From an optimization exercise on the open Yosys and OpenROAD flow, aimed at a short achievable clock period and few clock cycles; shortcuts taken in it are not production practice.
Where RTL was checked, it was by simulation tests only, not by an equivalence proof against the original.
Not every run is shown, and edits may drop behaviour that the tests do not exercise.
Function not checked in runs 4, 5 and 7: the RTL went through the layout flow alone.

===== design/flow/design.v =====
module register (
	input clk,     
	input rst,   
	input [7:0] data,
	input 		ena ,
	output reg [15:0] opc_iraddr
);
	reg state ;
	always @(posedge clk) begin : proc_opc_iraddr
		if(rst) begin
			opc_iraddr <= 16'b 0000_0000_0000_0000;
			state      <= 1'b0 ;
		end else if (ena) begin
			case (state)
				1'b0 : begin
					opc_iraddr[15:8] <= data ;
					state			 <= 1'b1 	 ;
				end
				1'b1 : begin
					opc_iraddr[7:0] <= data ;
					state			<= 1'b0 	;
				end
			endcase
		end else begin
			state <= 1'b0 ;
		end
	end
endmodule
module accum (
	input clk,     
	input rst,     
	input ena,
	input [7:0] data,
	output reg [7:0] accum
);
	always @(posedge clk) begin
		if(rst) begin
			accum <= 8'b0000_0000;
		end else if (ena) begin
			accum <= data;
		end
	end
endmodule
module alu (
	input [2:0] opcode  ,  
	input [7:0] data    ,  
	input [7:0] accum   ,  
	output reg [7:0] alu_out, 
	output zero
);
	parameter HLT = 3'b000 ;
	parameter SKZ = 3'b001 ;
	parameter ADD = 3'b010 ;
	parameter ANDD = 3'b011 ;
	parameter XORR = 3'b100 ;
	parameter LDA = 3'b101 ;
	parameter STO = 3'b110 ;
	parameter JMP = 3'b111 ;
	always @(*) begin
		casex(opcode)
			HLT : alu_out = accum ;
			SKZ : alu_out = accum ;
			ADD : alu_out = data + accum ;
			ANDD: alu_out = data & accum ;
			XORR: alu_out = data ^ accum ;
			LDA : alu_out = data ;
			STO : alu_out = accum;
			JMP : alu_out = accum;
			default : alu_out = accum ;
		endcase
	end
	assign zero = !accum ;
endmodule
module machin (
	input clk,     
	input rst,     
	input zero,    
	input [2:0] opcode,
	output reg fetch	,   
	output reg inc_pc 	,
	output reg load_acc ,
	output reg load_pc  ,
	output reg rd 	    ,
	output reg wr	    ,
	output reg load_ir  ,
	output reg datactl_ena,
	output reg halt	    
);
	parameter HLT = 3'b000 ;
	parameter SKZ = 3'b001 ;
	parameter ADD = 3'b010 ;
	parameter ANDD = 3'b011 ;
	parameter XORR = 3'b100 ;
	parameter LDA = 3'b101 ;
	parameter STO = 3'b110 ;
	parameter JMP = 3'b111 ;
	reg [2 : 0] state ;
	always @(posedge clk) begin
		if (rst) begin
			state <= 3'b000 ;
			fetch <= 1'b0 ;
			{inc_pc, load_acc, load_pc, rd} <= 4'b0000;
			{wr, load_ir, datactl_ena, halt} <= 4'b0000;
		end else if (!halt) begin
			fetch <= (state == 3'b111) || (state == 3'b000) || (state == 3'b001) || (state == 3'b010) ;
			ctl_cycle;
		end
	end
	task ctl_cycle;
		begin
			case(state)
				3'b000:  
					begin
						{inc_pc, load_acc, load_pc, rd} <= 4'b1001 ;
						{wr, load_ir, datactl_ena, halt} <= 4'b0100;
						state <= 3'b001 ;
					end
				3'b001:  
					begin
						{inc_pc, load_acc, load_pc, rd} <= 4'b0001 ;
						{wr, load_ir, datactl_ena, halt} <= 4'b0100;
						state <= 3'b010 ;
					end
				3'b010:  
					begin
						{inc_pc, load_acc, load_pc, rd} <= 4'b1000 ;
						{wr, load_ir, datactl_ena, halt} <= 4'b0000;
						state <= 3'b011 ;
					end
				3'b011:  
					begin
						if (opcode == HLT) begin
							{inc_pc, load_acc, load_pc, rd} <= 4'b0000 ;
							{wr, load_ir, datactl_ena, halt} <= 4'b0001;
						end else begin
							{inc_pc, load_acc, load_pc, rd} <= 4'b0000 ;
							{wr, load_ir, datactl_ena, halt} <= 4'b0000;
						end
						state <= 3'b100 ;
					end
				3'b100:  
					begin
						if (opcode == JMP) begin
							{inc_pc, load_acc, load_pc, rd} <= 4'b0010 ;
							{wr, load_ir, datactl_ena, halt} <= 4'b0000;
						end 
						else if (opcode == ADD || opcode == ANDD || opcode == XORR || opcode == LDA) begin
							{inc_pc, load_acc, load_pc, rd} <= 4'b0001 ;
							{wr, load_ir, datactl_ena, halt} <= 4'b0000;
						end
						else if (opcode == STO) begin
							{inc_pc, load_acc, load_pc, rd} <= 4'b0000 ;
							{wr, load_ir, datactl_ena, halt} <= 4'b0010;
						end
						else begin
							{inc_pc, load_acc, load_pc, rd} <= 4'b0000 ;
							{wr, load_ir, datactl_ena, halt} <= 4'b0000;
						end
						state <= 3'b101 ;
					end
				3'b101:  
					begin
						if (opcode == ADD || opcode == ANDD || opcode == XORR || opcode == LDA) begin
							{inc_pc, load_acc, load_pc, rd} <= 4'b0101 ;
							{wr, load_ir, datactl_ena, halt} <= 4'b0000;
						end
						else if (opcode == SKZ && zero == 1) begin
							{inc_pc, load_acc, load_pc, rd} <= 4'b1000 ;
							{wr, load_ir, datactl_ena, halt} <= 4'b0000;
						end
						else if (opcode == JMP) begin
							{inc_pc, load_acc, load_pc, rd} <= 4'b1010 ;
							{wr, load_ir, datactl_ena, halt} <= 4'b0000;
						end
						else if (opcode == STO) begin
							{inc_pc, load_acc, load_pc, rd} <= 4'b0000 ;
							{wr, load_ir, datactl_ena, halt} <= 4'b1010;
						end
						else begin
							{inc_pc, load_acc, load_pc, rd} <= 4'b0000 ;
							{wr, load_ir, datactl_ena, halt} <= 4'b0000;
						end
						state <= 3'b110 ;
					end
				3'b110 : 
					begin
						if (opcode == STO) begin
							{inc_pc, load_acc, load_pc, rd} <= 4'b0000 ;
							{wr, load_ir, datactl_ena, halt} <= 4'b0010;
						end else if (opcode == ADD || opcode == ANDD || opcode == XORR || opcode == LDA) begin
							{inc_pc, load_acc, load_pc, rd} <= 4'b0001 ;
							{wr, load_ir, datactl_ena, halt} <= 4'b0000;
						end else begin
							{inc_pc, load_acc, load_pc, rd} <= 4'b0000 ;
							{wr, load_ir, datactl_ena, halt} <= 4'b0000;
						end
						state <= 3'b111 ;
					end 
				3'b111 : 
					begin
						if (opcode == SKZ && zero == 1) begin
							{inc_pc, load_acc, load_pc, rd} <= 4'b1000 ;
							{wr, load_ir, datactl_ena, halt} <= 4'b0000;
						end else begin
							{inc_pc, load_acc, load_pc, rd} <= 4'b0000 ;
							{wr, load_ir, datactl_ena, halt} <= 4'b0000;
						end
						state <= 3'b000 ;
					end
				default: 
					begin
						{inc_pc, load_acc, load_pc, rd} <= 4'b0000 ;
						{wr, load_ir, datactl_ena, halt} <= 4'b0000;
						state <= 3'b000 ;
					end
			endcase
		end	
	endtask
endmodule
module datactl (
	input [7:0] in 		,  
	input 	 	data_ena,  
	output wire [7:0] data  
);
	assign data = (data_ena) ? in : 8'b0000_0000;
endmodule
module adr (
    	input fetch ,  
    	input [12:0] ir_addr ,
    	input [12:0] pc_addr ,
    	output wire [12:0] addr
    );
	assign addr = fetch ? pc_addr : ir_addr ;
endmodule    
module counter (
	input 	  		  clk    ,  
	input 	  		  rst    ,  
	input 	  		  inc    ,  
	input 	  [12:0]  ir_addr,  
	input 	  		  load	 ,  
	output reg [12:0] pc_addr   
);
	always @(posedge clk) begin
		if (rst) begin
			pc_addr <= 13'b0_0000_0000_0000 ;
		end
		else if (inc && load) begin
			pc_addr <= ir_addr ;
		end else if (inc) begin
			pc_addr <= pc_addr + 1'b1 ;
		end
	end
endmodule
module risc_cpu (
	input 				clk    , 
	input 				rst    , 
	output wire 		rd     ,
	output wire 		wr     ,
	output wire 		halt   ,
	output wire [12:0] 	addr   ,
	input  wire [7:0] 	data_in ,
	output wire [7:0] 	data_out
);
	wire [7:0] alu_out ;
	wire [7:0] accum   ;
	wire [2:0] opcode  ;
	wire [12:0] ir_addr;
	wire [12:0] pc_addr;
	wire zero ;
	wire fetch;
	wire inc_pc;
	wire load_acc;
	wire load_pc;
	wire load_ir;
	wire data_ena;
	register inst_register (
		.clk(clk), 
		.rst(rst), 
		.data(data_in), 
		.ena(load_ir), 
		.opc_iraddr({opcode, ir_addr})
		);
	accum inst_accum (
		.clk(clk), 
		.rst(rst), 
		.ena(load_acc), 
		.data(alu_out), 
		.accum(accum)
		);
	alu inst_alu (
		.opcode  (opcode),
		.data    (data_in),
		.accum   (accum),
		.alu_out (alu_out),
		.zero    (zero)
		);
	machin inst_machin (
		.clk         (clk),
		.rst         (rst),
		.zero        (zero),
		.opcode      (opcode),
		.fetch       (fetch),
		.inc_pc      (inc_pc),
		.load_acc    (load_acc),
		.load_pc     (load_pc),
		.rd          (rd),
		.wr          (wr),
		.load_ir     (load_ir),
		.datactl_ena (data_ena),
		.halt        (halt)
		);
	datactl inst_datactl (
		.in(alu_out), 
		.data_ena(data_ena), 
		.data(data_out)
		);
	adr inst_adr (
		.fetch(fetch), 
		.ir_addr(ir_addr), 
		.pc_addr(pc_addr), 
		.addr(addr)
		);
	counter inst_counter (
		.clk(clk), 
		.rst(rst), 
		.inc(inc_pc), 
		.ir_addr(ir_addr), 
		.load(load_pc), 
		.pc_addr(pc_addr)
		);
endmodule

===== design/flow/run.sh =====
#!/bin/bash
# synth_recipe.tcl (not shown) runs the flow's synth.tcl, then flattens the netlist and writes it again
# the make line also repeats each setting of config.mk as NAME=value (left out here)
make -C /OpenROAD-flow-scripts/flow DESIGN_CONFIG=/design/flow/config.mk WORK_HOME=/design/flow/orfs CLKGATE_MAP_FILE= SYNTH_SCRIPT=/design/flow/synth_recipe.tcl finish

===== design/flow/config.mk =====
export PLATFORM = sky130hd
export DESIGN_NAME = risc_cpu
export DESIGN_NICKNAME = risc_cpu
export VERILOG_FILES = /design/flow/design.v
export SDC_FILE = /design/flow/constraint.sdc
export NUM_CORES = 4
export LEC_CHECK = 0
export CAP_MARGIN = 20
export CORE_MARGIN = 2
export CORE_UTILIZATION = 40
export SLEW_MARGIN = 20

===== design/flow/constraint.sdc =====
create_clock -name core_clock -period 5.0 [get_ports {clk}]
set_input_delay 1.0000 -clock core_clock [delete_from_list [all_inputs] [get_ports {clk}]]
set_output_delay 1.0000 -clock core_clock [all_outputs]
set_load 0.01 [all_outputs]

**Run 1: met1 routing**

(6 px per µm) Supply wires on this layer in grey. Cells faint in the background.
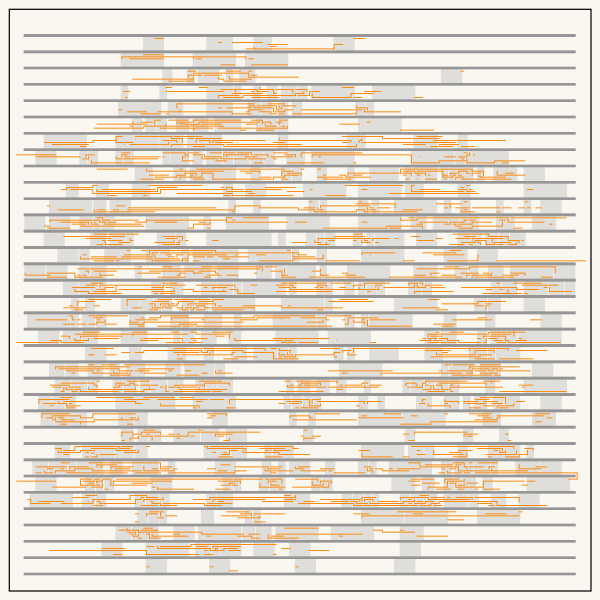
The layer carries 4360 µm of wire. The longest straight run is 30.4 µm. The wires run mostly horizontal.
met1 demand-to-capacity share in global routing: 27.2%
total routed wirelength: 9020 µm
routed via count: 3247

**Run 1: the metal 2 layer**

(6 px per µm)
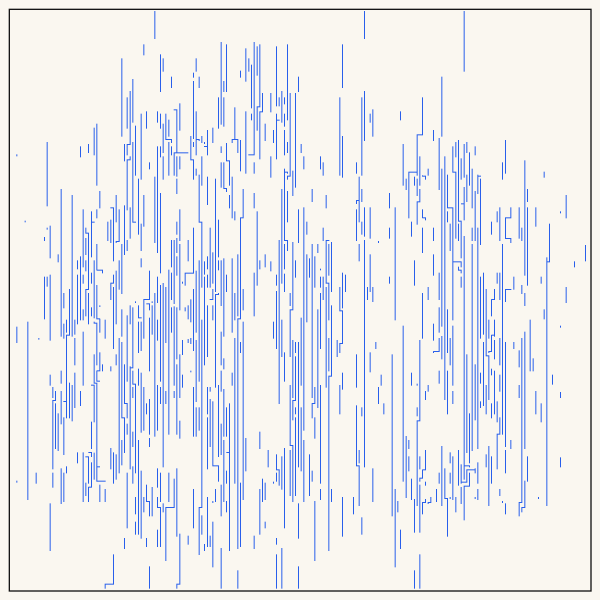
The longest straight run is 41.3 µm. 367 nets have wire on it. The layer holds 46% of the routed length. The wires run mostly vertical.

**Run 1: the metal 3 layer**

(4 px per µm)
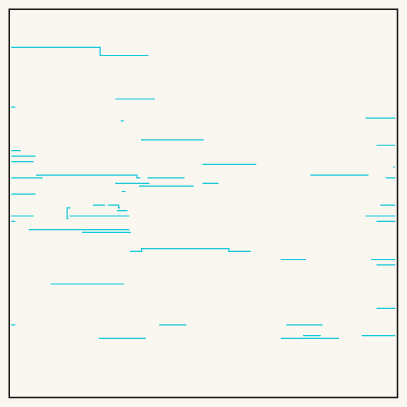
The longest straight run is 25.1 µm. The layer carries 399 µm of wire. The layer holds 4.4% of the routed length. The wires run mostly horizontal. 40 nets have wire on it.

-- run 1: per-layer routing --
metal	vias to the layer above	wire length (µm)
met5	-	0
met4	0	75
met3	9	399
met2	67	4180
met1	1519	4360
li1	1652	-
-- run 1: area by class of cell --
type,count,share of cell area (%)
multi-input cells,346,58.0
flip-flops and latches,50,25.8
clock buffers,6,2.13
repair buffers,35,8.78
inverters,9,0.872
clock inverters,2,1.00
well taps,105,3.39
-- run 1: final timing paths --
path	slack (ns)	start	to
worst min register to register	0.48	inst_register.opc_iraddr[12]	inst_register.opc_iraddr[12]
worst max register to register	2.75	inst_register.opc_iraddr[13]	inst_accum.accum[4]
worst min-delay path	0.48	inst_register.opc_iraddr[12]	inst_register.opc_iraddr[12]
worst max-delay path	0.21	data_in[0]	data_out[4]
-- run 1: synthesized netlist by cell type, drive strengths merged, types with 4 or more instances --
cell type | number | area share [%]
nand4 | 5 | 0.91
a211o | 4 | 1.0
buf | 6 | 1.3
a211oi | 16 | 3.5
a311oi | 4 | 1.0
nor3 | 9 | 1.3
ha | 13 | 4.7
dfxtp | 50 | 29
mux2 | 14 | 4.6
or3 | 6 | 1.1
a21oi | 44 | 6.4
nor3b | 8 | 1.7
nor2b | 8 | 1.5
o211ai | 7 | 1.5
a31oi | 4 | 0.73
nor2 | 22 | 2.4
nor4 | 6 | 1.1
nand3b | 4 | 0.87
nand2 | 48 | 5.2
nand2b | 12 | 2.2
nand3 | 23 | 3.3
o21ai | 26 | 3.8
inv | 9 | 0.98
mux2i | 11 | 3.2
clkbuf | 31 | 3.4
-- run 1: sequential cells by signal, summed over array words and instances, names as in the netlist --
name,cells
inst_machin.load_ir,1
inst_machin.load_acc,1
inst_accum.accum,8
inst_counter.pc_addr,13
inst_machin.inc_pc,1
inst_machin.halt,1
inst_machin.fetch,1
inst_machin.state,3
inst_machin.rd,1
inst_machin.datactl_ena,1
inst_machin.load_pc,1
inst_machin.wr,1
inst_register.state,1
inst_register.opc_iraddr,16
==> flow_results.org, run 1 <==
** Outcome
- Result of the run :: complete, no violations

** Detailed routing
- For this run, design rule violations remaining after detail routing come to 0.
- Once detail routing completed, the nets flagged for antenna violations numbered 0.
- Iteration count of the initial detailed-routing pass :: 7
- Dividing the detail-routed via count by the number of cells gives between 5 and 6.
- In the final routed layout, each cell accounts on average for about 16 µm.
- The detailed router finished its first iteration with 141 violations.

** Timing
- Tmin final :: ~4.8 ns
- Post-route clock skew :: approximately 0.0037 ns
- Maximum clock frequency :: 209 MHz
- The number of pins exceeding their max-slew limit in the final report was 0.
- Setup violations remaining at the end of the flow were counted as 0.
- The number of hold violations in the final report is 0.
- Headroom to the max-slew limit came out at 30.7%.
- Setup TNS Final :: 0 ns
- Worst setup margin :: 0.212 ns
- Setup repair after global routing left no endpoint under its margin.
- Worst hold slack after final layout :: roughly 0.48 ns
- Final worst path period share :: a little over nine tenths
- Measured slew at the worst slew-check pin :: slightly above 1 ns

** Logic synthesis
- Mean instance size in the synthesized netlist :: slightly below 8 µm²
- Simple-gate share of the synthesized area :: 24.3%
- Async set or reset register ratio after synthesis :: 0%
- Mux contribution to synthesized area :: slightly below 8%
- After Yosys synthesis, full adders, half adders and majority gates account for under 10% of the synthesized area.
- Main synth FF type :: sky130_fd_sc_hd__dfxtp_1
- After synthesis, the largest family of logic cells by area is compound AO/OA/AOI/OAI gates.
- Area of the mapped netlist :: ~3400 µm²
- For this run, the register share of the synthesized area comes to 29.1%.
- Count of distinct cell types in the synthesized netlist :: 57
- Register bit count reported by yosys :: 50
- The synthesized netlist devotes between 20% and 30% of its cell area to compound gates.
- Parity-gate share of the synthesized area counting xor and xnor cells :: less than 1%
- Number of warnings issued by yosys :: 5
- Count of mapped cells out of synthesis :: between 400 and 500
- The number of nets in the synthesized netlist is about 470.
- The synthesized design contains 0 enable-type register cells.

** Layout
- Area of all placed cells without fillers :: ~3900 µm²
- Final core utilization :: between 40% and 50%
- 0 antenna diodes ended up in the layout.
- Net count reported at finish :: about 470
- In the final layout, the multi-input gates occupy around 2200 µm².
- Share of post-route cells with drive strength above 1 :: under 10%
- Area grow syn2layout :: 12.7%
- Sequential cell area :: between 1000 and 1500 µm²
- The library cell used most frequently in the layout, excluding fill and tap cells, is sky130_fd_sc_hd__dfxtp_1.
- In the layout the commonest cells are sky130_fd_sc_hd__dfxtp_1 (50), sky130_fd_sc_hd__nand2_1 (48), sky130_fd_sc_hd__a21oi_1 (44).
- After filler insertion, the fill cell instance count of the layout stands at 858.
- The count of cells in the finished layout, fillers not included, comes to about 550.

** Place
- Last weighted congestion value of the routability-driven placer :: 0.865
- Summed over all nets, the half-perimeter wirelength after detailed placement is 6200 µm.
- Post-Place Cell Area :: ~3700 µm²
- Port-buffer cells :: 33
- The number of placed instances, taps included, is 545.

** Setup path
- For this run, the slowest stage of the critical path takes about 0.58 ns.
- For this design, the slowest cell found on the critical path is sky130_fd_sc_hd__clkdlybuf4s50_1.
- Crit-path leading delay family :: buffers and inverters
- Cell type with the highest occurrence count on the critical path :: sky130_fd_sc_hd__clkdlybuf4s50_1
- Together, buffers and inverters on the worst path number 2.
- The critical path goes through clkdlybuf4s50_1, ha_1, fa_1, a211oi_2, nor3_1, or2_2, nor3b_1, clkdlybuf4s50_1.
- For the worst setup path, the data arrival time is ~3.8 ns.
- The critical path is of the input pin to primary output type.
- Path length in cells of the critical path :: 8
- The worst setup path is captured at a primary output.
- Type of origin of the critical path :: input pin
- Measured in cells, the most critical reg-to-reg path has a length of 4.
- Critical path required time :: about 4 ns
- Critical Path Fanout Max :: 5

** Global route
- Entering global routing, the biggest net connects between 50 and 60 pins.
- Global-route wire length before repair :: roughly 15000 µm
- The total overflow left after global routing is 0.
- Global routing consumed, on the met3 layer, ~4% of the routing resources.
- Most crowded layer after global routing :: met2
- Met2 routing resource usage after global routing :: 30.0%
- The initial antenna violation count came to 0.
- The via count of the first global-routing pass is between 2000 and 3000.
- Global routing used between 10% and 20% of the available tracks across all layers.

** Clock tree
- At the later pin of the worst-skew pair, clock insertion delay measures approximately 0.31 ns.
- Clk Tree Root Cell :: sky130_fd_sc_hd__clkbuf_8
- The number of clock buffers added by TritonCTS is 5.
- Sink count of the clock tree :: 50
- Clock-pin slew was measured on the worst setup and hold paths at 0.10 ns.
- Post-CTS timing repair inserted 0 buffers for setup.
- Post-cts sizing count :: 0
- Count of H-tree levels built during CTS :: 2
- Hold repair after CTS inserted 0 buffers.
- Longest Clk Path Bufs :: 2
- TritonCTS clock tree :: yes

** Hold path
- Along the worst hold path, the cell count comes to 2.
- Tightest Hold Check Type :: flop to flop

** Floorplanning
- Number of top-level design ports :: 34
- Die span in x :: about 97 µm
- Std cell rows :: 33
- Area of the die :: roughly 9400 µm²
- Effective utilization at floorplan :: a little over two fifths
- In this run the standard cell core region covers between 8000 and 9000 µm².

** Flow run
- The tool flagged a number of max-cap violations equal to 0.
Testbench counts for the RTL of run 1, summed over its fixed seeds: cycles 64,424.
==> run 2: changes to the inputs <==
==> design/flow/design.v (replaced) <==
module risc_cpu (
	input 				clk    ,
	input 				rst    ,
	output wire 		rd     ,
	output wire 		wr     ,
	output wire 		halt   ,
	output wire [12:0] 	addr   ,
	input  wire [7:0] 	data_in ,
	output wire [7:0] 	data_out
);
	localparam [2:0] HLT = 3'b000, SKZ = 3'b001, ADD = 3'b010, ANDD = 3'b011,
	                 XORR = 3'b100, LDA = 3'b101, STO = 3'b110, JMP = 3'b111;
	localparam [1:0] S_F0 = 2'd0, S_F1 = 2'd1, S_D = 2'd2, S_W = 2'd3;
	reg [1:0]  state;
	reg [12:0] addr_r;
	reg [12:0] pc_r;       
	reg [2:0]  op_r;
	reg [4:0]  hi_r;
	reg [7:0]  acc;
	reg        rd_r, wr_r, halt_r;
	reg [7:0]  dout_r;
	assign addr     = addr_r;
	assign rd       = rd_r;
	assign wr       = wr_r;
	assign halt     = halt_r;
	assign data_out = dout_r;
	wire [2:0]  op_in = data_in[7:5];
	wire        zero  = (acc == 8'd0);
	wire [12:0] target = {hi_r, data_in};
	reg [7:0] alu;
	always @(*) begin
		case (op_r)
			ADD:     alu = acc + data_in;
			ANDD:    alu = acc & data_in;
			XORR:    alu = acc ^ data_in;
			default: alu = data_in;      
		endcase
	end
	always @(posedge clk) begin
		if (rst) begin
			state  <= S_F0;
			addr_r <= 13'd0;
			pc_r   <= 13'd0;
			op_r   <= 3'd0;
			hi_r   <= 5'd0;
			acc    <= 8'd0;
			rd_r   <= 1'b1;
			wr_r   <= 1'b0;
			halt_r <= 1'b0;
			dout_r <= 8'd0;
		end else if (!halt_r) begin
			case (state)
				S_F0: begin
					op_r <= op_in;
					hi_r <= data_in[4:0];
					if (op_in == HLT) begin
						halt_r <= 1'b1;
						rd_r   <= 1'b0;
					end else if (op_in == SKZ) begin
						addr_r <= addr_r + (zero ? 13'd4 : 13'd2);
					end else begin
						addr_r <= addr_r + 13'd1;
						state  <= S_F1;
					end
				end
				S_F1: begin
					addr_r <= target;
					pc_r   <= addr_r + 13'd1;
					if (op_r == JMP) begin
						state <= S_F0;
					end else if (op_r == STO) begin
						state  <= S_W;
						rd_r   <= 1'b0;
						wr_r   <= 1'b1;
						dout_r <= acc;
					end else begin
						state <= S_D;
					end
				end
				S_D: begin
					acc    <= alu;
					addr_r <= pc_r;
					state  <= S_F0;
				end
				S_W: begin
					addr_r <= pc_r;
					rd_r   <= 1'b1;
					wr_r   <= 1'b0;
					dout_r <= 8'd0;
					state  <= S_F0;
				end
			endcase
		end
	end
endmodule
--- a/design/flow/config.mk
+++ b/design/flow/config.mk
@@ -5,7 +5,10 @@
 export SDC_FILE = /design/flow/constraint.sdc
 export NUM_CORES = 4
 export LEC_CHECK = 0
+export ABC_CLOCK_PERIOD_IN_PS = 1500
 export CAP_MARGIN = 20
 export CORE_MARGIN = 2
 export CORE_UTILIZATION = 40
+export SETUP_SLACK_MARGIN = 3.5
 export SLEW_MARGIN = 20
+export TNS_END_PERCENT = 100
**Run 2: clock tree branches**

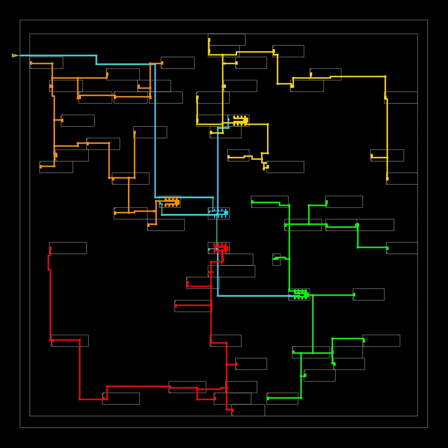
sink count of the clock tree: 55
number of sequential storage elements: 55
CTS Buf Count: 5

**Run 2: met1 routing**

(6 px per µm) Supply wires on this layer in grey. Cells faint in the background.
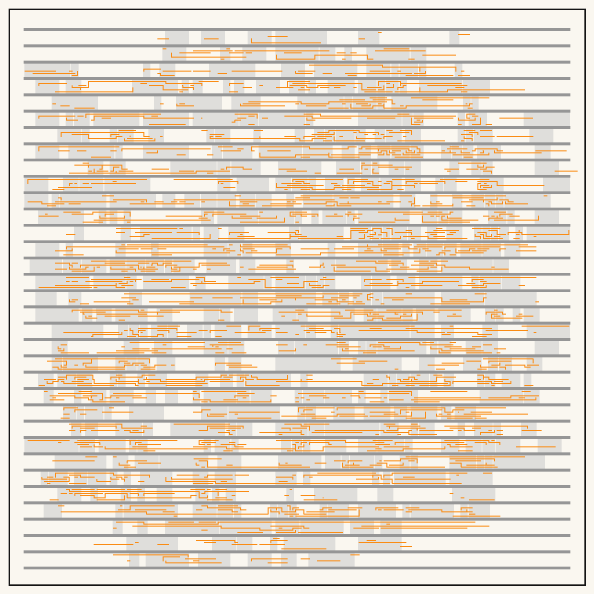
The layer carries 4780 µm of wire. 476 nets have wire on it. The layer holds 41% of the routed length.
total routed wirelength: 11500 µm
routed via count: 3569

==> flow_results.org, run 2 <==
** Place
- Estimated wirelength of the detail-placed design :: 6760 µm (was 6200 µm)
- Worst slack at placement :: 1.67 ns (was 0.116 ns)
- The placer congestion estimate is 0.878 (was 0.865).
- The number of buffer cells added on primary ports came to 33 (unchanged).

** Detailed routing
- The top routing layer in use was met4 (unchanged).
- Number of vias per cell :: 5.85 (was 5.87)
- The total routed wire length on the met1 layer is 4780 µm (was 4360 µm).
- The remaining design rule violation count was 0 (unchanged).
- The met2 wire length came to 5990 µm (was 4180 µm).
- The first-iteration detailed-routing DRC count is 191 (was 141).
- Wirelength per Cell :: 18.9 µm (was 16.3 µm)
- The remaining number of nets flagged by the antenna check after routing was 0 (unchanged).
- The number of detailed-routing iterations run before antenna repair was 7 (unchanged).
- Sum of met3 wire segment lengths after detailed routing :: 479 µm (was 399 µm)

** Floorplanning
- Area of the die :: 9160 µm² (was 9350 µm²)
- The total I/O pin count came to 34 (unchanged).
- The die outline width came to 95.7 µm (was 96.7 µm).
- The number of rows created at floorplan is 33 (unchanged).
- The initial cell density of the core came to 41.2% (was 41.6%).
- Placeable core area :: 8180 µm² (was 8260 µm²)
- The y dimension of the die was 95.7 µm (was 96.7 µm).

** Timing
- Fin. max-slew vios :: 0 (unchanged)
- The final critical-path share of the clock period was 48.2% (was 95.8%).
- Post-route clock skew :: 0.00596 ns (was 0.00367 ns)
- Hold Vio Cnt, Final :: 0 (unchanged)
- The tightest slew margin relative to the limit is 63.6% (was 30.7%).
- The maximum clock frequency came to 415 MHz (was 209 MHz).
- Number of failing setup endpoints in the final timing report :: 0 (unchanged)
- The transition time of the tightest slew-check pin was 0.544 ns (was 1.04 ns).
- The final critical path time including I/O delays and setup came to 2.41 ns (was 4.79 ns).
- Worst setup margin :: 2.59 ns (was 0.212 ns)
- Setup TNS Final :: 0 ns (unchanged)
- Unrepaired setup endpoints after global routing: true (was false).

** Setup path
- Launch point of the worst path :: data_in[6] (was data_in[0])
- The cell with the biggest individual delay on the critical path was sky130_fd_sc_hd__or3_4 (was sky130_fd_sc_hd__clkdlybuf4s50_1).
- Critical Path Fanout Max :: 7 (was 5)
- The kind of critical path is input pin to flop (was input pin to primary output).
- The critical path capture point type is a flop (was primary output).
- Worst-path cell chain: buf_12, or3b_4, or3_4, and2_4, a2111o_1, o311a_1 (was clkdlybuf4s50_1, ha_1, fa_1, a211oi_2, nor3_1, or2_2, nor3b_1, clkdlybuf4s50_1).
- The data arrival time of the worst path was 2.62 ns (was 3.79 ns).
- The largest stage delay on the critical path came to 0.43 ns (was 0.58 ns).
- Critical path required time :: 5.21 ns (was 4.00 ns)
- Type of origin of the critical path :: input pin (unchanged)
- The startpoint of the lowest-slack register-to-register path is acc[1] (was inst_register.opc_iraddr[13]).

** Clock tree
- The buffer depth of the longest clock path was 2 (unchanged).
- The clock transition at the register clock pins on the worst setup and hold paths after CTS came to 0.10 ns (about the same).
- The cell at the root of the clock tree was sky130_fd_sc_hd__clkbuf_8 (unchanged).
- The clock tree from TritonCTS is yes (unchanged).
- Count of H-tree levels built during CTS :: 2 (unchanged)
- CTS Hold Bufs :: 0 (unchanged)
- The latest clock arrival within the worst-skew pair is 0.31 ns (about the same).

** Logic synthesis
- Cell taking the most area after synthesis :: sky130_fd_sc_hd__dfxtp_1 (unchanged)
- Post-synth top area share :: 32.7% (was 29.1%)
- The count of flip-flops with a built-in enable after synthesis was 0 (unchanged).
- The cell with the most instances after synthesis is sky130_fd_sc_hd__nor2_1 (was sky130_fd_sc_hd__dfxtp_1).
- Total nets after synthesis :: 457 (was 466)
- The count of unique library cells instantiated by Yosys came to 61 (was 57).
- Number of warnings issued by yosys :: 1 (was 5)
- Leading post-synthesis cells by cell area :: sky130_fd_sc_hd__dfxtp_1 (33%), sky130_fd_sc_hd__nor2_1 (7.7%), sky130_fd_sc_hd__a211oi_1 (4.7%), sky130_fd_sc_hd__nand2_1 (4.6%), sky130_fd_sc_hd__a21oi_1 (4.5%) (was sky130_fd_sc_hd__dfxtp_1 (29%), sky130_fd_sc_hd__a21oi_1 (6.4%), sky130_fd_sc_hd__nand2_1 (5.2%), sky130_fd_sc_hd__ha_1 (4.7%), sky130_fd_sc_hd__mux2_2 (4.6%))
- The proportion of register bits with asynchronous set or reset after synthesis was 0% (unchanged).
- Register bit count reported by yosys :: 55 (was 50)
- Main synth FF type :: sky130_fd_sc_hd__dfxtp_1 (unchanged)
- Area of the mapped netlist :: 3370 µm² (was 3440 µm²)
- Count of mapped cells out of synthesis :: 434 (was 442)
- The sequential area share after synthesis came to 32.7% (was 29.1%).
- Top cells by count, synth :: sky130_fd_sc_hd__nor2_1 (69), sky130_fd_sc_hd__dfxtp_1 (55), sky130_fd_sc_hd__nand2_1 (41) (was sky130_fd_sc_hd__dfxtp_1 (50), sky130_fd_sc_hd__nand2_1 (48), sky130_fd_sc_hd__a21oi_1 (44))
- Mean instance size in the synthesized netlist :: 7.76 µm² (was 7.78 µm²)

** Layout
- Commonest non-fill, non-tap cells in the layout: sky130_fd_sc_hd__nor2_1 (62), sky130_fd_sc_hd__buf_4 (39), sky130_fd_sc_hd__nand2_1 (38) (was sky130_fd_sc_hd__dfxtp_1 (50), sky130_fd_sc_hd__nand2_1 (48), sky130_fd_sc_hd__a21oi_1 (44)).
- The fraction of final layout cells with drive strength greater than 1 is 39.0% (was 7.37%).
- Area occupied by multi-input gates :: 2530 µm² (was 2250 µm²)
- The number of nets in the layout is 527 (was 471).
- Biggest registers after layout :: addr_r: 13 flops, pc_r: 13 flops (was inst_register.opc_iraddr: 16 flops, inst_counter.pc_addr: 13 flops, inst_accum.accum: 8 flops)
- The area occupied by registers was 1190 µm² (was 1000 µm²).
- The diode insertion count for antenna repair was 0 (unchanged).
- Number of inserted filler cells in the final layout :: 739 (was 858)
- The synthesis-to-finish area growth came to 45.1% (was 12.7%).
- The most common cell after layout, fill and taps aside is sky130_fd_sc_hd__nor2_1 (was sky130_fd_sc_hd__dfxtp_1).

** Global route
- The overflow left after global routing was 0 (unchanged).
- The initial antenna violation count was 0 (unchanged).
- Met1 demand-to-capacity share in global routing :: 30.9% (was 27.2%)
- The pin count of the biggest net entering global routing was 57 (was 54).
- The met2 track utilization from global routing is 48.4% (was 30.0%).
- Gr usage total :: 26.2% (was 19.1%)
- Global-route wire length before repair :: 18300 µm (was 15000 µm)
- The fraction of met3 tracks used by global routing was 3.84% (was 3.97%).
- Vias in the first global route :: 3461 (was 2909)
- Most crowded layer after global routing :: met2 (unchanged)

** Outcome
- Result of the run: complete, no violations (unchanged).

** Hold path
- Origin of the worst min-delay path :: pc_r[1] (was inst_register.opc_iraddr[12])
- The type of the most critical hold path was flop to flop (unchanged).

** Flow run
- MaxCap Viol Count :: 0 (unchanged)
Testbench counts for the RTL of run 2, summed over its fixed seeds: cycles 21,235.
**Run 2: the metal 4 layer**

(4 px per µm) Supply wires on this layer in grey.
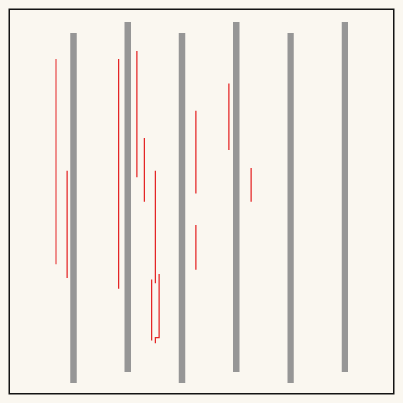
The longest straight run is 57.1 µm. The wires run mostly vertical. The layer carries 298 µm of wire. 11 nets have wire on it. The layer holds 2.6% of the routed length.

[run 2: cell type report]
type / count / share of cell area (%)
Clock buffer: 6 / 1.69
Clock inverter: 2 / 0.718
Inverter: 12 / 0.923
Multi-Input combinational cell: 344 / 51.9
Sequential cell: 55 / 24.3
Tap cell: 105 / 2.69
Timing Repair Buffer: 86 / 17.7
[run 2: cells by family (layout without fill, tap and decap cells)]
| group | after synthesis | after routing | share of synthesized area [%] |
|---|---|---|---|
| adder cells (fa/ha/maj) | 13 | 13 | 5.28 |
| XOR/XNOR | 13 | 13 | 3.38 |
| multiplexers | 13 | 13 | 3.90 |
| flip-flops | 55 | 55 | 32.7 |
| buffers and inverters | 37 | 106 | 4.20 |
| AO/OA/AOI/OAI | 132 | 132 | 26.2 |
| AND/OR/NAND/NOR | 171 | 173 | 24.3 |
[run 2: final timing paths]
kind | slack, ns | cells after the start | end
hold reg to reg | 0.46 | 2 | pc_r[1]
setup reg to reg | 2.64 | 7 | addr_r[5]
setup / recovery | 2.59 | 6 | addr_r[5]
hold / removal | 0.46 | 2 | pc_r[1]
[run 2: critical path: cells and delay by family]
family	cells	cell delay (ns)
AND/OR/NAND/NOR	3	0.99
AO/OA/AOI/OAI	2	0.52
buffers and inverters	1	0.11
[run 2: stage by stage]
step | hold slack (ns) | area [µm²] | instances | util [%]
floorplan | 0.436 | 3580 | 434 | -
global placement | 0.442 | 3910 | 550 | 47.8
detailed placement | 0.447 | 3910 | 550 | 47.8
CTS | 0.465 | 4690 | 599 | 57.4
global route | 0.496 | 4880 | 610 | 59.7
finish | 0.464 | 4880 | 610 | 59.7
[run 2: timing repair]
action | in CTS | in global routing
pin swaps | 37 | 19
buffers inserted | 37 | 11
gates cloned | 4 | 0
resized for setup | 251 | 27
setup endpoints to repair | 79 | 77
==> run 3: changes to the inputs <==
==> design/flow/config.mk (replaced) <==
export PLATFORM = sky130hd
export DESIGN_NAME = risc_cpu
export DESIGN_NICKNAME = risc_cpu
export VERILOG_FILES = /design/flow/design.v
export SDC_FILE = /design/flow/constraint.sdc
export NUM_CORES = 4
export LEC_CHECK = 0
export CAP_MARGIN = 20
export CORE_MARGIN = 2
export CORE_UTILIZATION = 40
export SLEW_MARGIN = 20
**Run 3: clock tree branches**

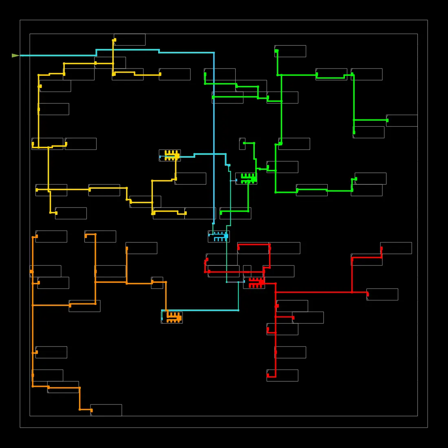
Clk Tree Root Cell: sky130_fd_sc_hd__clkbuf_8
count of H-tree levels built during CTS: 2

**Run 3: the metal 2 layer**

(6 px per µm)
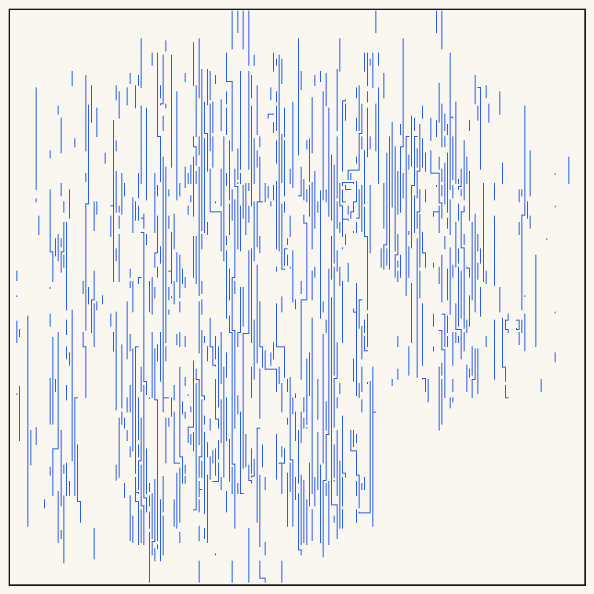
382 nets have wire on it. The layer holds 47% of the routed length. The longest straight run is 42.5 µm. The wires run mostly vertical.
met2 routing resource usage after global routing: 33.1%
total routed wirelength: 9330 µm

==> flow_results.org, run 3 <==
** Outcome
- Result of the run: complete, no violations (unchanged).

** Timing
- The largest clock skew in the final design is 0.0127 ns (was 0.00596 ns).
- The tightest slew margin relative to the limit is 29.5% (was 63.6%).
- Maximum clock frequency :: 318 MHz (was 415 MHz)
- Fin. max-slew vios :: 0 (unchanged)
- Hold Vio Cnt, Final :: 0 (unchanged)
- The final critical path time including I/O delays and setup was 3.15 ns (was 2.41 ns).
- The final number of setup-violating endpoints is 0 (unchanged).
- The final critical-path share of the clock period is 62.9% (was 48.2%).
- Measured slew at the worst slew-check pin :: 1.06 ns (was 0.544 ns)
- Unrepaired setup endpoints after global routing: false (was true).
- Setup TNS Final :: 0 ns (unchanged)

** Clock tree
- Clock Latency Late Sink :: 0.31 ns (about the same)
- Longest Clk Path Bufs :: 2 (unchanged)
- Clock transition time at the flip-flop clock pins of the worst setup and hold paths :: 0.11 ns (was 0.10 ns)
- The clock tree from TritonCTS was yes (unchanged).
- CTS Buf Count :: 5 (unchanged)
- CTS Hold Bufs :: 0 (unchanged)
- The number of clock sinks was 55 (unchanged).
- Post-CTS repair timing setup buffer count :: 0 (was 37)
- Post-cts sizing count :: 0 (was 251)

** Global route
- Overflow after GRT :: 0 (unchanged)
- Maximum number of pins on one net before global-route repair :: 57 (unchanged)
- The total routing resource utilization after global routing is 21.4% (was 26.2%).
- The wire length of the first global-routing pass was 15400 µm (was 18300 µm).
- The initial antenna violation count was 0 (unchanged).
- The via count of the first global-routing pass was 3023 (was 3461).

** Detailed routing
- Highest Signal Layer :: met4 (unchanged)
- The remaining number of nets flagged by the antenna check after routing came to 0 (unchanged).
- The remaining design rule violation count was 0 (unchanged).
- Wirelength per Cell :: 16.7 µm (was 18.9 µm)
- The detail-routed via count per cell was 5.79 (was 5.85).
- The number of detailed-routing iterations run before antenna repair was 4 (was 7).
- The met2 wire length is 4360 µm (was 5990 µm).
- The first-iteration detailed-routing DRC count came to 159 (was 191).
- The total routed wire length on the met1 layer came to 4390 µm (was 4780 µm).
- The count of vias placed by the detailed router is 3237 (was 3569).
- The sum of met3 wire segment lengths after detailed routing is 506 µm (was 479 µm).

** Logic synthesis
- Share of synthesized cell area in full adder, half adder and majority cells :: 5.28% (unchanged)
- The cell with the most instances after synthesis is sky130_fd_sc_hd__nor2_1 (unchanged).
- Total nets after synthesis :: 457 (unchanged)
- The main combinational cell family by area after synthesis is compound AO/OA/AOI/OAI gates (unchanged).
- The fraction of the mapped netlist area in compound gates was 26.2% (unchanged).
- The proportion of register bits with asynchronous set or reset after synthesis is 0% (unchanged).
- The total of flip-flops plus latches after synthesis came to 55 (unchanged).
- Cell taking the most area after synthesis :: sky130_fd_sc_hd__dfxtp_1 (unchanged)
- The simple-gate share of the synthesized area is 24.3% (unchanged).
- Part of the Yosys area used for sequential elements :: 32.7% (unchanged)
- Post-synth top area share :: 32.7% (unchanged)
- Top cells by count, synth: sky130_fd_sc_hd__nor2_1 (69), sky130_fd_sc_hd__dfxtp_1 (55), sky130_fd_sc_hd__nand2_1 (41) (unchanged).
- Mux contribution to synthesized area :: 3.90% (unchanged)
- The post-synthesis instance total is 434 (unchanged).
- The most used flip-flop cell after synthesis was sky130_fd_sc_hd__dfxtp_1 (unchanged).
- The number of synthesis warnings is 1 (unchanged).
- Post-synth EDFFs :: 0 (unchanged)
- Count of distinct cell types in the synthesized netlist :: 61 (unchanged)
- The fraction of synthesized cell area in xor and xnor cells was 3.38% (unchanged).
- Area of the mapped netlist :: 3370 µm² (unchanged)
- Leading post-synthesis cells by cell area: sky130_fd_sc_hd__dfxtp_1 (33%), sky130_fd_sc_hd__nor2_1 (7.7%), sky130_fd_sc_hd__a211oi_1 (4.7%), sky130_fd_sc_hd__nand2_1 (4.6%), sky130_fd_sc_hd__a21oi_1 (4.5%) (unchanged).
- Mean instance size in the synthesized netlist :: 7.76 µm² (unchanged)

** Layout
- The number of nets in the layout was 476 (was 527).
- The most common cell after layout, fill and taps aside is sky130_fd_sc_hd__nor2_1 (unchanged).
- Area grow syn2layout :: 14.1% (was 45.1%)
- The fraction of final layout cells with drive strength greater than 1 was 5.95% (was 39.0%).
- The post-layout instance count excluding filler cells was 559 (was 610).
- Biggest registers after layout :: addr_r: 13 flops, pc_r: 13 flops (unchanged)
- Commonest non-fill, non-tap cells in the layout: sky130_fd_sc_hd__nor2_1 (69), sky130_fd_sc_hd__dfxtp_1 (55), sky130_fd_sc_hd__nand2_1 (41) (was sky130_fd_sc_hd__nor2_1 (62), sky130_fd_sc_hd__buf_4 (39), sky130_fd_sc_hd__nand2_1 (38)).
- The diode insertion count for antenna repair came to 0 (unchanged).

** Setup path
- Critical path required time :: 5.17 ns (was 5.21 ns)
- Type of origin of the critical path :: input pin (unchanged)
- The data arrival time of the worst path came to 3.31 ns (was 2.62 ns).
- The worst-path maximum fanout is 8 (was 7).
- Kind of end point of the critical path :: flop (unchanged)
- The kind of critical path was input pin to flop (unchanged).

** Place
- The post-placement cell count is 551 (was 550).
- Last weighted congestion value of the routability-driven placer :: 0.964 (was 0.878)
- The number of buffer cells added on primary ports was 33 (unchanged).
- Estimated wirelength of the detail-placed design :: 6570 µm (was 6760 µm)

** Floorplanning
- Area of the die :: 9160 µm² (unchanged)
- The total I/O pin count is 34 (unchanged).
- The initial cell density of the core is 41.2% (unchanged).
- Placeable core area :: 8180 µm² (unchanged)
- The die outline width came to 95.7 µm (unchanged).
- The y dimension of the die came to 95.7 µm (unchanged).
- The number of rows created at floorplan is 33 (unchanged).

** Hold path
- Tightest Hold Check Type :: flop to flop (unchanged)

** Flow run
- MaxCap Viol Count :: 0 (unchanged)
**Run 3: met1 routing**

(6 px per µm) Supply wires on this layer in grey. Cells faint in the background.
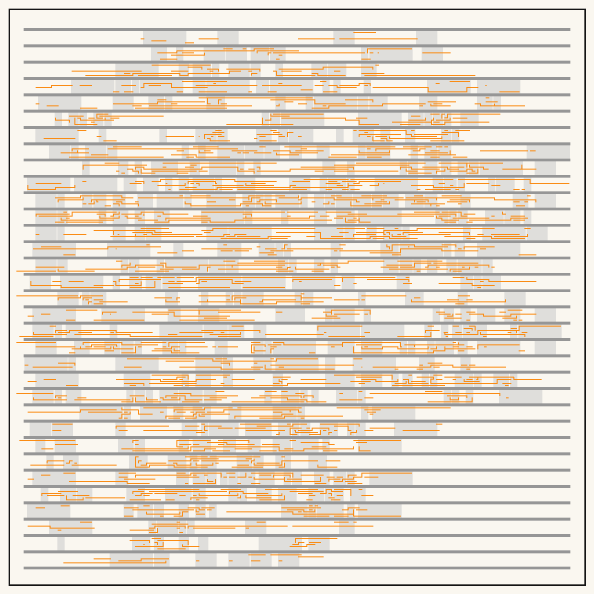
The layer holds 47% of the routed length. The layer carries 4390 µm of wire. The wires run mostly horizontal.

[run 3: changes by cell type in the layout (fill, tap and decap cells not counted), moves of 9 or more]
cell,before,now
sky130_fd_sc_hd__dfxtp_1,18,55
sky130_fd_sc_hd__o21ai_0,20,29
sky130_fd_sc_hd__buf_4,39,4
sky130_fd_sc_hd__buf_6,32,0
sky130_fd_sc_hd__a211oi_1,12,21
sky130_fd_sc_hd__dfxtp_2,21,0
sky130_fd_sc_hd__clkdlybuf4s50_1,1,32
sky130_fd_sc_hd__dfxtp_4,16,0
sky130_fd_sc_hd__o21ai_1,9,0
[run 3: logic make-up (layout without fill, tap and decap cells)]
logic type      after synthesis  in the layout
simple gates                171            171
flops                        55             55
mux                          13             13
fa+ha+maj                    13             13
compound gates              132            132
buf+inv                      37             57
xor+xnor                     13             13
[run 3: path summary, 6_finish.rpt]
path | from | end | depth (start not counted) | slack (ns)
max | data_in[5] | addr_r[4] | 6 | 1.85
min | rd_r | rd_r | 2 | 0.47
max reg2reg | acc[1] | addr_r[11] | 9 | 2.35
min reg2reg | rd_r | rd_r | 2 | 0.47
[run 3: worst max-delay path, stage by stage]
cell,delay [ns]
sky130_fd_sc_hd__clkdlybuf4s50_1,0.68
sky130_fd_sc_hd__nor3b_2,0.40
sky130_fd_sc_hd__mux2i_1,0.63
sky130_fd_sc_hd__mux2_2,0.40
sky130_fd_sc_hd__a21oi_1,0.14
sky130_fd_sc_hd__nor3_1,0.06
[run 3: per-layer routing]
metal  vias to the layer above  GRT usage [%]
met5                         -              0
met3                         4           4.15
met4                         0           6.07
li1                       1611              -
met1                      1540           30.4
met2                        82           33.1
[run 3: final cells by class]
class                      count  area [µm²]
sequential                    55        1100
inverter                      12        45.0
clock inverter                 2        12.5
clock buffer                   6        72.6
timing repair buffer          37         355
fill                         833        4330
multi-input combinational    342        2120
tap                          105         131
[run 3: per-stage QoR]
step	hold slack (ns)	worst slack (ns)	cell area, µm²	util, %
finish	0.470	1.85	3840	47.0
global route	0.499	1.67	3840	47.0
CTS	0.471	1.88	3840	47.0
detailed placement	0.455	1.53	3760	45.9
global placement	0.445	1.62	3760	45.9
floorplan	0.436	2.46	3370	-
==> run 4: changes to the inputs <==
==> design/flow/design.v (replaced) <==
module risc_cpu (
	input 				clk    ,
	input 				rst    ,
	output wire 		rd     ,
	output wire 		wr     ,
	output wire 		halt   ,
	output wire [12:0] 	addr   ,
	input  wire [7:0] 	data_in ,
	output wire [7:0] 	data_out
);
	localparam [2:0] HLT = 3'b000, SKZ = 3'b001, ADD = 3'b010, ANDD = 3'b011,
	                 XORR = 3'b100, LDA = 3'b101, STO = 3'b110, JMP = 3'b111;
	reg        s_f0, s_f1, s_d, s_w;
	reg [12:0] addr_r;
	reg [12:0] pc_r;       
	reg [4:0]  hi_r;
	reg        o_add, o_and, o_xor, o_jmp, o_sto;
	reg [7:0]  acc;
	reg        rd_r, wr_r, halt_r;
	reg [7:0]  dout_r;
	assign addr     = addr_r;
	assign rd       = rd_r;
	assign wr       = wr_r;
	assign halt     = halt_r;
	assign data_out = dout_r;
	wire [2:0]  op_in  = data_in[7:5];
	wire        in_hlt = (op_in == HLT);
	wire        in_skz = (op_in == SKZ);
	wire        zero   = (acc == 8'd0);
	wire        run    = !halt_r;
	wire [12:0] addr_p1 = addr_r + 13'd1;
	wire [12:0] pc_skz  = addr_r + (zero ? 13'd4 : 13'd2);
	wire [12:0] base    = s_f0 ? addr_p1 : pc_r;
	wire        f0_skz  = s_f0 && in_skz;
	reg [12:0] addr_n;
	always @(*) begin
		addr_n = f0_skz ? pc_skz : base;
		if (s_f1) addr_n = {hi_r, data_in};
	end
	reg [7:0] alu;
	always @(*) begin
		if (o_add)      alu = acc + data_in;
		else if (o_and) alu = acc & data_in;
		else if (o_xor) alu = acc ^ data_in;
		else            alu = data_in;      
	end
	always @(posedge clk) begin
		if (rst) begin
			s_f0   <= 1'b1;
			s_f1   <= 1'b0;
			s_d    <= 1'b0;
			s_w    <= 1'b0;
			addr_r <= 13'd0;
			acc    <= 8'd0;
			rd_r   <= 1'b1;
			wr_r   <= 1'b0;
			halt_r <= 1'b0;
			dout_r <= 8'd0;
		end else begin
			addr_r <= addr_n;
			if (s_d) acc <= alu;
			if (run) begin
				s_f0   <= (s_f0 && (in_skz || in_hlt)) || s_d || s_w || (s_f1 && o_jmp);
				s_f1   <= s_f0 && !in_skz && !in_hlt;
				s_d    <= s_f1 && !o_jmp && !o_sto;
				s_w    <= s_f1 && o_sto;
				halt_r <= s_f0 && in_hlt;
				rd_r   <= !(s_f0 && in_hlt) && !(s_f1 && o_sto);
				wr_r   <= s_f1 && o_sto;
				dout_r <= (s_f1 && o_sto) ? acc : 8'd0;
			end
		end
	end
	always @(posedge clk) begin
		if (s_f0) begin
			hi_r  <= data_in[4:0];
			o_add <= (op_in == ADD);
			o_and <= (op_in == ANDD);
			o_xor <= (op_in == XORR);
			o_jmp <= (op_in == JMP);
			o_sto <= (op_in == STO);
		end
		if (s_f1) pc_r <= addr_p1;
	end
endmodule
--- a/design/flow/config.mk
+++ b/design/flow/config.mk
@@ -5,7 +5,10 @@
 export SDC_FILE = /design/flow/constraint.sdc
 export NUM_CORES = 4
 export LEC_CHECK = 0
+export ABC_CLOCK_PERIOD_IN_PS = 1500
 export CAP_MARGIN = 20
 export CORE_MARGIN = 2
 export CORE_UTILIZATION = 40
+export SETUP_SLACK_MARGIN = 3.3
 export SLEW_MARGIN = 20
+export TNS_END_PERCENT = 100
**Run 4: clock tree branches**

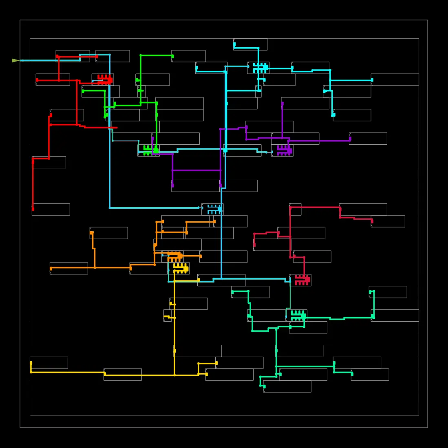
sink count of the clock tree: 58
count of H-tree levels built during CTS: 3

**Run 4: met1 routing**

(8 px per µm) Supply wires on this layer in grey. Cells faint in the background.
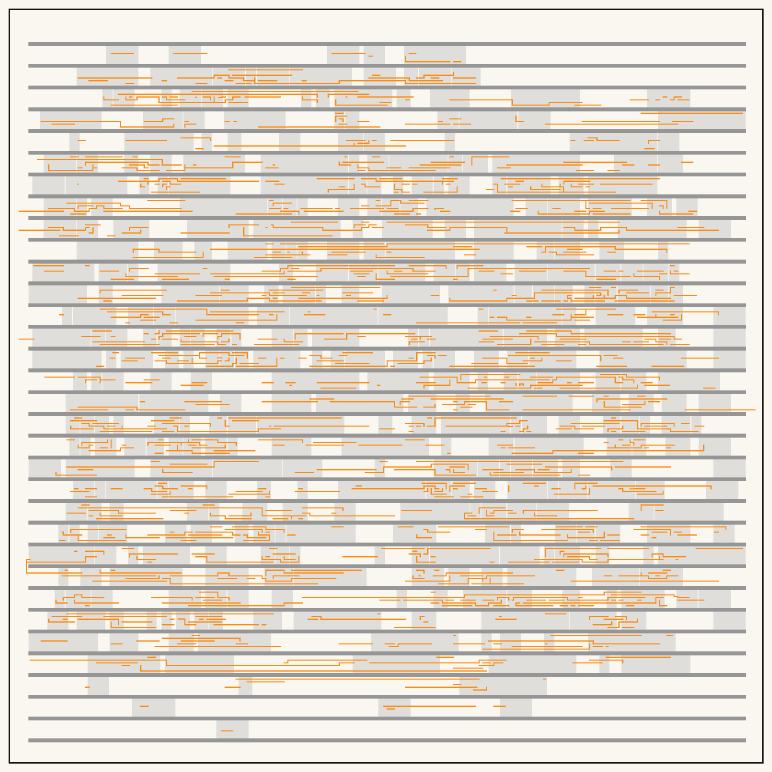
The wires run mostly horizontal. The longest straight run is 43.2 µm. 401 nets have wire on it.
routed via count: 2940
met1 demand-to-capacity share in global routing: 29.2%
total routed wirelength: 9310 µm

==> flow_results.org, run 4 <==
** Logic synthesis
- The count of flip-flops with a built-in enable after synthesis is 23 (was 0).
- The sequential area share after synthesis is 42.9% (was 32.7%).
- Total nets after synthesis :: 366 (was 457)
- The post-synthesis instance total came to 343 (was 434).
- The most used flip-flop cell after synthesis is sky130_fd_sc_hd__dfxtp_1 (unchanged).
- The number of synthesis warnings was 1 (unchanged).
- Count of distinct cell types in the synthesized netlist :: 55 (was 61)
- Post-synth top area share :: 21.6% (was 32.7%)
- Area of the mapped netlist :: 3240 µm² (was 3370 µm²)
- Leading post-synthesis cells by cell area: sky130_fd_sc_hd__dfxtp_1 (22%), sky130_fd_sc_hd__edfxtp_1 (21%), sky130_fd_sc_hd__a221oi_1 (4.3%), sky130_fd_sc_hd__ha_1 (4.2%), sky130_fd_sc_hd__nand2_1 (3.6%) (was sky130_fd_sc_hd__dfxtp_1 (33%), sky130_fd_sc_hd__nor2_1 (7.7%), sky130_fd_sc_hd__a211oi_1 (4.7%), sky130_fd_sc_hd__nand2_1 (4.6%), sky130_fd_sc_hd__a21oi_1 (4.5%)).
- Top cells by count, synth :: sky130_fd_sc_hd__dfxtp_1 (35), sky130_fd_sc_hd__nand2_1 (31), sky130_fd_sc_hd__nor2_1 (25) (was sky130_fd_sc_hd__nor2_1 (69), sky130_fd_sc_hd__dfxtp_1 (55), sky130_fd_sc_hd__nand2_1 (41))
- The total of flip-flops plus latches after synthesis is 58 (was 55).
- Mean instance size in the synthesized netlist :: 9.45 µm² (was 7.76 µm²)
- The cell with the most instances after synthesis is sky130_fd_sc_hd__dfxtp_1 (was sky130_fd_sc_hd__nor2_1).
- Async set or reset register ratio after synthesis :: 0% (unchanged)
- Cell taking the most area after synthesis :: sky130_fd_sc_hd__dfxtp_1 (unchanged)

** Timing
- Tmin final :: 2.19 ns (was 3.15 ns)
- Worst hold slack after final layout :: 0.491 ns (was 0.470 ns)
- The final critical-path share of the clock period is 43.9% (was 62.9%).
- The tightest slew margin relative to the limit is 60.6% (was 29.5%).
- Unrepaired setup endpoints after global routing: true (was false).
- Hold Vio Cnt, Final :: 0 (unchanged)
- The maximum clock frequency came to 456 MHz (was 318 MHz).
- Post-route clock skew :: 0.0107 ns (was 0.0127 ns)
- Number of failing setup endpoints in the final timing report :: 0 (unchanged)
- Setup TNS Final :: 0 ns (unchanged)
- The transition time of the tightest slew-check pin is 0.590 ns (was 1.06 ns).
- The number of pins exceeding their max-slew limit in the final report came to 0 (unchanged).

** Clock tree
- Clock transition time at the flip-flop clock pins of the worst setup and hold paths :: 0.07 ns (was 0.11 ns)
- CTS Hold Bufs :: 0 (unchanged)
- Clk Tree Root Cell :: sky130_fd_sc_hd__clkbuf_8 (unchanged)
- TritonCTS clock tree :: yes (unchanged)
- CTS Buf Count :: 9 (was 5)
- Longest Clk Path Bufs :: 2 (unchanged)
- Clock Latency Late Sink :: 0.34 ns (was 0.31 ns)

** Global route
- Overflow after GRT :: 0 (unchanged)
- Vias in the first global route :: 2866 (was 3023)
- The pin count of the biggest net entering global routing is 44 (was 57).
- Gr usage total :: 22.6% (was 21.4%)
- Antenna violations before repair :: 0 (unchanged)
- Global-route wire length before repair :: 15100 µm (was 15400 µm)

** Setup path
- The kind of critical path is input pin to flop (unchanged).
- Worst reg2reg path depth :: 10 (was 9)
- Critical Path AT :: 2.41 ns (was 3.31 ns)
- Crit Reg-Reg Startpoint :: acc[0] (was acc[1])
- Largest incremental delay on the critical path :: 0.33 ns (was 0.68 ns)
- Reg-to-reg critical path endpoint :: addr_r[4] (was addr_r[11])
- Critical path required time :: 5.22 ns (was 5.17 ns)
- Worst-path cell chain :: buf_8, ha_4, inv_2, fa_2, and2b_1, o211ai_1, a21boi_1, mux2i_1, o41ai_2 (was clkdlybuf4s50_1, nor3b_2, mux2i_1, mux2_2, a21oi_1, nor3_1)
- Type of origin of the critical path :: input pin (unchanged)
- Slowest library cell on the worst path :: sky130_fd_sc_hd__fa_2 (was sky130_fd_sc_hd__clkdlybuf4s50_1)
- The reg2reg setup slack was 2.86 ns (was 2.35 ns).
- The worst-path maximum fanout is 2 (was 8).
- The buffer and inverter count on the worst path was 2 (was 1).
- Kind of end point of the critical path :: flop (unchanged)
- Crit-path leading delay family :: adder cells (was multiplexers)

** Hold path
- The hold path startpoint is rd_r (unchanged).
- Tightest Hold Check Type :: flop to flop (unchanged)
- Number of cells on the worst hold path :: 2 (unchanged)
- Hold path endpoint :: rd_r (unchanged)

** Place
- The half-perimeter wire length after placement is 5580 µm (was 6570 µm).
- Last weighted congestion value of the routability-driven placer :: 0.776 (was 0.964)
- Port-buffer cells :: 33 (unchanged)

** Detailed routing
- The first-iteration detailed-routing DRC count came to 143 (was 159).
- The wire length per cell was 17.7 µm (was 16.7 µm).
- Number of vias per cell :: 5.59 (was 5.79)
- Number of antenna-violating nets in the routed design :: 0 (unchanged)
- The number of detailed-routing iterations run before antenna repair came to 4 (unchanged).
- The remaining design rule violation count is 0 (unchanged).

** Floorplanning
- Effective utilization at floorplan :: 41.5% (was 41.2%)
- The die outline width came to 94.0 µm (was 95.7 µm).
- Placeable core area :: 7810 µm² (was 8180 µm²)
- The number of rows created at floorplan was 32 (was 33).
- Number of top-level design ports :: 34 (unchanged)
- Vertical die dimension :: 94.0 µm (was 95.7 µm)
- The full die area came to 8840 µm² (was 9160 µm²).

** Layout
- The fraction of final layout cells with drive strength greater than 1 is 46.7% (was 5.95%).
- Sequential cell area :: 1480 µm² (was 1100 µm²)
- The area taken by multi-input logic gates came to 2030 µm² (was 2120 µm²).
- Area grow syn2layout :: 48.0% (was 14.1%)
- The number of nets in the layout is 442 (was 476).
- Commonest non-fill, non-tap cells in the layout :: sky130_fd_sc_hd__buf_4 (45), sky130_fd_sc_hd__buf_6 (33), sky130_fd_sc_hd__nand2_1 (27) (was sky130_fd_sc_hd__nor2_1 (69), sky130_fd_sc_hd__dfxtp_1 (55), sky130_fd_sc_hd__nand2_1 (41))
- Biggest registers after layout: addr_r: 13 flops, pc_r: 13 flops (unchanged).
- Leading cell type in the layout, fill and taps excluded :: sky130_fd_sc_hd__buf_4 (was sky130_fd_sc_hd__nor2_1)
- The count of fill cells added during filler insertion came to 660 (was 833).
- The diode insertion count for antenna repair came to 0 (unchanged).

** Flow run
- The number of max-capacitance violations reported is 0 (unchanged).

** Outcome
- Result of the run: complete, no violations (unchanged).
**Run 4: the metal 2 layer**

(6 px per µm)
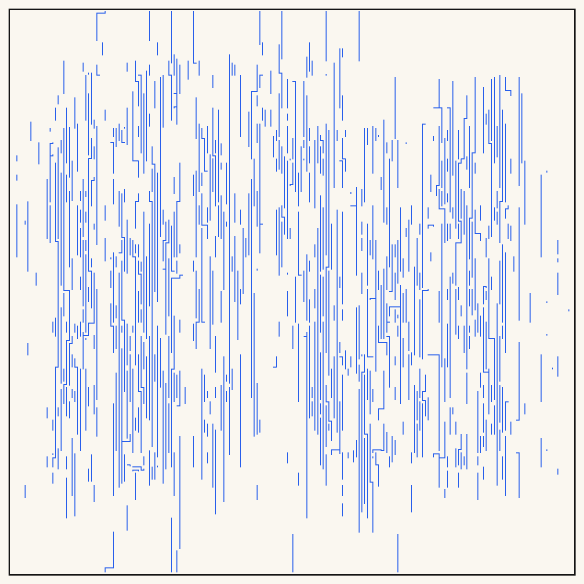
393 nets have wire on it. The longest straight run is 54.7 µm. The wires run mostly vertical.

run 4: through the flow:
stage	cells	worst slack [ns]	util [%]	instance area, µm²
after floorplan	343	2.69	-	3380
after detailed placement	459	1.76	48.0	3740
after CTS	515	2.73	58.4	4560
after global routing	526	2.74	61.4	4790
final	526	2.81	61.4	4790
after global placement	459	1.79	48.0	3740
run 4: per-layer routing:
metal	wire length (µm)	track usage, %	share of wire [%]	up-vias
li1	-	-	-	1408
met1	4070	29.2	44	1447
met2	4600	36.6	49	71
met3	374	5.46	4.0	14
met4	262	8.45	2.8	0
met5	0	0	0	-
run 4: kinds of logic (layout without fill, tap and decap cells):
family	Yosys count	after routing	synth area share [%]
and+or+nand+nor	108	108	17.4
AOI/OAI and AO/OA	84	84	18.1
DFF	58	58	42.9
buffers and inverters	46	127	6.22
xor gates and xnor gates	22	22	6.18
adders and majority gates	13	13	5.48
muxes	12	12	3.75
run 4: how the worst max path moves through the flow:
stage / slack [ns] / end / from / depth (start not counted)
4_1_cts: 2.73 / acc[6] / data_in[0] / 9
3_5_place_dp: 1.76 / addr_r[4] / data_in[7] / 6
2_1_floorplan: 2.69 / acc[6] / data_in[0] / 8
6_report: 2.81 / acc[6] / data_in[0] / 9
3_3_place_gp: 1.79 / addr_r[4] / data_in[7] / 6
5_1_grt: 2.74 / acc[6] / data_in[0] / 9
run 4: area by class of cell:
cell class                      instances  area share, %
Clock buffer                           11           2.95
Multi-Input combinational cell        239           42.3
Inverter                               24           2.01
Timing Repair Buffer                   87           17.6
Tap cell                              102           2.66
Sequential cell                        58           30.9
Clock inverter                          5           1.62
run 4: worst register-to-register path: cells and delay by family (launching register included):
| family | cells | cell delay, ns |
|---|---|---|
| fa+ha+maj | 1 | 0.18 |
| simple gates | 4 | 0.68 |
| buf+inv | 2 | 0.19 |
| flops | 1 | 0.35 |
| compound gates | 3 | 0.65 |
run 4: timing repair:
action	in CTS	in global routing
endpoints found under the hold margin	0	0
setup buffers	40	11
gates resized for setup	247	35
setup endpoints to repair	65	50
pin swaps	36	25
gates cloned	0	0
==> run 5: changes to the inputs <==
==> design/flow/config.mk (replaced) <==
export PLATFORM = sky130hd
export DESIGN_NAME = risc_cpu
export DESIGN_NICKNAME = risc_cpu
export VERILOG_FILES = /design/flow/design.v
export SDC_FILE = /design/flow/constraint.sdc
export NUM_CORES = 4
export LEC_CHECK = 0
export ABC_CLOCK_PERIOD_IN_PS = 1000
export CAP_MARGIN = 20
export CORE_MARGIN = 2
export CORE_UTILIZATION = 60
export SETUP_SLACK_MARGIN = 3.5
export SLEW_MARGIN = 20
export TNS_END_PERCENT = 100
**Run 5: clock tree branches**

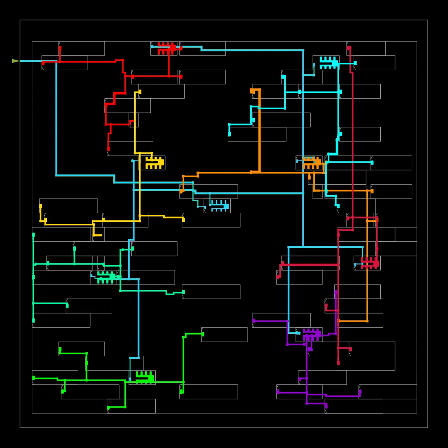
CTS Buf Count: 9
number of sequential storage elements: 58

**Run 5: met1 routing**

(8 px per µm) Supply wires on this layer in grey. Cells faint in the background.
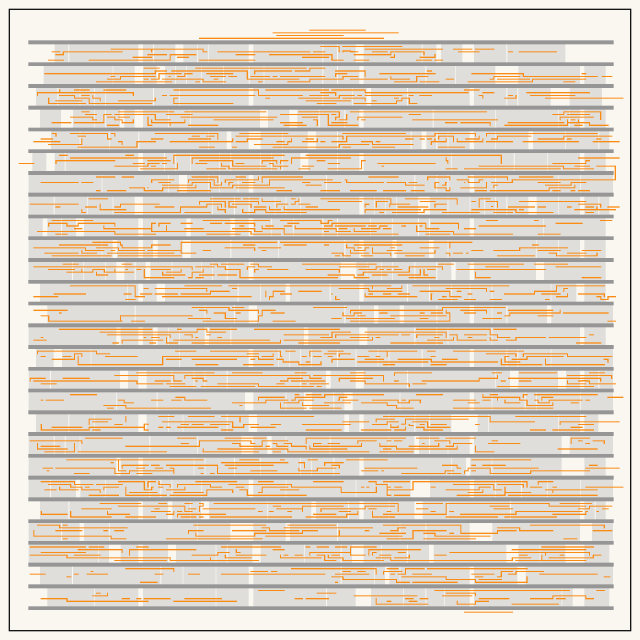
The layer carries 4610 µm of wire. The wires run mostly horizontal. 420 nets have wire on it. The layer holds 37% of the routed length. The longest straight run is 24.4 µm.

==> flow_results.org, run 5 <==
** Floorplanning
- Effective utilization at floorplan :: 62.7% (was 41.5%)
- The core footprint came to 5170 µm² (was 7810 µm²).
- Vertical die dimension :: 77.5 µm (was 94.0 µm)
- Area of the die :: 6000 µm² (was 8840 µm²)
- The total I/O pin count is 34 (unchanged).
- The number of rows created at floorplan is 26 (was 32).
- Die span in x :: 77.5 µm (was 94.0 µm)

** Logic synthesis
- The net count after synthesis was 366 (unchanged).
- Main synth FF type :: sky130_fd_sc_hd__dfxtp_1 (unchanged)
- Area of the mapped netlist :: 3240 µm² (unchanged)
- The share of the synthesized area in the top cell type came to 21.6% (unchanged).
- Count of mapped cells out of synthesis :: 343 (unchanged)
- The leading area contributor after synthesis is sky130_fd_sc_hd__dfxtp_1 (unchanged).
- Most frequently used cell type in the post-synthesis netlist :: sky130_fd_sc_hd__dfxtp_1 (unchanged)
- The proportion of register bits with asynchronous set or reset after synthesis came to 0% (unchanged).
- Part of the Yosys area used for sequential elements :: 42.9% (unchanged)
- The per-instance average area after synthesis was 9.45 µm² (unchanged).
- Register bit count reported by yosys :: 58 (unchanged)
- The count of flip-flops with a built-in enable after synthesis is 23 (unchanged).
- Top cells by count, synth: sky130_fd_sc_hd__dfxtp_1 (35), sky130_fd_sc_hd__nand2_1 (31), sky130_fd_sc_hd__nor2_1 (25) (unchanged).
- Count of distinct cell types in the synthesized netlist :: 55 (unchanged)
- Leading post-synthesis cells by cell area: sky130_fd_sc_hd__dfxtp_1 (22%), sky130_fd_sc_hd__edfxtp_1 (21%), sky130_fd_sc_hd__a221oi_1 (4.3%), sky130_fd_sc_hd__ha_1 (4.2%), sky130_fd_sc_hd__nand2_1 (3.6%) (unchanged).
- The number of synthesis warnings is 1 (unchanged).

** Layout
- The number of nets in the layout was 448 (was 442).
- The fraction of final layout cells with drive strength greater than 1 came to 51.2% (was 46.7%).
- Biggest registers after layout: addr_r: 13 flops, pc_r: 13 flops (unchanged).
- Final non-filler cell total :: 500 (was 526)
- The most common cell after layout, fill and taps aside is sky130_fd_sc_hd__buf_4 (unchanged).
- The diode insertion count for antenna repair was 0 (unchanged).
- Commonest non-fill, non-tap cells in the layout: sky130_fd_sc_hd__buf_4 (55), sky130_fd_sc_hd__buf_6 (30), sky130_fd_sc_hd__nand2_1 (26) (was sky130_fd_sc_hd__buf_4 (45), sky130_fd_sc_hd__buf_6 (33), sky130_fd_sc_hd__nand2_1 (27)).
- The post-layout instance area was 4840 µm² (was 4790 µm²).
- Area grow syn2layout :: 49.4% (was 48.0%)

** Global route
- The initial antenna violation count was 0 (unchanged).
- The total routing resource utilization after global routing is 32.1% (was 22.6%).
- Global-route wire length before repair :: 14900 µm (was 15100 µm)
- The via count of the first global-routing pass is 2932 (was 2866).
- Maximum number of pins on one net before global-route repair :: 44 (unchanged)
- Overflow after GRT :: 0 (unchanged)

** Timing
- The final critical-path share of the clock period is 46.5% (was 43.9%).
- The final total negative setup slack came to 0 ns (unchanged).
- Hold Vio Cnt, Final :: 0 (unchanged)
- Unrepaired setup endpoints after global routing :: true (unchanged)
- Worst setup margin :: 2.67 ns (was 2.81 ns)
- The final critical path time including I/O delays and setup is 2.33 ns (was 2.19 ns).
- The maximum clock frequency is 430 MHz (was 456 MHz).
- The transition time of the tightest slew-check pin was 0.626 ns (was 0.590 ns).
- Post-route clock skew :: 0.0109 ns (was 0.0107 ns)
- Worst slew margin relative to its limit :: 58.3% (was 60.6%)
- Fin. max-slew vios :: 0 (unchanged)
- Number of failing setup endpoints in the final timing report :: 0 (unchanged)

** Place
- The cell area after placement came to 3700 µm² (was 3740 µm²).
- The number of buffer cells added on primary ports is 33 (unchanged).
- The worst-case setup slack after placement is 1.95 ns (was 1.76 ns).
- Last weighted congestion value of the routability-driven placer :: 0.911 (was 0.776)
- Estimated wirelength of the detail-placed design :: 5250 µm (was 5580 µm)
- The post-placement cell count came to 426 (was 459).

** Setup path
- Worst reg2reg path depth :: 8 (was 10)
- Critical Path Fanout Max :: 5 (was 2)
- Worst-path cell chain :: buf_4, inv_2, fa_2, and2b_2, o211ai_1, a21boi_1, mux2i_1, o41ai_1 (was buf_8, ha_4, inv_2, fa_2, and2b_1, o211ai_1, a21boi_1, mux2i_1, o41ai_2)
- The largest stage delay on the critical path came to 0.38 ns (was 0.33 ns).
- Kind of end point of the critical path :: flop (unchanged)
- The data required time of the critical path came to 5.23 ns (was 5.22 ns).
- The startpoint of the lowest-slack register-to-register path is acc[4] (was acc[0]).
- The reg2reg setup slack came to 2.77 ns (was 2.86 ns).
- The cell with the biggest individual delay on the critical path is sky130_fd_sc_hd__fa_2 (unchanged).
- Critical Path AT :: 2.56 ns (was 2.41 ns)
- The kind of critical path is input pin to flop (unchanged).
- The kind of start point of the critical path is an input pin (unchanged).
- Reg-to-reg critical path endpoint :: addr_r[11] (was addr_r[4])

** Clock tree
- The number of levels in the clock H-tree is 3 (unchanged).
- Clk Tree Root Cell :: sky130_fd_sc_hd__clkbuf_8 (unchanged)
- The clock transition at the register clock pins on the worst setup and hold paths after CTS is 0.08 ns (was 0.07 ns).
- Clock Latency Late Sink :: 0.37 ns (was 0.34 ns)
- The number of buffers added to fix hold violations after cts is 0 (unchanged).
- Sink count of the clock tree :: 58 (unchanged)
- The buffer depth of the longest clock path came to 2 (unchanged).
- TritonCTS clock tree :: yes (unchanged)

** Flow run
- The number of max-capacitance violations reported came to 0 (unchanged).

** Detailed routing
- Post-detailed-route DRC marker count :: 0 (unchanged)
- Iteration count of the initial detailed-routing pass :: 6 (was 4)
- The wire length per cell came to 25.2 µm (was 17.7 µm).
- Iter 0 DRT Violations :: 583 (was 143)
- The top routing layer in use is met4 (unchanged).
- Number of antenna-violating nets in the routed design :: 0 (unchanged)
- Sum of met3 wire segment lengths after detailed routing :: 1440 µm (was 374 µm)
- Routed met1 length :: 4610 µm (was 4070 µm)
- Total met2 wirelength after detailed routing :: 5850 µm (was 4600 µm)
- Number of vias per cell :: 6.96 (was 5.59)

** Hold path
- Number of cells on the worst hold path :: 2 (unchanged)
- The terminating pin of the worst hold path is rd_r (unchanged).
- Tightest Hold Check Type :: flop to flop (unchanged)
- Origin of the worst min-delay path :: rd_r (unchanged)

** Outcome
- Result of the run: complete, no violations (unchanged).
**Run 5: the metal 4 layer**

(4 px per µm) Supply wires on this layer in grey.
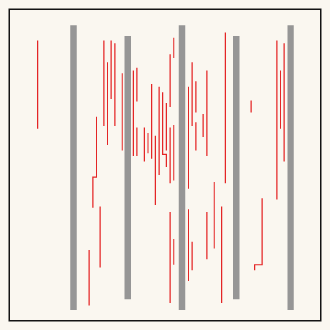
The layer carries 680 µm of wire. The longest straight run is 39.4 µm. The layer holds 5.4% of the routed length. The wires run mostly vertical. 39 nets have wire on it.
routed via count: 3480
total routed wirelength: 12600 µm

[run 5: cell counts after synthesis]
No cell type changed its count.
[run 5: final cells by class]
type / count / area (µm²)
Timing Repair Buffer: 93 / 871
Tap cell: 70 / 87.6
Multi-Input combinational cell: 239 / 2090
Sequential cell: 58 / 1490
Clock inverter: 3 / 16.3
Inverter: 24 / 93.8
Clock buffer: 13 / 191
Fill cell: 150 / 332
[run 5: how the worst max path moves through the flow]
stage                           from  endpoint  slack, ns  cells past startpoint
after detailed placement  data_in[0]    acc[6]       1.95                      9
after CTS                 data_in[0]    acc[6]       2.87                      9
final                     data_in[1]    acc[6]       2.67                      8
after global placement    data_in[0]    acc[6]       2.02                      9
after floorplan           data_in[0]    acc[6]       2.69                      8
after global routing      data_in[1]    acc[6]       2.60                      8
[run 5: metal layers]
| metal | vias to the layer above | GRT usage [%] |
|---|---|---|
| met5 | - | 0 |
| met4 | 0 | 12.0 |
| met3 | 92 | 8.26 |
| met2 | 326 | 50.0 |
| met1 | 1635 | 43.3 |
| li1 | 1427 | - |
[run 5: kinds of logic after synthesis]
logic type / share of synthesized area [%]
and+or+nand+nor: 17.4
AOI/OAI and AO/OA: 18.1
DFF: 42.9
buffers and inverters: 6.22
xor gates and xnor gates: 6.18
adders and majority gates: 5.48
muxes: 3.75
[run 5: metrics by stage]
step           hold WS [ns]  util, %
6_report              0.518     93.6
5_1_grt               0.522     93.6
4_1_cts               0.478     85.4
3_5_place_dp          0.462     71.6
3_3_place_gp          0.452     71.6
2_1_floorplan         0.464        -
[run 5: worst max-delay path, delay by kind of cell]
family | cells | cell delay (ns)
AOI/OAI and AO/OA | 3 | 0.62
buffers and inverters | 2 | 0.18
adders and majority gates | 1 | 0.38
muxes | 1 | 0.12
and+or+nand+nor | 1 | 0.26
[run 5: what timing repair did]
item                       4_1_cts  5_1_grt
setup endpoints to repair       68       58
buffers inserted                38       20
pin swaps                       32       39
gates resized for setup        236       65
==> run 6: changes to the inputs <==
--- a/design/flow/design.v
+++ b/design/flow/design.v
@@ -11,11 +11,14 @@
 	localparam [2:0] HLT = 3'b000, SKZ = 3'b001, ADD = 3'b010, ANDD = 3'b011,
 	                 XORR = 3'b100, LDA = 3'b101, STO = 3'b110, JMP = 3'b111;
 	reg        s_f0, s_f1, s_d, s_w;
+	reg        s_p;        
 	reg [12:0] addr_r;
 	reg [12:0] pc_r;       
 	reg [4:0]  hi_r;
 	reg        o_add, o_and, o_xor, o_jmp, o_sto;
 	reg [7:0]  acc;
+	reg [7:0]  mdr;
+	reg        zflag;      
 	reg        rd_r, wr_r, halt_r;
 	reg [7:0]  dout_r;
 	assign addr     = addr_r;
@@ -26,10 +29,11 @@
 	wire [2:0]  op_in  = data_in[7:5];
 	wire        in_hlt = (op_in == HLT);
 	wire        in_skz = (op_in == SKZ);
-	wire        zero   = (acc == 8'd0);
 	wire        run    = !halt_r;
 	wire [12:0] addr_p1 = addr_r + 13'd1;
-	wire [12:0] pc_skz  = addr_r + (zero ? 13'd4 : 13'd2);
+	wire [12:0] addr_p2 = addr_r + 13'd2;
+	wire [12:0] addr_p4 = addr_r + 13'd4;
+	wire [12:0] pc_skz  = zflag ? addr_p4 : addr_p2;
 	wire [12:0] base    = s_f0 ? addr_p1 : pc_r;
 	wire        f0_skz  = s_f0 && in_skz;
 	reg [12:0] addr_n;
@@ -37,12 +41,17 @@
 		addr_n = f0_skz ? pc_skz : base;
 		if (s_f1) addr_n = {hi_r, data_in};
 	end
+	wire z_add = ((acc ^ data_in) == {acc[6:0] | data_in[6:0], 1'b0});
+	wire z_and = ((acc & data_in) == 8'd0);
+	wire z_xor = (acc == data_in);
+	wire z_lda = (data_in == 8'd0);
+	wire z_new = o_add ? z_add : o_and ? z_and : o_xor ? z_xor : z_lda;
 	reg [7:0] alu;
 	always @(*) begin
-		if (o_add)      alu = acc + data_in;
-		else if (o_and) alu = acc & data_in;
-		else if (o_xor) alu = acc ^ data_in;
-		else            alu = data_in;      
+		if (o_add)      alu = acc + mdr;
+		else if (o_and) alu = acc & mdr;
+		else if (o_xor) alu = acc ^ mdr;
+		else            alu = mdr;      
 	end
 	always @(posedge clk) begin
 		if (rst) begin
@@ -50,20 +59,24 @@
 			s_f1   <= 1'b0;
 			s_d    <= 1'b0;
 			s_w    <= 1'b0;
+			s_p    <= 1'b0;
 			addr_r <= 13'd0;
 			acc    <= 8'd0;
+			zflag  <= 1'b1;
 			rd_r   <= 1'b1;
 			wr_r   <= 1'b0;
 			halt_r <= 1'b0;
 			dout_r <= 8'd0;
 		end else begin
 			addr_r <= addr_n;
-			if (s_d) acc <= alu;
+			if (s_p) acc <= alu;
+			if (s_d) zflag <= z_new;
 			if (run) begin
 				s_f0   <= (s_f0 && (in_skz || in_hlt)) || s_d || s_w || (s_f1 && o_jmp);
 				s_f1   <= s_f0 && !in_skz && !in_hlt;
 				s_d    <= s_f1 && !o_jmp && !o_sto;
 				s_w    <= s_f1 && o_sto;
+				s_p    <= s_d;
 				halt_r <= s_f0 && in_hlt;
 				rd_r   <= !(s_f0 && in_hlt) && !(s_f1 && o_sto);
 				wr_r   <= s_f1 && o_sto;
@@ -81,5 +94,6 @@
 			o_sto <= (op_in == STO);
 		end
 		if (s_f1) pc_r <= addr_p1;
+		if (s_d)  mdr  <= data_in;
 	end
 endmodule
==> design/flow/config.mk (replaced) <==
export PLATFORM = sky130hd
export DESIGN_NAME = risc_cpu
export DESIGN_NICKNAME = risc_cpu
export VERILOG_FILES = /design/flow/design.v
export SDC_FILE = /design/flow/constraint.sdc
export NUM_CORES = 4
export LEC_CHECK = 0
export ABC_CLOCK_PERIOD_IN_PS = 1500
export CAP_MARGIN = 20
export CORE_MARGIN = 2
export CORE_UTILIZATION = 40
export SETUP_SLACK_MARGIN = 3.3
export SLEW_MARGIN = 20
export TNS_END_PERCENT = 100
**Run 6: the metal 4 layer**

(4 px per µm) Supply wires on this layer in grey.
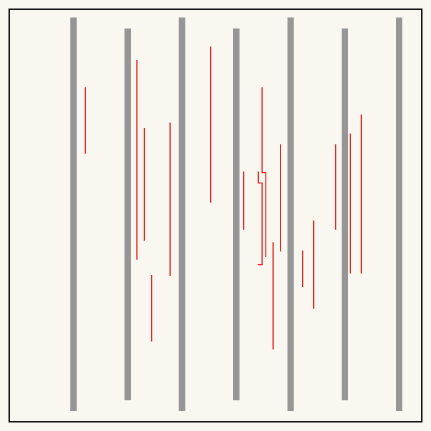
12 nets have wire on it. The wires run mostly vertical. The longest straight run is 49.6 µm.
routed via count: 3451
total routed wirelength: 11400 µm

**Run 6: clock tree branches**

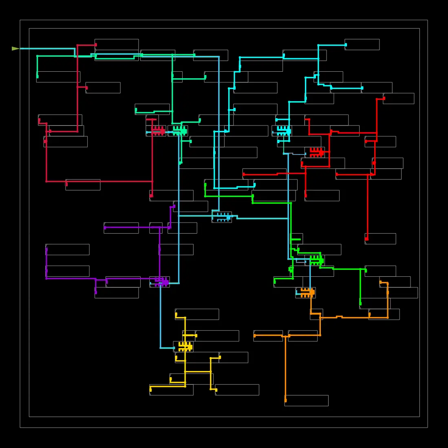
sink count of the clock tree: 68
number of sequential storage elements: 68

==> flow_results.org, run 6 <==
** Outcome
- Result of the run: complete, no violations (unchanged).

** Layout
- The count of plain and timing-repair buffers in the layout is 90 (was 93).
- Leading cell type in the layout, fill and taps excluded :: sky130_fd_sc_hd__buf_4 (unchanged)
- The number of nets in the layout came to 521 (was 448).
- Count of multi-input combinational gates :: 290 (was 239)
- The diode insertion count for antenna repair was 0 (unchanged).
- The clock buffer instance count of the final layout came to 9 (was 13).
- Area occupied by multi-input gates :: 2410 µm² (was 2090 µm²)
- The number of non-clock inverters in the layout came to 24 (unchanged).
- Area fraction of clock buffers and clock inverters :: 3.71% (was 4.29%)
- The area occupied by registers is 1750 µm² (was 1490 µm²).
- Cell type taking the most area :: multi-input combinational cells (unchanged)
- Commonest non-fill, non-tap cells in the layout :: sky130_fd_sc_hd__buf_4 (52), sky130_fd_sc_hd__nor2_1 (34), sky130_fd_sc_hd__edfxtp_1 (31) (was sky130_fd_sc_hd__buf_4 (55), sky130_fd_sc_hd__buf_6 (30), sky130_fd_sc_hd__nand2_1 (26))
- The synthesis-to-finish area growth came to 41.9% (was 49.4%).
- Buffer share of cell area :: 16.2% (was 18.0%)
- Fraction of area in registers :: 31.6% (was 30.7%)
- The multi-input gate share of total cell area is 43.5% (was 43.2%).
- Biggest registers after layout: addr_r: 13 flops, pc_r: 13 flops (unchanged).
- Number of inserted filler cells in the final layout :: 849 (was 150)
- The fraction of final layout cells with drive strength greater than 1 is 39.3% (was 51.2%).

** Timing
- Number of failing setup endpoints in the final timing report :: 0 (unchanged)
- The transition time of the tightest slew-check pin is 0.683 ns (was 0.626 ns).
- The worst-case setup margin in the final layout is 3.01 ns (was 2.67 ns).
- The number of pins exceeding their max-slew limit in the final report was 0 (unchanged).
- The final-layout worst hold slack is 0.485 ns (was 0.518 ns).
- Setup TNS Final :: 0 ns (unchanged)
- Unrepaired setup endpoints after global routing :: true (unchanged)
- The number of hold violations in the final report is 0 (unchanged).
- Post-route clock skew :: 0.0117 ns (was 0.0109 ns)
- Worst slew margin relative to its limit :: 54.4% (was 58.3%)
- Tmin final :: 1.99 ns (was 2.33 ns)
- Maximum clock frequency :: 504 MHz (was 430 MHz)
- Final worst path period share :: 39.7% (was 46.5%)

** Global route
- The overflow left after global routing was 0 (unchanged).
- Antenna violations before repair :: 0 (unchanged)
- The pin count of the biggest net entering global routing is 36 (was 44).
- The wire length of the first global-routing pass was 18400 µm (was 14900 µm).
- The via count of the first global-routing pass was 3423 (was 2932).
- Gr usage total :: 23.0% (was 32.1%)

** Clock tree
- Count of H-tree levels built during CTS :: 3 (unchanged)
- The clock transition at the register clock pins on the worst setup and hold paths after CTS is 0.09 ns (was 0.08 ns).
- The latest clock arrival within the worst-skew pair is 0.35 ns (was 0.37 ns).
- Longest Clk Path Bufs :: 2 (unchanged)
- CTS Buf Count :: 9 (unchanged)
- Clk Tree Root Cell :: sky130_fd_sc_hd__clkbuf_8 (unchanged)
- TritonCTS clock tree :: yes (unchanged)

** Logic synthesis
- Count of distinct cell types in the synthesized netlist :: 51 (was 55)
- The sequential area share after synthesis is 42.8% (was 42.9%).
- Register bit count reported by yosys :: 68 (was 58)
- Count of mapped cells out of synthesis :: 407 (was 343)
- Total nets after synthesis :: 445 (was 366)
- The share of the synthesized area in the top cell type came to 23.9% (was 21.6%).
- The cell with the most instances after synthesis is sky130_fd_sc_hd__dfxtp_1 (unchanged).
- The number of synthesis warnings was 1 (unchanged).
- The leading area contributor after synthesis was sky130_fd_sc_hd__edfxtp_1 (was sky130_fd_sc_hd__dfxtp_1).
- Top cells by count, synth :: sky130_fd_sc_hd__dfxtp_1 (37), sky130_fd_sc_hd__nor2_1 (35), sky130_fd_sc_hd__edfxtp_1 (31) (was sky130_fd_sc_hd__dfxtp_1 (35), sky130_fd_sc_hd__nand2_1 (31), sky130_fd_sc_hd__nor2_1 (25))
- The most used flip-flop cell after synthesis was sky130_fd_sc_hd__dfxtp_1 (unchanged).
- The post-synthesis cell area came to 3900 µm² (was 3240 µm²).
- Post-synth EDFFs :: 31 (was 23)
- The proportion of register bits with asynchronous set or reset after synthesis is 0% (unchanged).
- Leading post-synthesis cells by cell area :: sky130_fd_sc_hd__edfxtp_1 (24%), sky130_fd_sc_hd__dfxtp_1 (19%), sky130_fd_sc_hd__ha_1 (8.7%), sky130_fd_sc_hd__xor2_1 (3.6%), sky130_fd_sc_hd__nor2_1 (3.4%) (was sky130_fd_sc_hd__dfxtp_1 (22%), sky130_fd_sc_hd__edfxtp_1 (21%), sky130_fd_sc_hd__a221oi_1 (4.3%), sky130_fd_sc_hd__ha_1 (4.2%), sky130_fd_sc_hd__nand2_1 (3.6%))
- Mean instance size in the synthesized netlist :: 9.59 µm² (was 9.45 µm²)

** Floorplanning
- Die span in x :: 103 µm (was 77.5 µm)
- The number of tap instances was 133 (was 70).
- The total I/O pin count was 34 (unchanged).
- The initial cell density of the core came to 40.5% (was 62.7%).
- Vertical die dimension :: 103 µm (was 77.5 µm)
- The number of rows created at floorplan came to 36 (was 26).
- Placeable core area :: 9640 µm² (was 5170 µm²)
- The full die area came to 10600 µm² (was 6000 µm²).

** Place
- Port-buffer cells :: 33 (unchanged)
- Worst slack at placement :: 1.84 ns (was 1.95 ns)
- Estimated wirelength of the detail-placed design :: 6930 µm (was 5250 µm)
- The placer congestion estimate is 0.859 (was 0.911).

** Setup path
- The data arrival time of the worst path is 2.25 ns (was 2.56 ns).
- The cell with the biggest individual delay on the critical path is sky130_fd_sc_hd__or3b_4 (was sky130_fd_sc_hd__fa_2).
- Critical path required time :: 5.27 ns (was 5.23 ns)
- The kind of start point of the critical path is an input pin (unchanged).
- Worst-path cell chain :: buf_12, or3b_4, a221oi_4, a2111oi_4, xnor2_1, o31ai_2 (was buf_4, inv_2, fa_2, and2b_2, o211ai_1, a21boi_1, mux2i_1, o41ai_1)
- Critical path class :: input pin to flop (unchanged)
- Largest incremental delay on the critical path :: 0.46 ns (was 0.38 ns)
- The critical path capture point type was a flop (unchanged).
- Critical Path Fanout Max :: 7 (was 5)

** Detailed routing
- The detail-routed via count per cell came to 5.56 (was 6.96).
- The wire length per cell came to 18.3 µm (was 25.2 µm).
- Number of antenna-violating nets in the routed design :: 0 (unchanged)
- Iter 0 DRT Violations :: 168 (was 583)
- Iteration count of the initial detailed-routing pass :: 4 (was 6)
- The remaining design rule violation count is 0 (unchanged).

** Flow run
- The number of max-capacitance violations reported came to 0 (unchanged).

** Hold path
- Tightest Hold Check Type :: flop to flop (unchanged)
Testbench counts for the RTL of run 6, summed over its fixed seeds: cycles 21,235.
**Run 6: the metal 3 layer**

(4 px per µm)
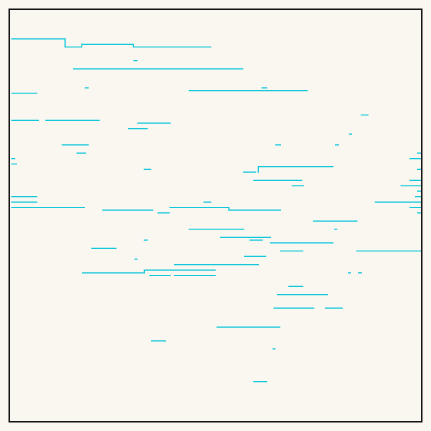
44 nets have wire on it. The layer holds 4.7% of the routed length. The layer carries 535 µm of wire.
routing usage on met3: 4.14%

==> run 6: cell count changes after synthesis, moves of 8 or more <==
cell and delta:
sky130_fd_sc_hd__ha_1 +16, sky130_fd_sc_hd__xor2_1 +8, sky130_fd_sc_hd__a211oi_1 +12, sky130_fd_sc_hd__clkbuf_1 +12, sky130_fd_sc_hd__a221oi_1 -13, sky130_fd_sc_hd__edfxtp_1 +8, sky130_fd_sc_hd__nor2_1 +10
==> run 6: stage by stage <==
| stage | area (µm²) | utilization (%) | instances |
|---|---|---|---|
| global placement | 4400 | 45.7 | 551 |
| CTS | 5320 | 55.2 | 608 |
| finish | 5540 | 57.4 | 621 |
| floorplan | 4010 | - | 407 |
| global route | 5540 | 57.4 | 621 |
| detailed placement | 4400 | 45.7 | 551 |
==> run 6: worst max-delay path: cells and delay by family <==
kind                   cells  cell delay (ns)
XOR/XNOR                   1             0.15
AND/OR/NAND/NOR            1             0.46
AO/OA/AOI/OAI              3             0.52
buffers and inverters      1             0.12
==> run 6: routing by layer <==
layer	vias up	wire length [µm]	GRT usage, %
met5	-	0	0
met4	0	448	11.4
met3	36	535	4.14
met2	90	5440	37.0
met1	1682	4950	29.9
li1	1643	-	-
==> run 6: kinds of logic after synthesis <==
logic type                 after synthesis  synth area share [%]
and+or+nand+nor                        124                  15.7
buffers and inverters                   49                  5.16
AOI/OAI and AO/OA                      101                  18.4
DFF                                     68                  42.8
muxes                                   12                  3.08
adders and majority gates               28                  9.17
xor gates and xnor gates                25                  5.61
==> run 6: final timing paths <==
| path | endpoint | from | cells past startpoint | slack (ns) |
|---|---|---|---|---|
| worst max-delay path | addr_r[12] | data_in[7] | 6 | 3.01 |
| worst min-delay path | rd_r | rd_r | 2 | 0.48 |
| worst max register to register | acc[4] | mdr[0] | 8 | 3.10 |
| worst min register to register | rd_r | rd_r | 2 | 0.48 |
==> run 6: repair_timing <==
action / CTS / global route
hold endpoints to repair: 0 / 0
hold buffers: 0 / 0
cloned: 1 / 0
pin swaps: 26 / 21
buffers inserted: 40 / 13
endpoints found under the setup margin: 61 / 49
gates resized for setup: 267 / 21
==> run 7: changes to the inputs <==
==> design/flow/design.v (replaced) <==
module risc_cpu (
	input 				clk    ,
	input 				rst    ,
	output wire 		rd     ,
	output wire 		wr     ,
	output wire 		halt   ,
	output wire [12:0] 	addr   ,
	input  wire [7:0] 	data_in ,
	output wire [7:0] 	data_out
);
	localparam [2:0] HLT = 3'b000, SKZ = 3'b001, ADD = 3'b010, ANDD = 3'b011,
	                 XORR = 3'b100, LDA = 3'b101, STO = 3'b110, JMP = 3'b111;
	localparam [1:0] M_FETCH = 2'd0, M_F1 = 2'd1, M_DATA = 2'd2;
	localparam integer NIDX = 5;                
	localparam integer NENT = 1 << NIDX;
	localparam integer TAGW = 13 - NIDX;        
	reg [1:0]  mode;
	reg [12:0] addr_r;
	reg [12:0] pc;         
	reg [2:0]  cur_op;     
	reg [7:0]  b0_r;
	reg [7:0]  acc;
	reg        rd_r, wr_r, halt_r;
	reg [NENT-1:0] c_val;
	reg [TAGW-1:0] c_tag [0:NENT-1];
	reg [7:0]      c_b0  [0:NENT-1];
	reg [7:0]      c_b1  [0:NENT-1];
	assign addr     = addr_r;
	assign rd       = rd_r;
	assign wr       = wr_r;
	assign halt     = halt_r;
	assign data_out = wr_r ? acc : 8'd0;
	wire            zero   = (acc == 8'd0);
	wire [NIDX-1:0] idx    = pc[NIDX:1];
	wire [TAGW-1:0] tag    = {pc[12:NIDX+1], pc[0]};
	wire            hit    = c_val[idx] && (c_tag[idx] == tag);
	wire [7:0]      h_b0   = c_b0[idx];
	wire [7:0]      h_b1   = c_b1[idx];
	wire [2:0]      h_op   = h_b0[7:5];
	wire [12:0]     h_a    = {h_b0[4:0], h_b1};
	wire [2:0]      in_op  = data_in[7:5];
	wire [12:0]     f1_a   = {b0_r[4:0], data_in};
	wire [2:0]      f1_op  = b0_r[7:5];
	wire [12:0]     pc_1   = pc + 13'd1;
	wire [12:0]     pc_2   = pc + 13'd2;
	wire [12:0]     pc_skz = pc + (zero ? 13'd4 : 13'd2);
	wire            d_read = (mode == M_DATA) && !wr_r;    
	reg [7:0] alu;
	always @(*) begin
		case (cur_op)
			ADD:     alu = acc + data_in;
			ANDD:    alu = acc & data_in;
			XORR:    alu = acc ^ data_in;
			default: alu = data_in;      
		endcase
	end
	wire c_we = (mode == M_F1) || ((mode == M_FETCH) && (in_op == SKZ));
	wire [7:0] c_wb0 = (mode == M_F1) ? b0_r : data_in;
	integer i;
	always @(posedge clk) begin
		if (rst) begin
			c_val <= {NENT{1'b0}};
		end else if (c_we && !halt_r) begin
			c_val[idx] <= 1'b1;
		end
	end
	always @(posedge clk) begin
		if (c_we && !halt_r) begin
			c_tag[idx] <= tag;
			c_b0[idx]  <= c_wb0;
			c_b1[idx]  <= data_in;
		end
	end
	always @(posedge clk) begin
		if (rst) begin
			mode   <= M_FETCH;
			addr_r <= 13'd0;
			pc     <= 13'd0;
			cur_op <= 3'd0;
			b0_r   <= 8'd0;
			acc    <= 8'd0;
			rd_r   <= 1'b1;
			wr_r   <= 1'b0;
			halt_r <= 1'b0;
		end else if (!halt_r) begin
			if (d_read) acc <= alu;
			rd_r <= 1'b1;
			wr_r <= 1'b0;
			if ((mode != M_F1) && hit) begin
				case (h_op)
					HLT: begin
						halt_r <= 1'b1;
						rd_r   <= 1'b0;
					end
					SKZ: begin
						mode <= M_FETCH;
						if (d_read) begin
							addr_r <= pc;
						end else begin
							addr_r <= pc_skz;
							pc     <= pc_skz;
						end
					end
					JMP: begin
						mode   <= M_FETCH;
						addr_r <= h_a;
						pc     <= h_a;
					end
					default: begin
						mode   <= M_DATA;
						addr_r <= h_a;
						pc     <= pc_2;
						cur_op <= h_op;
						if (h_op == STO) begin
							rd_r <= 1'b0;
							wr_r <= 1'b1;
						end
					end
				endcase
			end else if (mode == M_DATA) begin
				mode   <= M_FETCH;
				addr_r <= pc;
			end else if (mode == M_FETCH) begin
				case (in_op)
					HLT: begin
						halt_r <= 1'b1;
						rd_r   <= 1'b0;
					end
					SKZ: begin
						addr_r <= pc_skz;
						pc     <= pc_skz;
					end
					default: begin
						mode   <= M_F1;
						b0_r   <= data_in;
						addr_r <= pc_1;
					end
				endcase
			end else begin
				if (f1_op == JMP) begin
					mode   <= M_FETCH;
					addr_r <= f1_a;
					pc     <= f1_a;
				end else begin
					mode   <= M_DATA;
					addr_r <= f1_a;
					pc     <= pc_2;
					cur_op <= f1_op;
					if (f1_op == STO) begin
						rd_r <= 1'b0;
						wr_r <= 1'b1;
					end
				end
			end
		end
	end
endmodule
--- a/design/flow/config.mk
+++ b/design/flow/config.mk
@@ -9,6 +9,6 @@
 export CAP_MARGIN = 20
 export CORE_MARGIN = 2
 export CORE_UTILIZATION = 40
-export SETUP_SLACK_MARGIN = 3.3
+export SETUP_SLACK_MARGIN = 3.5
 export SLEW_MARGIN = 20
 export TNS_END_PERCENT = 100
**Run 7: the metal 3 layer**

(1.5 px per µm)
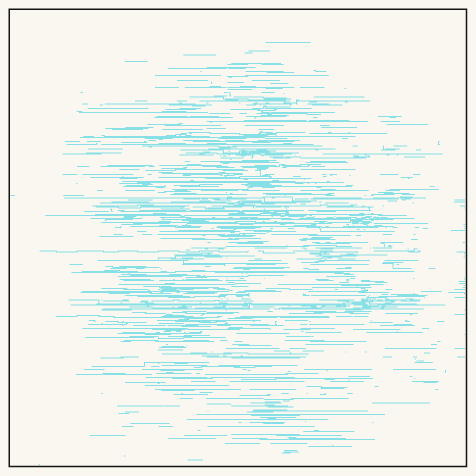
The layer holds 14% of the routed length. The wires run mostly horizontal. The longest straight run is 159 µm. The layer carries 18900 µm of wire.

**Run 7: met1 routing**

(2 px per µm) Supply wires on this layer in grey. Cells faint in the background.
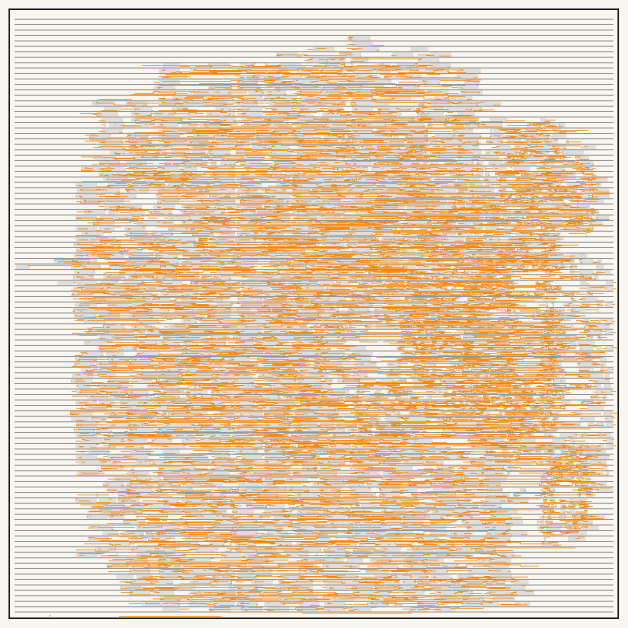
The longest straight run is 95.2 µm. The layer holds 36% of the routed length.

==> flow_results.org, run 7 <==
** Layout
- Leading cell type in the layout, fill and taps excluded :: sky130_fd_sc_hd__edfxtp_1 (was sky130_fd_sc_hd__buf_4)
- Final non-filler cell total :: 3805 (was 621)
- Commonest non-fill, non-tap cells in the layout :: sky130_fd_sc_hd__edfxtp_1 (768), sky130_fd_sc_hd__mux4_2 (213), sky130_fd_sc_hd__buf_4 (139) (was sky130_fd_sc_hd__buf_4 (52), sky130_fd_sc_hd__nor2_1 (34), sky130_fd_sc_hd__edfxtp_1 (31))
- Biggest registers after layout: c_b0: 256 flops, c_b1: 256 flops, c_tag: 256 flops (was addr_r: 13 flops, pc_r: 13 flops).
- The number of nets in the layout came to 2593 (was 521).
- Area grow syn2layout :: 37.1% (was 41.9%)
- The fraction of final layout cells with drive strength greater than 1 is 43.3% (was 39.3%).

** Detailed routing
- The number of detailed-routing iterations run before antenna repair is 7 (was 4).
- The total routed wire length on the met1 layer is 50300 µm (was 4950 µm).
- Wirelength per Cell :: 36.6 µm (was 18.3 µm)
- The remaining design rule violation count was 0 (unchanged).
- The first-iteration detailed-routing DRC count was 3339 (was 168).
- The remaining number of nets flagged by the antenna check after routing was 0 (unchanged).
- The met2 wire length came to 60200 µm (was 5440 µm).
- Routed via count :: 24350 (was 3451)

** Global route
- Maximum number of pins on one net before global-route repair :: 70 (was 36)
- The initial antenna violation count came to 4 (was 0).
- The overflow left after global routing came to 0 (unchanged).
- Gr usage total :: 27.4% (was 23.0%)
- The via count of the first global-routing pass came to 22749 (was 3423).

** Timing
- The final total negative setup slack is 0 ns (unchanged).
- Measured slew at the worst slew-check pin :: 0.889 ns (was 0.683 ns)
- The number of hold violations in the final report is 0 (unchanged).
- Fin. max-slew vios :: 0 (unchanged)
- Unrepaired setup endpoints after global routing :: true (unchanged)
- The final critical path time including I/O delays and setup is 3.57 ns (was 1.99 ns).
- Maximum clock frequency :: 280 MHz (was 504 MHz)
- The final critical-path share of the clock period was 71.3% (was 39.7%).
- The final-layout worst hold slack is 0.463 ns (was 0.485 ns).
- The largest clock skew in the final design was 0.0313 ns (was 0.0117 ns).

** Place
- The placer congestion estimate came to 0.932 (was 0.859).
- Estimated wirelength of the detail-placed design :: 61500 µm (was 6930 µm)
- The post-placement cell count was 3273 (was 551).

** Flow run
- The number of max-capacitance violations reported came to 0 (unchanged).

** Floorplanning
- Std cell rows :: 109 (was 36)
- Die span in x :: 304 µm (was 103 µm)
- Placeable core area :: 88800 µm² (was 9640 µm²)

** Logic synthesis
- Mean instance size in the synthesized netlist :: 17.1 µm² (was 9.59 µm²)
- The fraction of the mapped netlist area in compound gates was 5.59% (was 18.4%).
- Share of synthesized cell area in full adder, half adder and majority cells :: 0.668% (was 9.17%)
- The leading area contributor after synthesis was sky130_fd_sc_hd__edfxtp_1 (unchanged).
- Area of the mapped netlist :: 35900 µm² (was 3900 µm²)
- Post-synth EDFFs :: 768 (was 31)
- Async set or reset register ratio after synthesis :: 0% (unchanged)
- The main combinational cell family by area after synthesis was multiplexers (was compound AO/OA/AOI/OAI gates).
- The net count after synthesis is 2126 (was 445).
- The fraction of synthesized area in multiplexers came to 16.3% (was 3.08%).
- Count of mapped cells out of synthesis :: 2098 (was 407)

** Setup path
- The largest stage delay on the critical path is 0.52 ns (was 0.46 ns).
- The cell with the biggest individual delay on the critical path is sky130_fd_sc_hd__mux4_2 (was sky130_fd_sc_hd__or3b_4).
- Critical path required time :: 5.48 ns (was 5.27 ns)
- Worst-path cell chain :: buf_12, buf_12, mux4_2, mux4_2, mux2i_4, buf_12, buf_4, nand2_8, a21oi_4, nor2_4, and3_4, buf_4, o221ai_2, a21oi_1 (was buf_12, or3b_4, a221oi_4, a2111oi_4, xnor2_1, o31ai_2)
- Critical path class :: flop to flop (was input pin to flop)
- The worst-path maximum fanout came to 7 (unchanged).

** Clock tree
- Count of H-tree levels built during CTS :: 3 (unchanged)
- The number of clock sinks was 855 (was 68).
- Clock Latency Late Sink :: 0.66 ns (was 0.35 ns)
- Longest Clk Path Bufs :: 3 (was 2)
- The number of buffers added to fix hold violations after cts came to 0 (unchanged).

** Outcome
- Result of the run :: complete, no violations (unchanged)

** Hold path
- The type of the most critical hold path is flop to flop (unchanged).
**Run 7: clock tree branches**

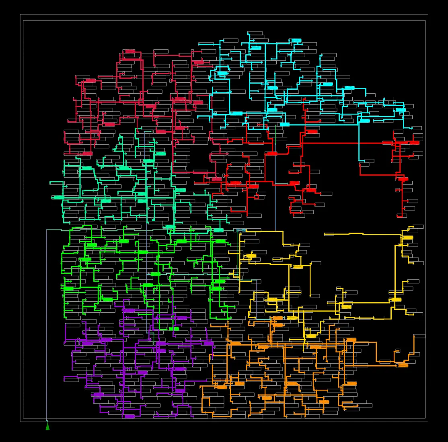
CTS Buf Count: 88
Clk Tree Root Cell: sky130_fd_sc_hd__clkbuf_16

[run 7: cells by family after synthesis]
group | after synthesis
buffers and inverters | 155
muxes | 315
DFF | 855
adders and majority gates | 18
AOI/OAI and AO/OA | 311
and+or+nand+nor | 400
xor gates and xnor gates | 44
[run 7: final timing paths]
check / startpoint / to / slack [ns] / depth (start not counted)
worst max-delay path: flop / pc[4] / 1.43 / 14
worst min-delay path: addr_r[1] / addr_r[1] / 0.46 / 2
worst max register to register: flop / pc[4] / 1.43 / 14
worst min register to register: addr_r[1] / addr_r[1] / 0.46 / 2
[run 7: through the flow]
stage,utilization (%),area [µm²]
2_1_floorplan,-,36800
3_3_place_gp,43.6,38700
3_5_place_dp,43.6,38700
4_1_cts,52.9,47000
5_1_grt,55.5,49300
6_report,55.5,49300
[run 7: what timing repair did]
| item | in CTS | in global routing |
|---|---|---|
| setup endpoints to repair | 1263 | 1165 |
| gates cloned | 75 | 43 |
| pin swaps | 76 | 51 |
| buffers inserted | 176 | 73 |
| resized for setup | 619 | 144 |
| endpoints found under the hold margin | 0 | 0 |
[run 7: area by class of cell]
type / instances / area [µm²] / area share [%]
clock buffers: 112 / 2320 / 4.71
diodes: 2 / 5.00 / 0.0102
multi-input cells: 1111 / 12300 / 25.0
repair buffers: 495 / 7780 / 15.8
flip-flops and latches: 855 / 24900 / 50.5
clock inverters: 51 / 458 / 0.929
inverters: 14 / 63.8 / 0.129
well taps: 1165 / 1460 / 2.96
[run 7: critical path: cells and delay by family (launching register included)]
kind | cells | cell delay (ns)
buf+inv | 5 | 0.73
flops | 1 | 0.45
simple gates | 3 | 0.43
mux | 3 | 1.21
compound gates | 3 | 0.55
[run 7: layer usage]
metal | track usage [%] | up-vias
met3 | 7.06 | 425
met1 | 37.9 | 12596
met4 | 12.3 | 6
met2 | 41.0 | 1835
li1 | - | 9488
met5 | 0 | -
## Run 8: large edit since run 7, in outline
design/flow/design.v: 157 -> 247 lines; modules unchanged: 0
  risc_cpu: edited, 157 -> 247 lines
--- a/design/flow/config.mk
+++ b/design/flow/config.mk
@@ -9,6 +9,6 @@
 export CAP_MARGIN = 20
 export CORE_MARGIN = 2
-export CORE_UTILIZATION = 40
-export SETUP_SLACK_MARGIN = 3.5
+export CORE_UTILIZATION = 25
+export SETUP_SLACK_MARGIN = 3.0
 export SLEW_MARGIN = 20
 export TNS_END_PERCENT = 100
**Run 8: the metal 3 layer**

(1 px per µm)
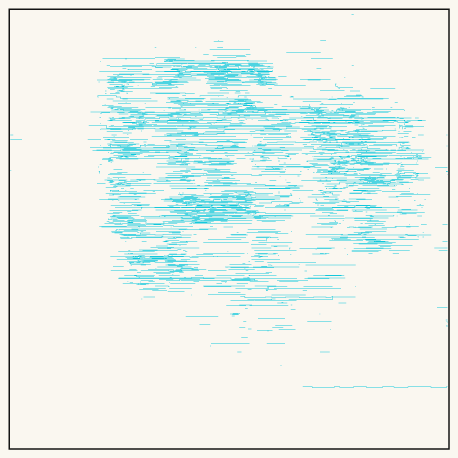
The layer holds 14% of the routed length. 643 nets have wire on it. The wires run mostly horizontal. The longest straight run is 151 µm. The layer carries 27.7 mm of wire.

**Run 8: the metal 2 layer**

(1 px per µm)
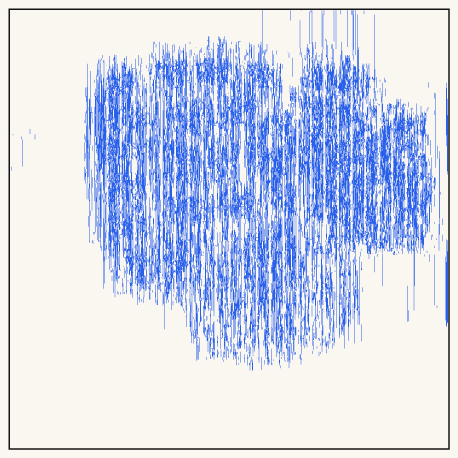
The wires run mostly vertical. 3476 nets have wire on it. The layer holds 42% of the routed length.
total routed wirelength: 203000 µm
met2 routing resource usage after global routing: 29.7%
routed via count: 38989

==> flow_results.org, run 8 <==
** Logic synthesis
- Number of warnings issued by yosys :: 4 (was 1)
- The per-instance average area after synthesis came to 12.1 µm² (was 17.1 µm²).
- The main combinational cell family by area after synthesis is compound AO/OA/AOI/OAI gates (was multiplexers).
- Total nets after synthesis :: 3947 (was 2126)
- Mux contribution to synthesized area :: 1.41% (was 16.3%)
- The simple-gate share of the synthesized area was 8.87% (was 5.31%).
- Most frequently used cell type in the post-synthesis netlist :: sky130_fd_sc_hd__edfxtp_1 (unchanged)
- The count of unique library cells instantiated by Yosys came to 78 (was 71).
- The proportion of register bits with asynchronous set or reset after synthesis is 0% (unchanged).
- Complex-gate fraction of the synthesized area :: 17.9% (was 5.59%)
- Cell taking the most area after synthesis :: sky130_fd_sc_hd__edfxtp_1 (unchanged)
- The most used flip-flop cell after synthesis is sky130_fd_sc_hd__edfxtp_1 (unchanged).
- The count of flip-flops with a built-in enable after synthesis came to 795 (was 768).

** Timing
- Post-route clock skew :: 0.0831 ns (was 0.0313 ns)
- The maximum clock frequency was 347 MHz (was 280 MHz).
- The final-layout worst hold slack came to 0.454 ns (was 0.463 ns).
- Worst slew margin relative to its limit :: 16.8% (was 40.7%)
- Tmin final :: 2.89 ns (was 3.57 ns)
- The number of hold violations in the final report was 0 (unchanged).
- The final critical-path share of the clock period is 57.7% (was 71.3%).
- Measured slew at the worst slew-check pin :: 1.25 ns (was 0.889 ns)

** Setup path
- Kind of end point of the critical path :: flop (unchanged)
- Reg-to-reg critical path endpoint :: q[4] (was pc[4])
- Buf/Inv on CP :: 8 (was 5)
- Slack of the worst reg-to-reg path :: 2.19 ns (was 1.43 ns)
- Largest incremental delay on the critical path :: 0.27 ns (was 0.52 ns)
- Critical path class :: input pin to flop (was flop to flop)
- The cell count of the worst reg-to-reg path came to 6 (was 14).
- Crit-path leading delay family :: buffers and inverters (was multiplexers)
- Slowest library cell on the worst path :: sky130_fd_sc_hd__nor4_2 (was sky130_fd_sc_hd__mux4_2)

** Layout
- Biggest registers after layout: c_b0: 256 flops, c_b1: 256 flops, c_tag: 256 flops (unchanged).
- Number of inserted filler cells in the final layout :: 18526 (was 6548)
- The final design utilization is 31.5% (was 55.5%).
- Sequential cell area :: 28400 µm² (was 24900 µm²)
- The area taken by multi-input logic gates came to 19300 µm² (was 12300 µm²).
- The synthesis-to-finish area growth was 25.3% (was 37.1%).
- Antenna Cells :: 0 (was 2)
- Share of post-route cells with drive strength above 1 :: 23.2% (was 43.3%)

** Hold path
- The terminating pin of the worst hold path is pc[3] (was addr_r[1]).
- The hold path startpoint was pc[3] (was addr_r[1]).

** Flow run
- MaxCap Viol Count :: 0 (unchanged)

** Floorplanning
- The core footprint is 188000 µm² (was 88800 µm²).
- Area of the die :: 192000 µm² (was 92300 µm²)
- The total I/O pin count was 34 (unchanged).
- Std cell rows :: 159 (was 109)
- The die outline width was 438 µm (was 304 µm).
- Effective utilization at floorplan :: 25.1% (was 40.5%)

** Clock tree
- CTS Buf Count :: 106 (was 88)
- The latest clock arrival within the worst-skew pair was 0.77 ns (was 0.66 ns).
- The number of clock sinks is 1012 (was 855).

** Detailed routing
- The number of detailed-routing iterations run before antenna repair came to 10 (was 7).
- The detail-routed via count per cell is 5.86 (was 6.40).
- The remaining design rule violation count came to 0 (unchanged).
- Wirelength per Cell :: 30.4 µm (was 36.6 µm)
- Number of antenna-violating nets in the routed design :: 0 (unchanged)

** Global route
- Most crowded layer after global routing :: met2 (unchanged)
- Global-route wire length before repair :: 281000 µm (was 178000 µm)
- The initial antenna violation count came to 7 (was 4).
- The pin count of the biggest net entering global routing is 51 (was 70).

** Place
- The placer congestion estimate came to 0.964 (was 0.932).
- Estimated wirelength of the detail-placed design :: 115000 µm (was 61500 µm)

** Outcome
- Result of the run :: complete, no violations (unchanged)
Testbench counts for the RTL of run 8, summed over its fixed seeds: cycles 15,320.
**Run 8: met1 routing**

(1.5 px per µm) Supply wires on this layer in grey. Cells faint in the background.
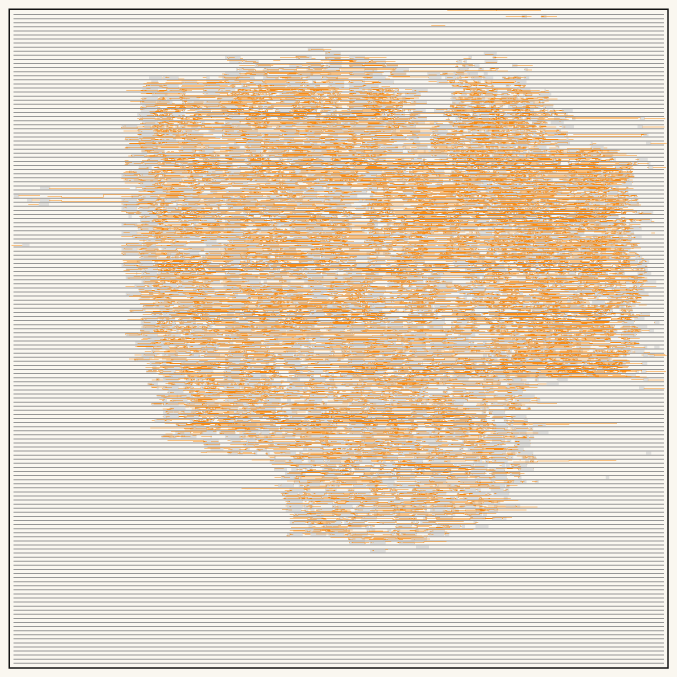
The layer holds 38% of the routed length. 3935 nets have wire on it. The layer carries 76.1 mm of wire. The longest straight run is 115 µm. The wires run mostly horizontal.
met1 demand-to-capacity share in global routing: 26.3%

-- run 8: routing by layer --
metal | vias to the layer above | routed length, µm
met5 | - | 142
met4 | 10 | 13800
met3 | 853 | 27700
met2 | 3224 | 85000
met1 | 19283 | 76100
li1 | 15619 | -
-- run 8: cells by family after synthesis --
group	after synthesis
XOR/XNOR	407
flip-flops	1012
adder cells (fa/ha/maj)	45
buffers and inverters	378
multiplexers	64
AO/OA/AOI/OAI	1142
AND/OR/NAND/NOR	844
-- run 8: tightest hold or removal path, stage by stage (launching register included) --
cell	delay, ns
sky130_fd_sc_hd__dfxtp_1	0.31
sky130_fd_sc_hd__nand2_1	0.05
sky130_fd_sc_hd__o21ai_1	0.05
-- run 8: timing repair --
item                                   CTS  global route
setup endpoints to repair              961           262
pin swaps                              126            76
gates cloned                            16             5
endpoints found under the hold margin    0             0
resized for setup                      531           118
setup buffers                          154            45
-- run 8: worst max-delay path by stage --
stage                     from      end  slack, ns  depth (start not counted)
finish              data_in[3]  pc_4[5]       2.11                         15
global route        data_in[5]  pc_1[6]       2.10                         14
CTS                 data_in[6]  pc_1[6]       2.27                         16
detailed placement  data_in[6]  pc_4[2]       0.74                         11
global placement    data_in[6]  pc_4[2]       0.78                         11
floorplan           data_in[4]  e_b0[4]       1.71                         12
-- run 8: layout make-up --
cell class / count / share of cell area [%]
Clock buffer: 154 / 5.26
Sequential cell: 1012 / 48.0
Multi-Input combinational cell: 2503 / 32.7
Inverter: 42 / 0.373
Clock inverter: 48 / 0.940
Tap cell: 2495 / 5.28
Timing Repair Buffer: 405 / 7.41
-- run 8: through the flow --
stage / std cells / cell area (µm²) / setup WS (ns)
2_1_floorplan: 3892 / 47800 / 1.71
3_3_place_gp: 6235 / 51000 / 0.778
3_5_place_dp: 6237 / 51100 / 0.737
4_1_cts: 6609 / 57900 / 2.27
5_1_grt: 6659 / 59100 / 2.10
6_report: 6659 / 59100 / 2.11

==> gallery <==
The metal 2 layer.
Plate I
(6 px per µm)
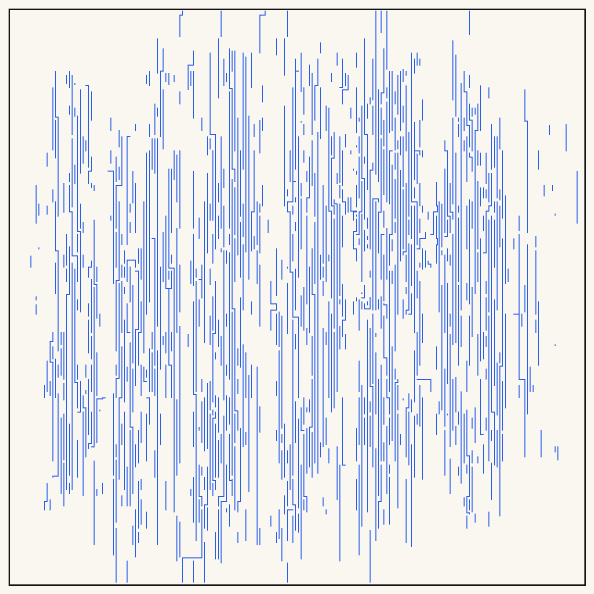
Plate II
(2 px per µm)
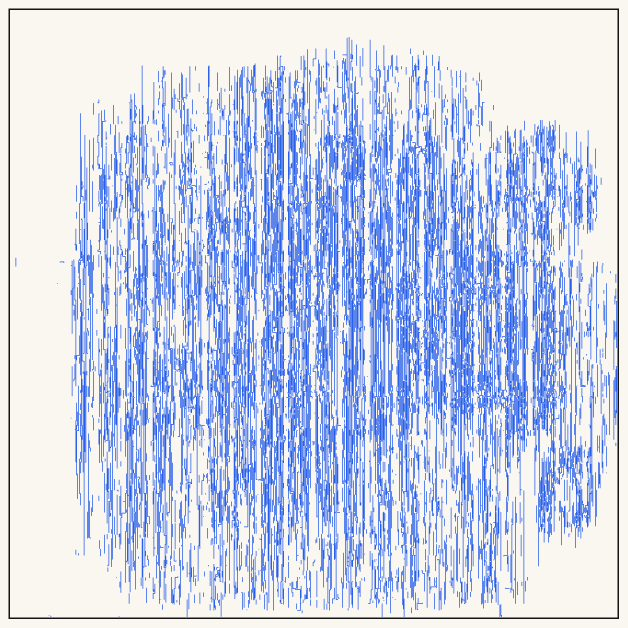
Plate III
(8 px per µm)
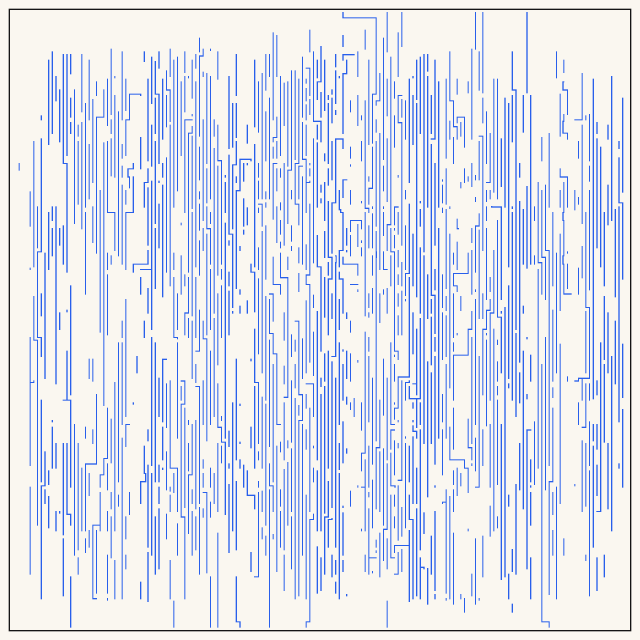
Plate IV
(6 px per µm)
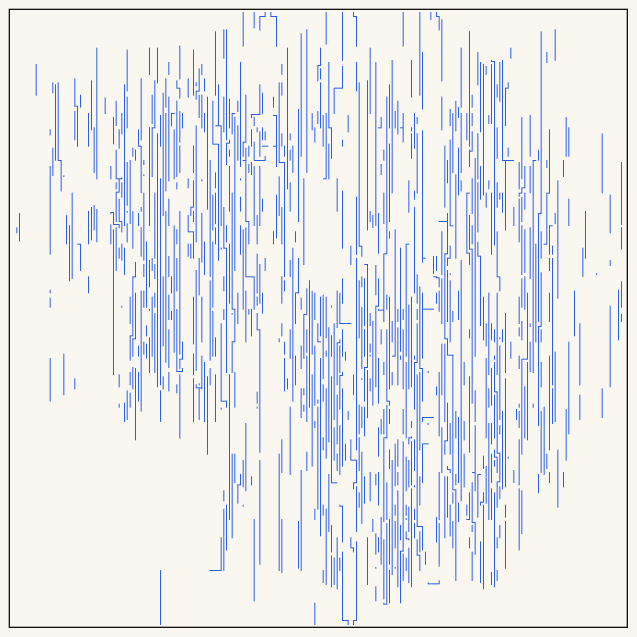
The one with the largest die is Plate II.
The one with the smallest die is Plate III.
Plate IV -> run 6
Plate III -> run 5
Plate II -> run 7
Plate I -> run 2


==> layout pictures side by side <==
The metal 4 layer.
picture 1
(4 px per µm) Supply wires on this layer in grey.
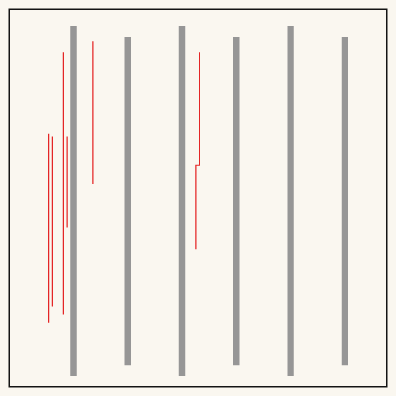
picture 2
(1 px per µm) Supply wires on this layer in grey.
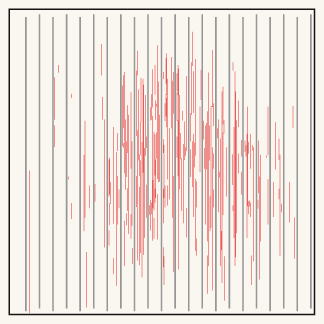
picture 3
(1 px per µm) Supply wires on this layer in grey.
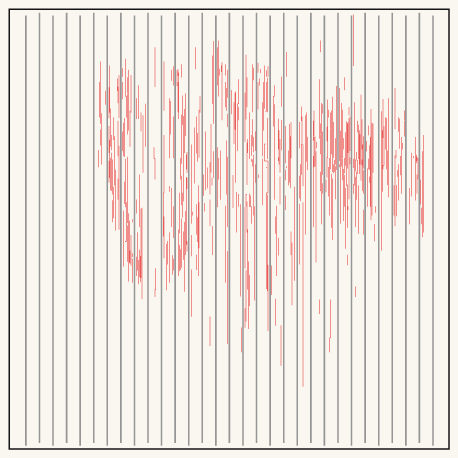
Of these, smallest die: picture 1
Of these, largest die: picture 3
run 8 -> picture 3
run 7 -> picture 2
run 4 -> picture 1

afterwards: timing with drivers on the ports:
No port has a modelled driver above. Below, the same layouts with a new extraction and two added sets of constraints. Step 1 sets driving cells, clkbuf_16 on the clock port and buf_2 on the other inputs (assumed; they add their load-dependent delay and slew). Step 2 adds t to the input delays and takes it off the output delays; t is the mean of the earliest and latest rising clock arrival at the registers after step 1. Input paths then give back, and output paths get back, about the clock's delay inside the block. Three values: ideal, step 1, step 2; two values: the first two.
run | t, ns | slack for setup (ns) | worst setup path after step 2
run 1 | 0.341 | 0.212 / 0.192 / 0.192 | input to output
run 2 | 0.343 | 2.590 / 2.575 / 2.233 | input to register
run 3 | 0.340 | 1.854 / 1.865 / 1.526 | input to register
run 4 | 0.366 | 2.807 / 2.774 / 2.408 | input to register
run 5 | 0.390 | 2.674 / 2.661 / 2.271 | input to register
run 6 | 0.383 | 3.014 / 2.994 / 2.611 | input to register
run 7 | 0.716 | 1.434 / 1.434 / 1.434 | register to register
run 8 | 0.808 | 2.114 / 2.162 / 1.354 | input to register
After both steps setup and hold are still met in every run listed. For run 8, which loses most, drivers alone change the setup slack by +0.048 ns; drivers and shift together by -0.760 ns.
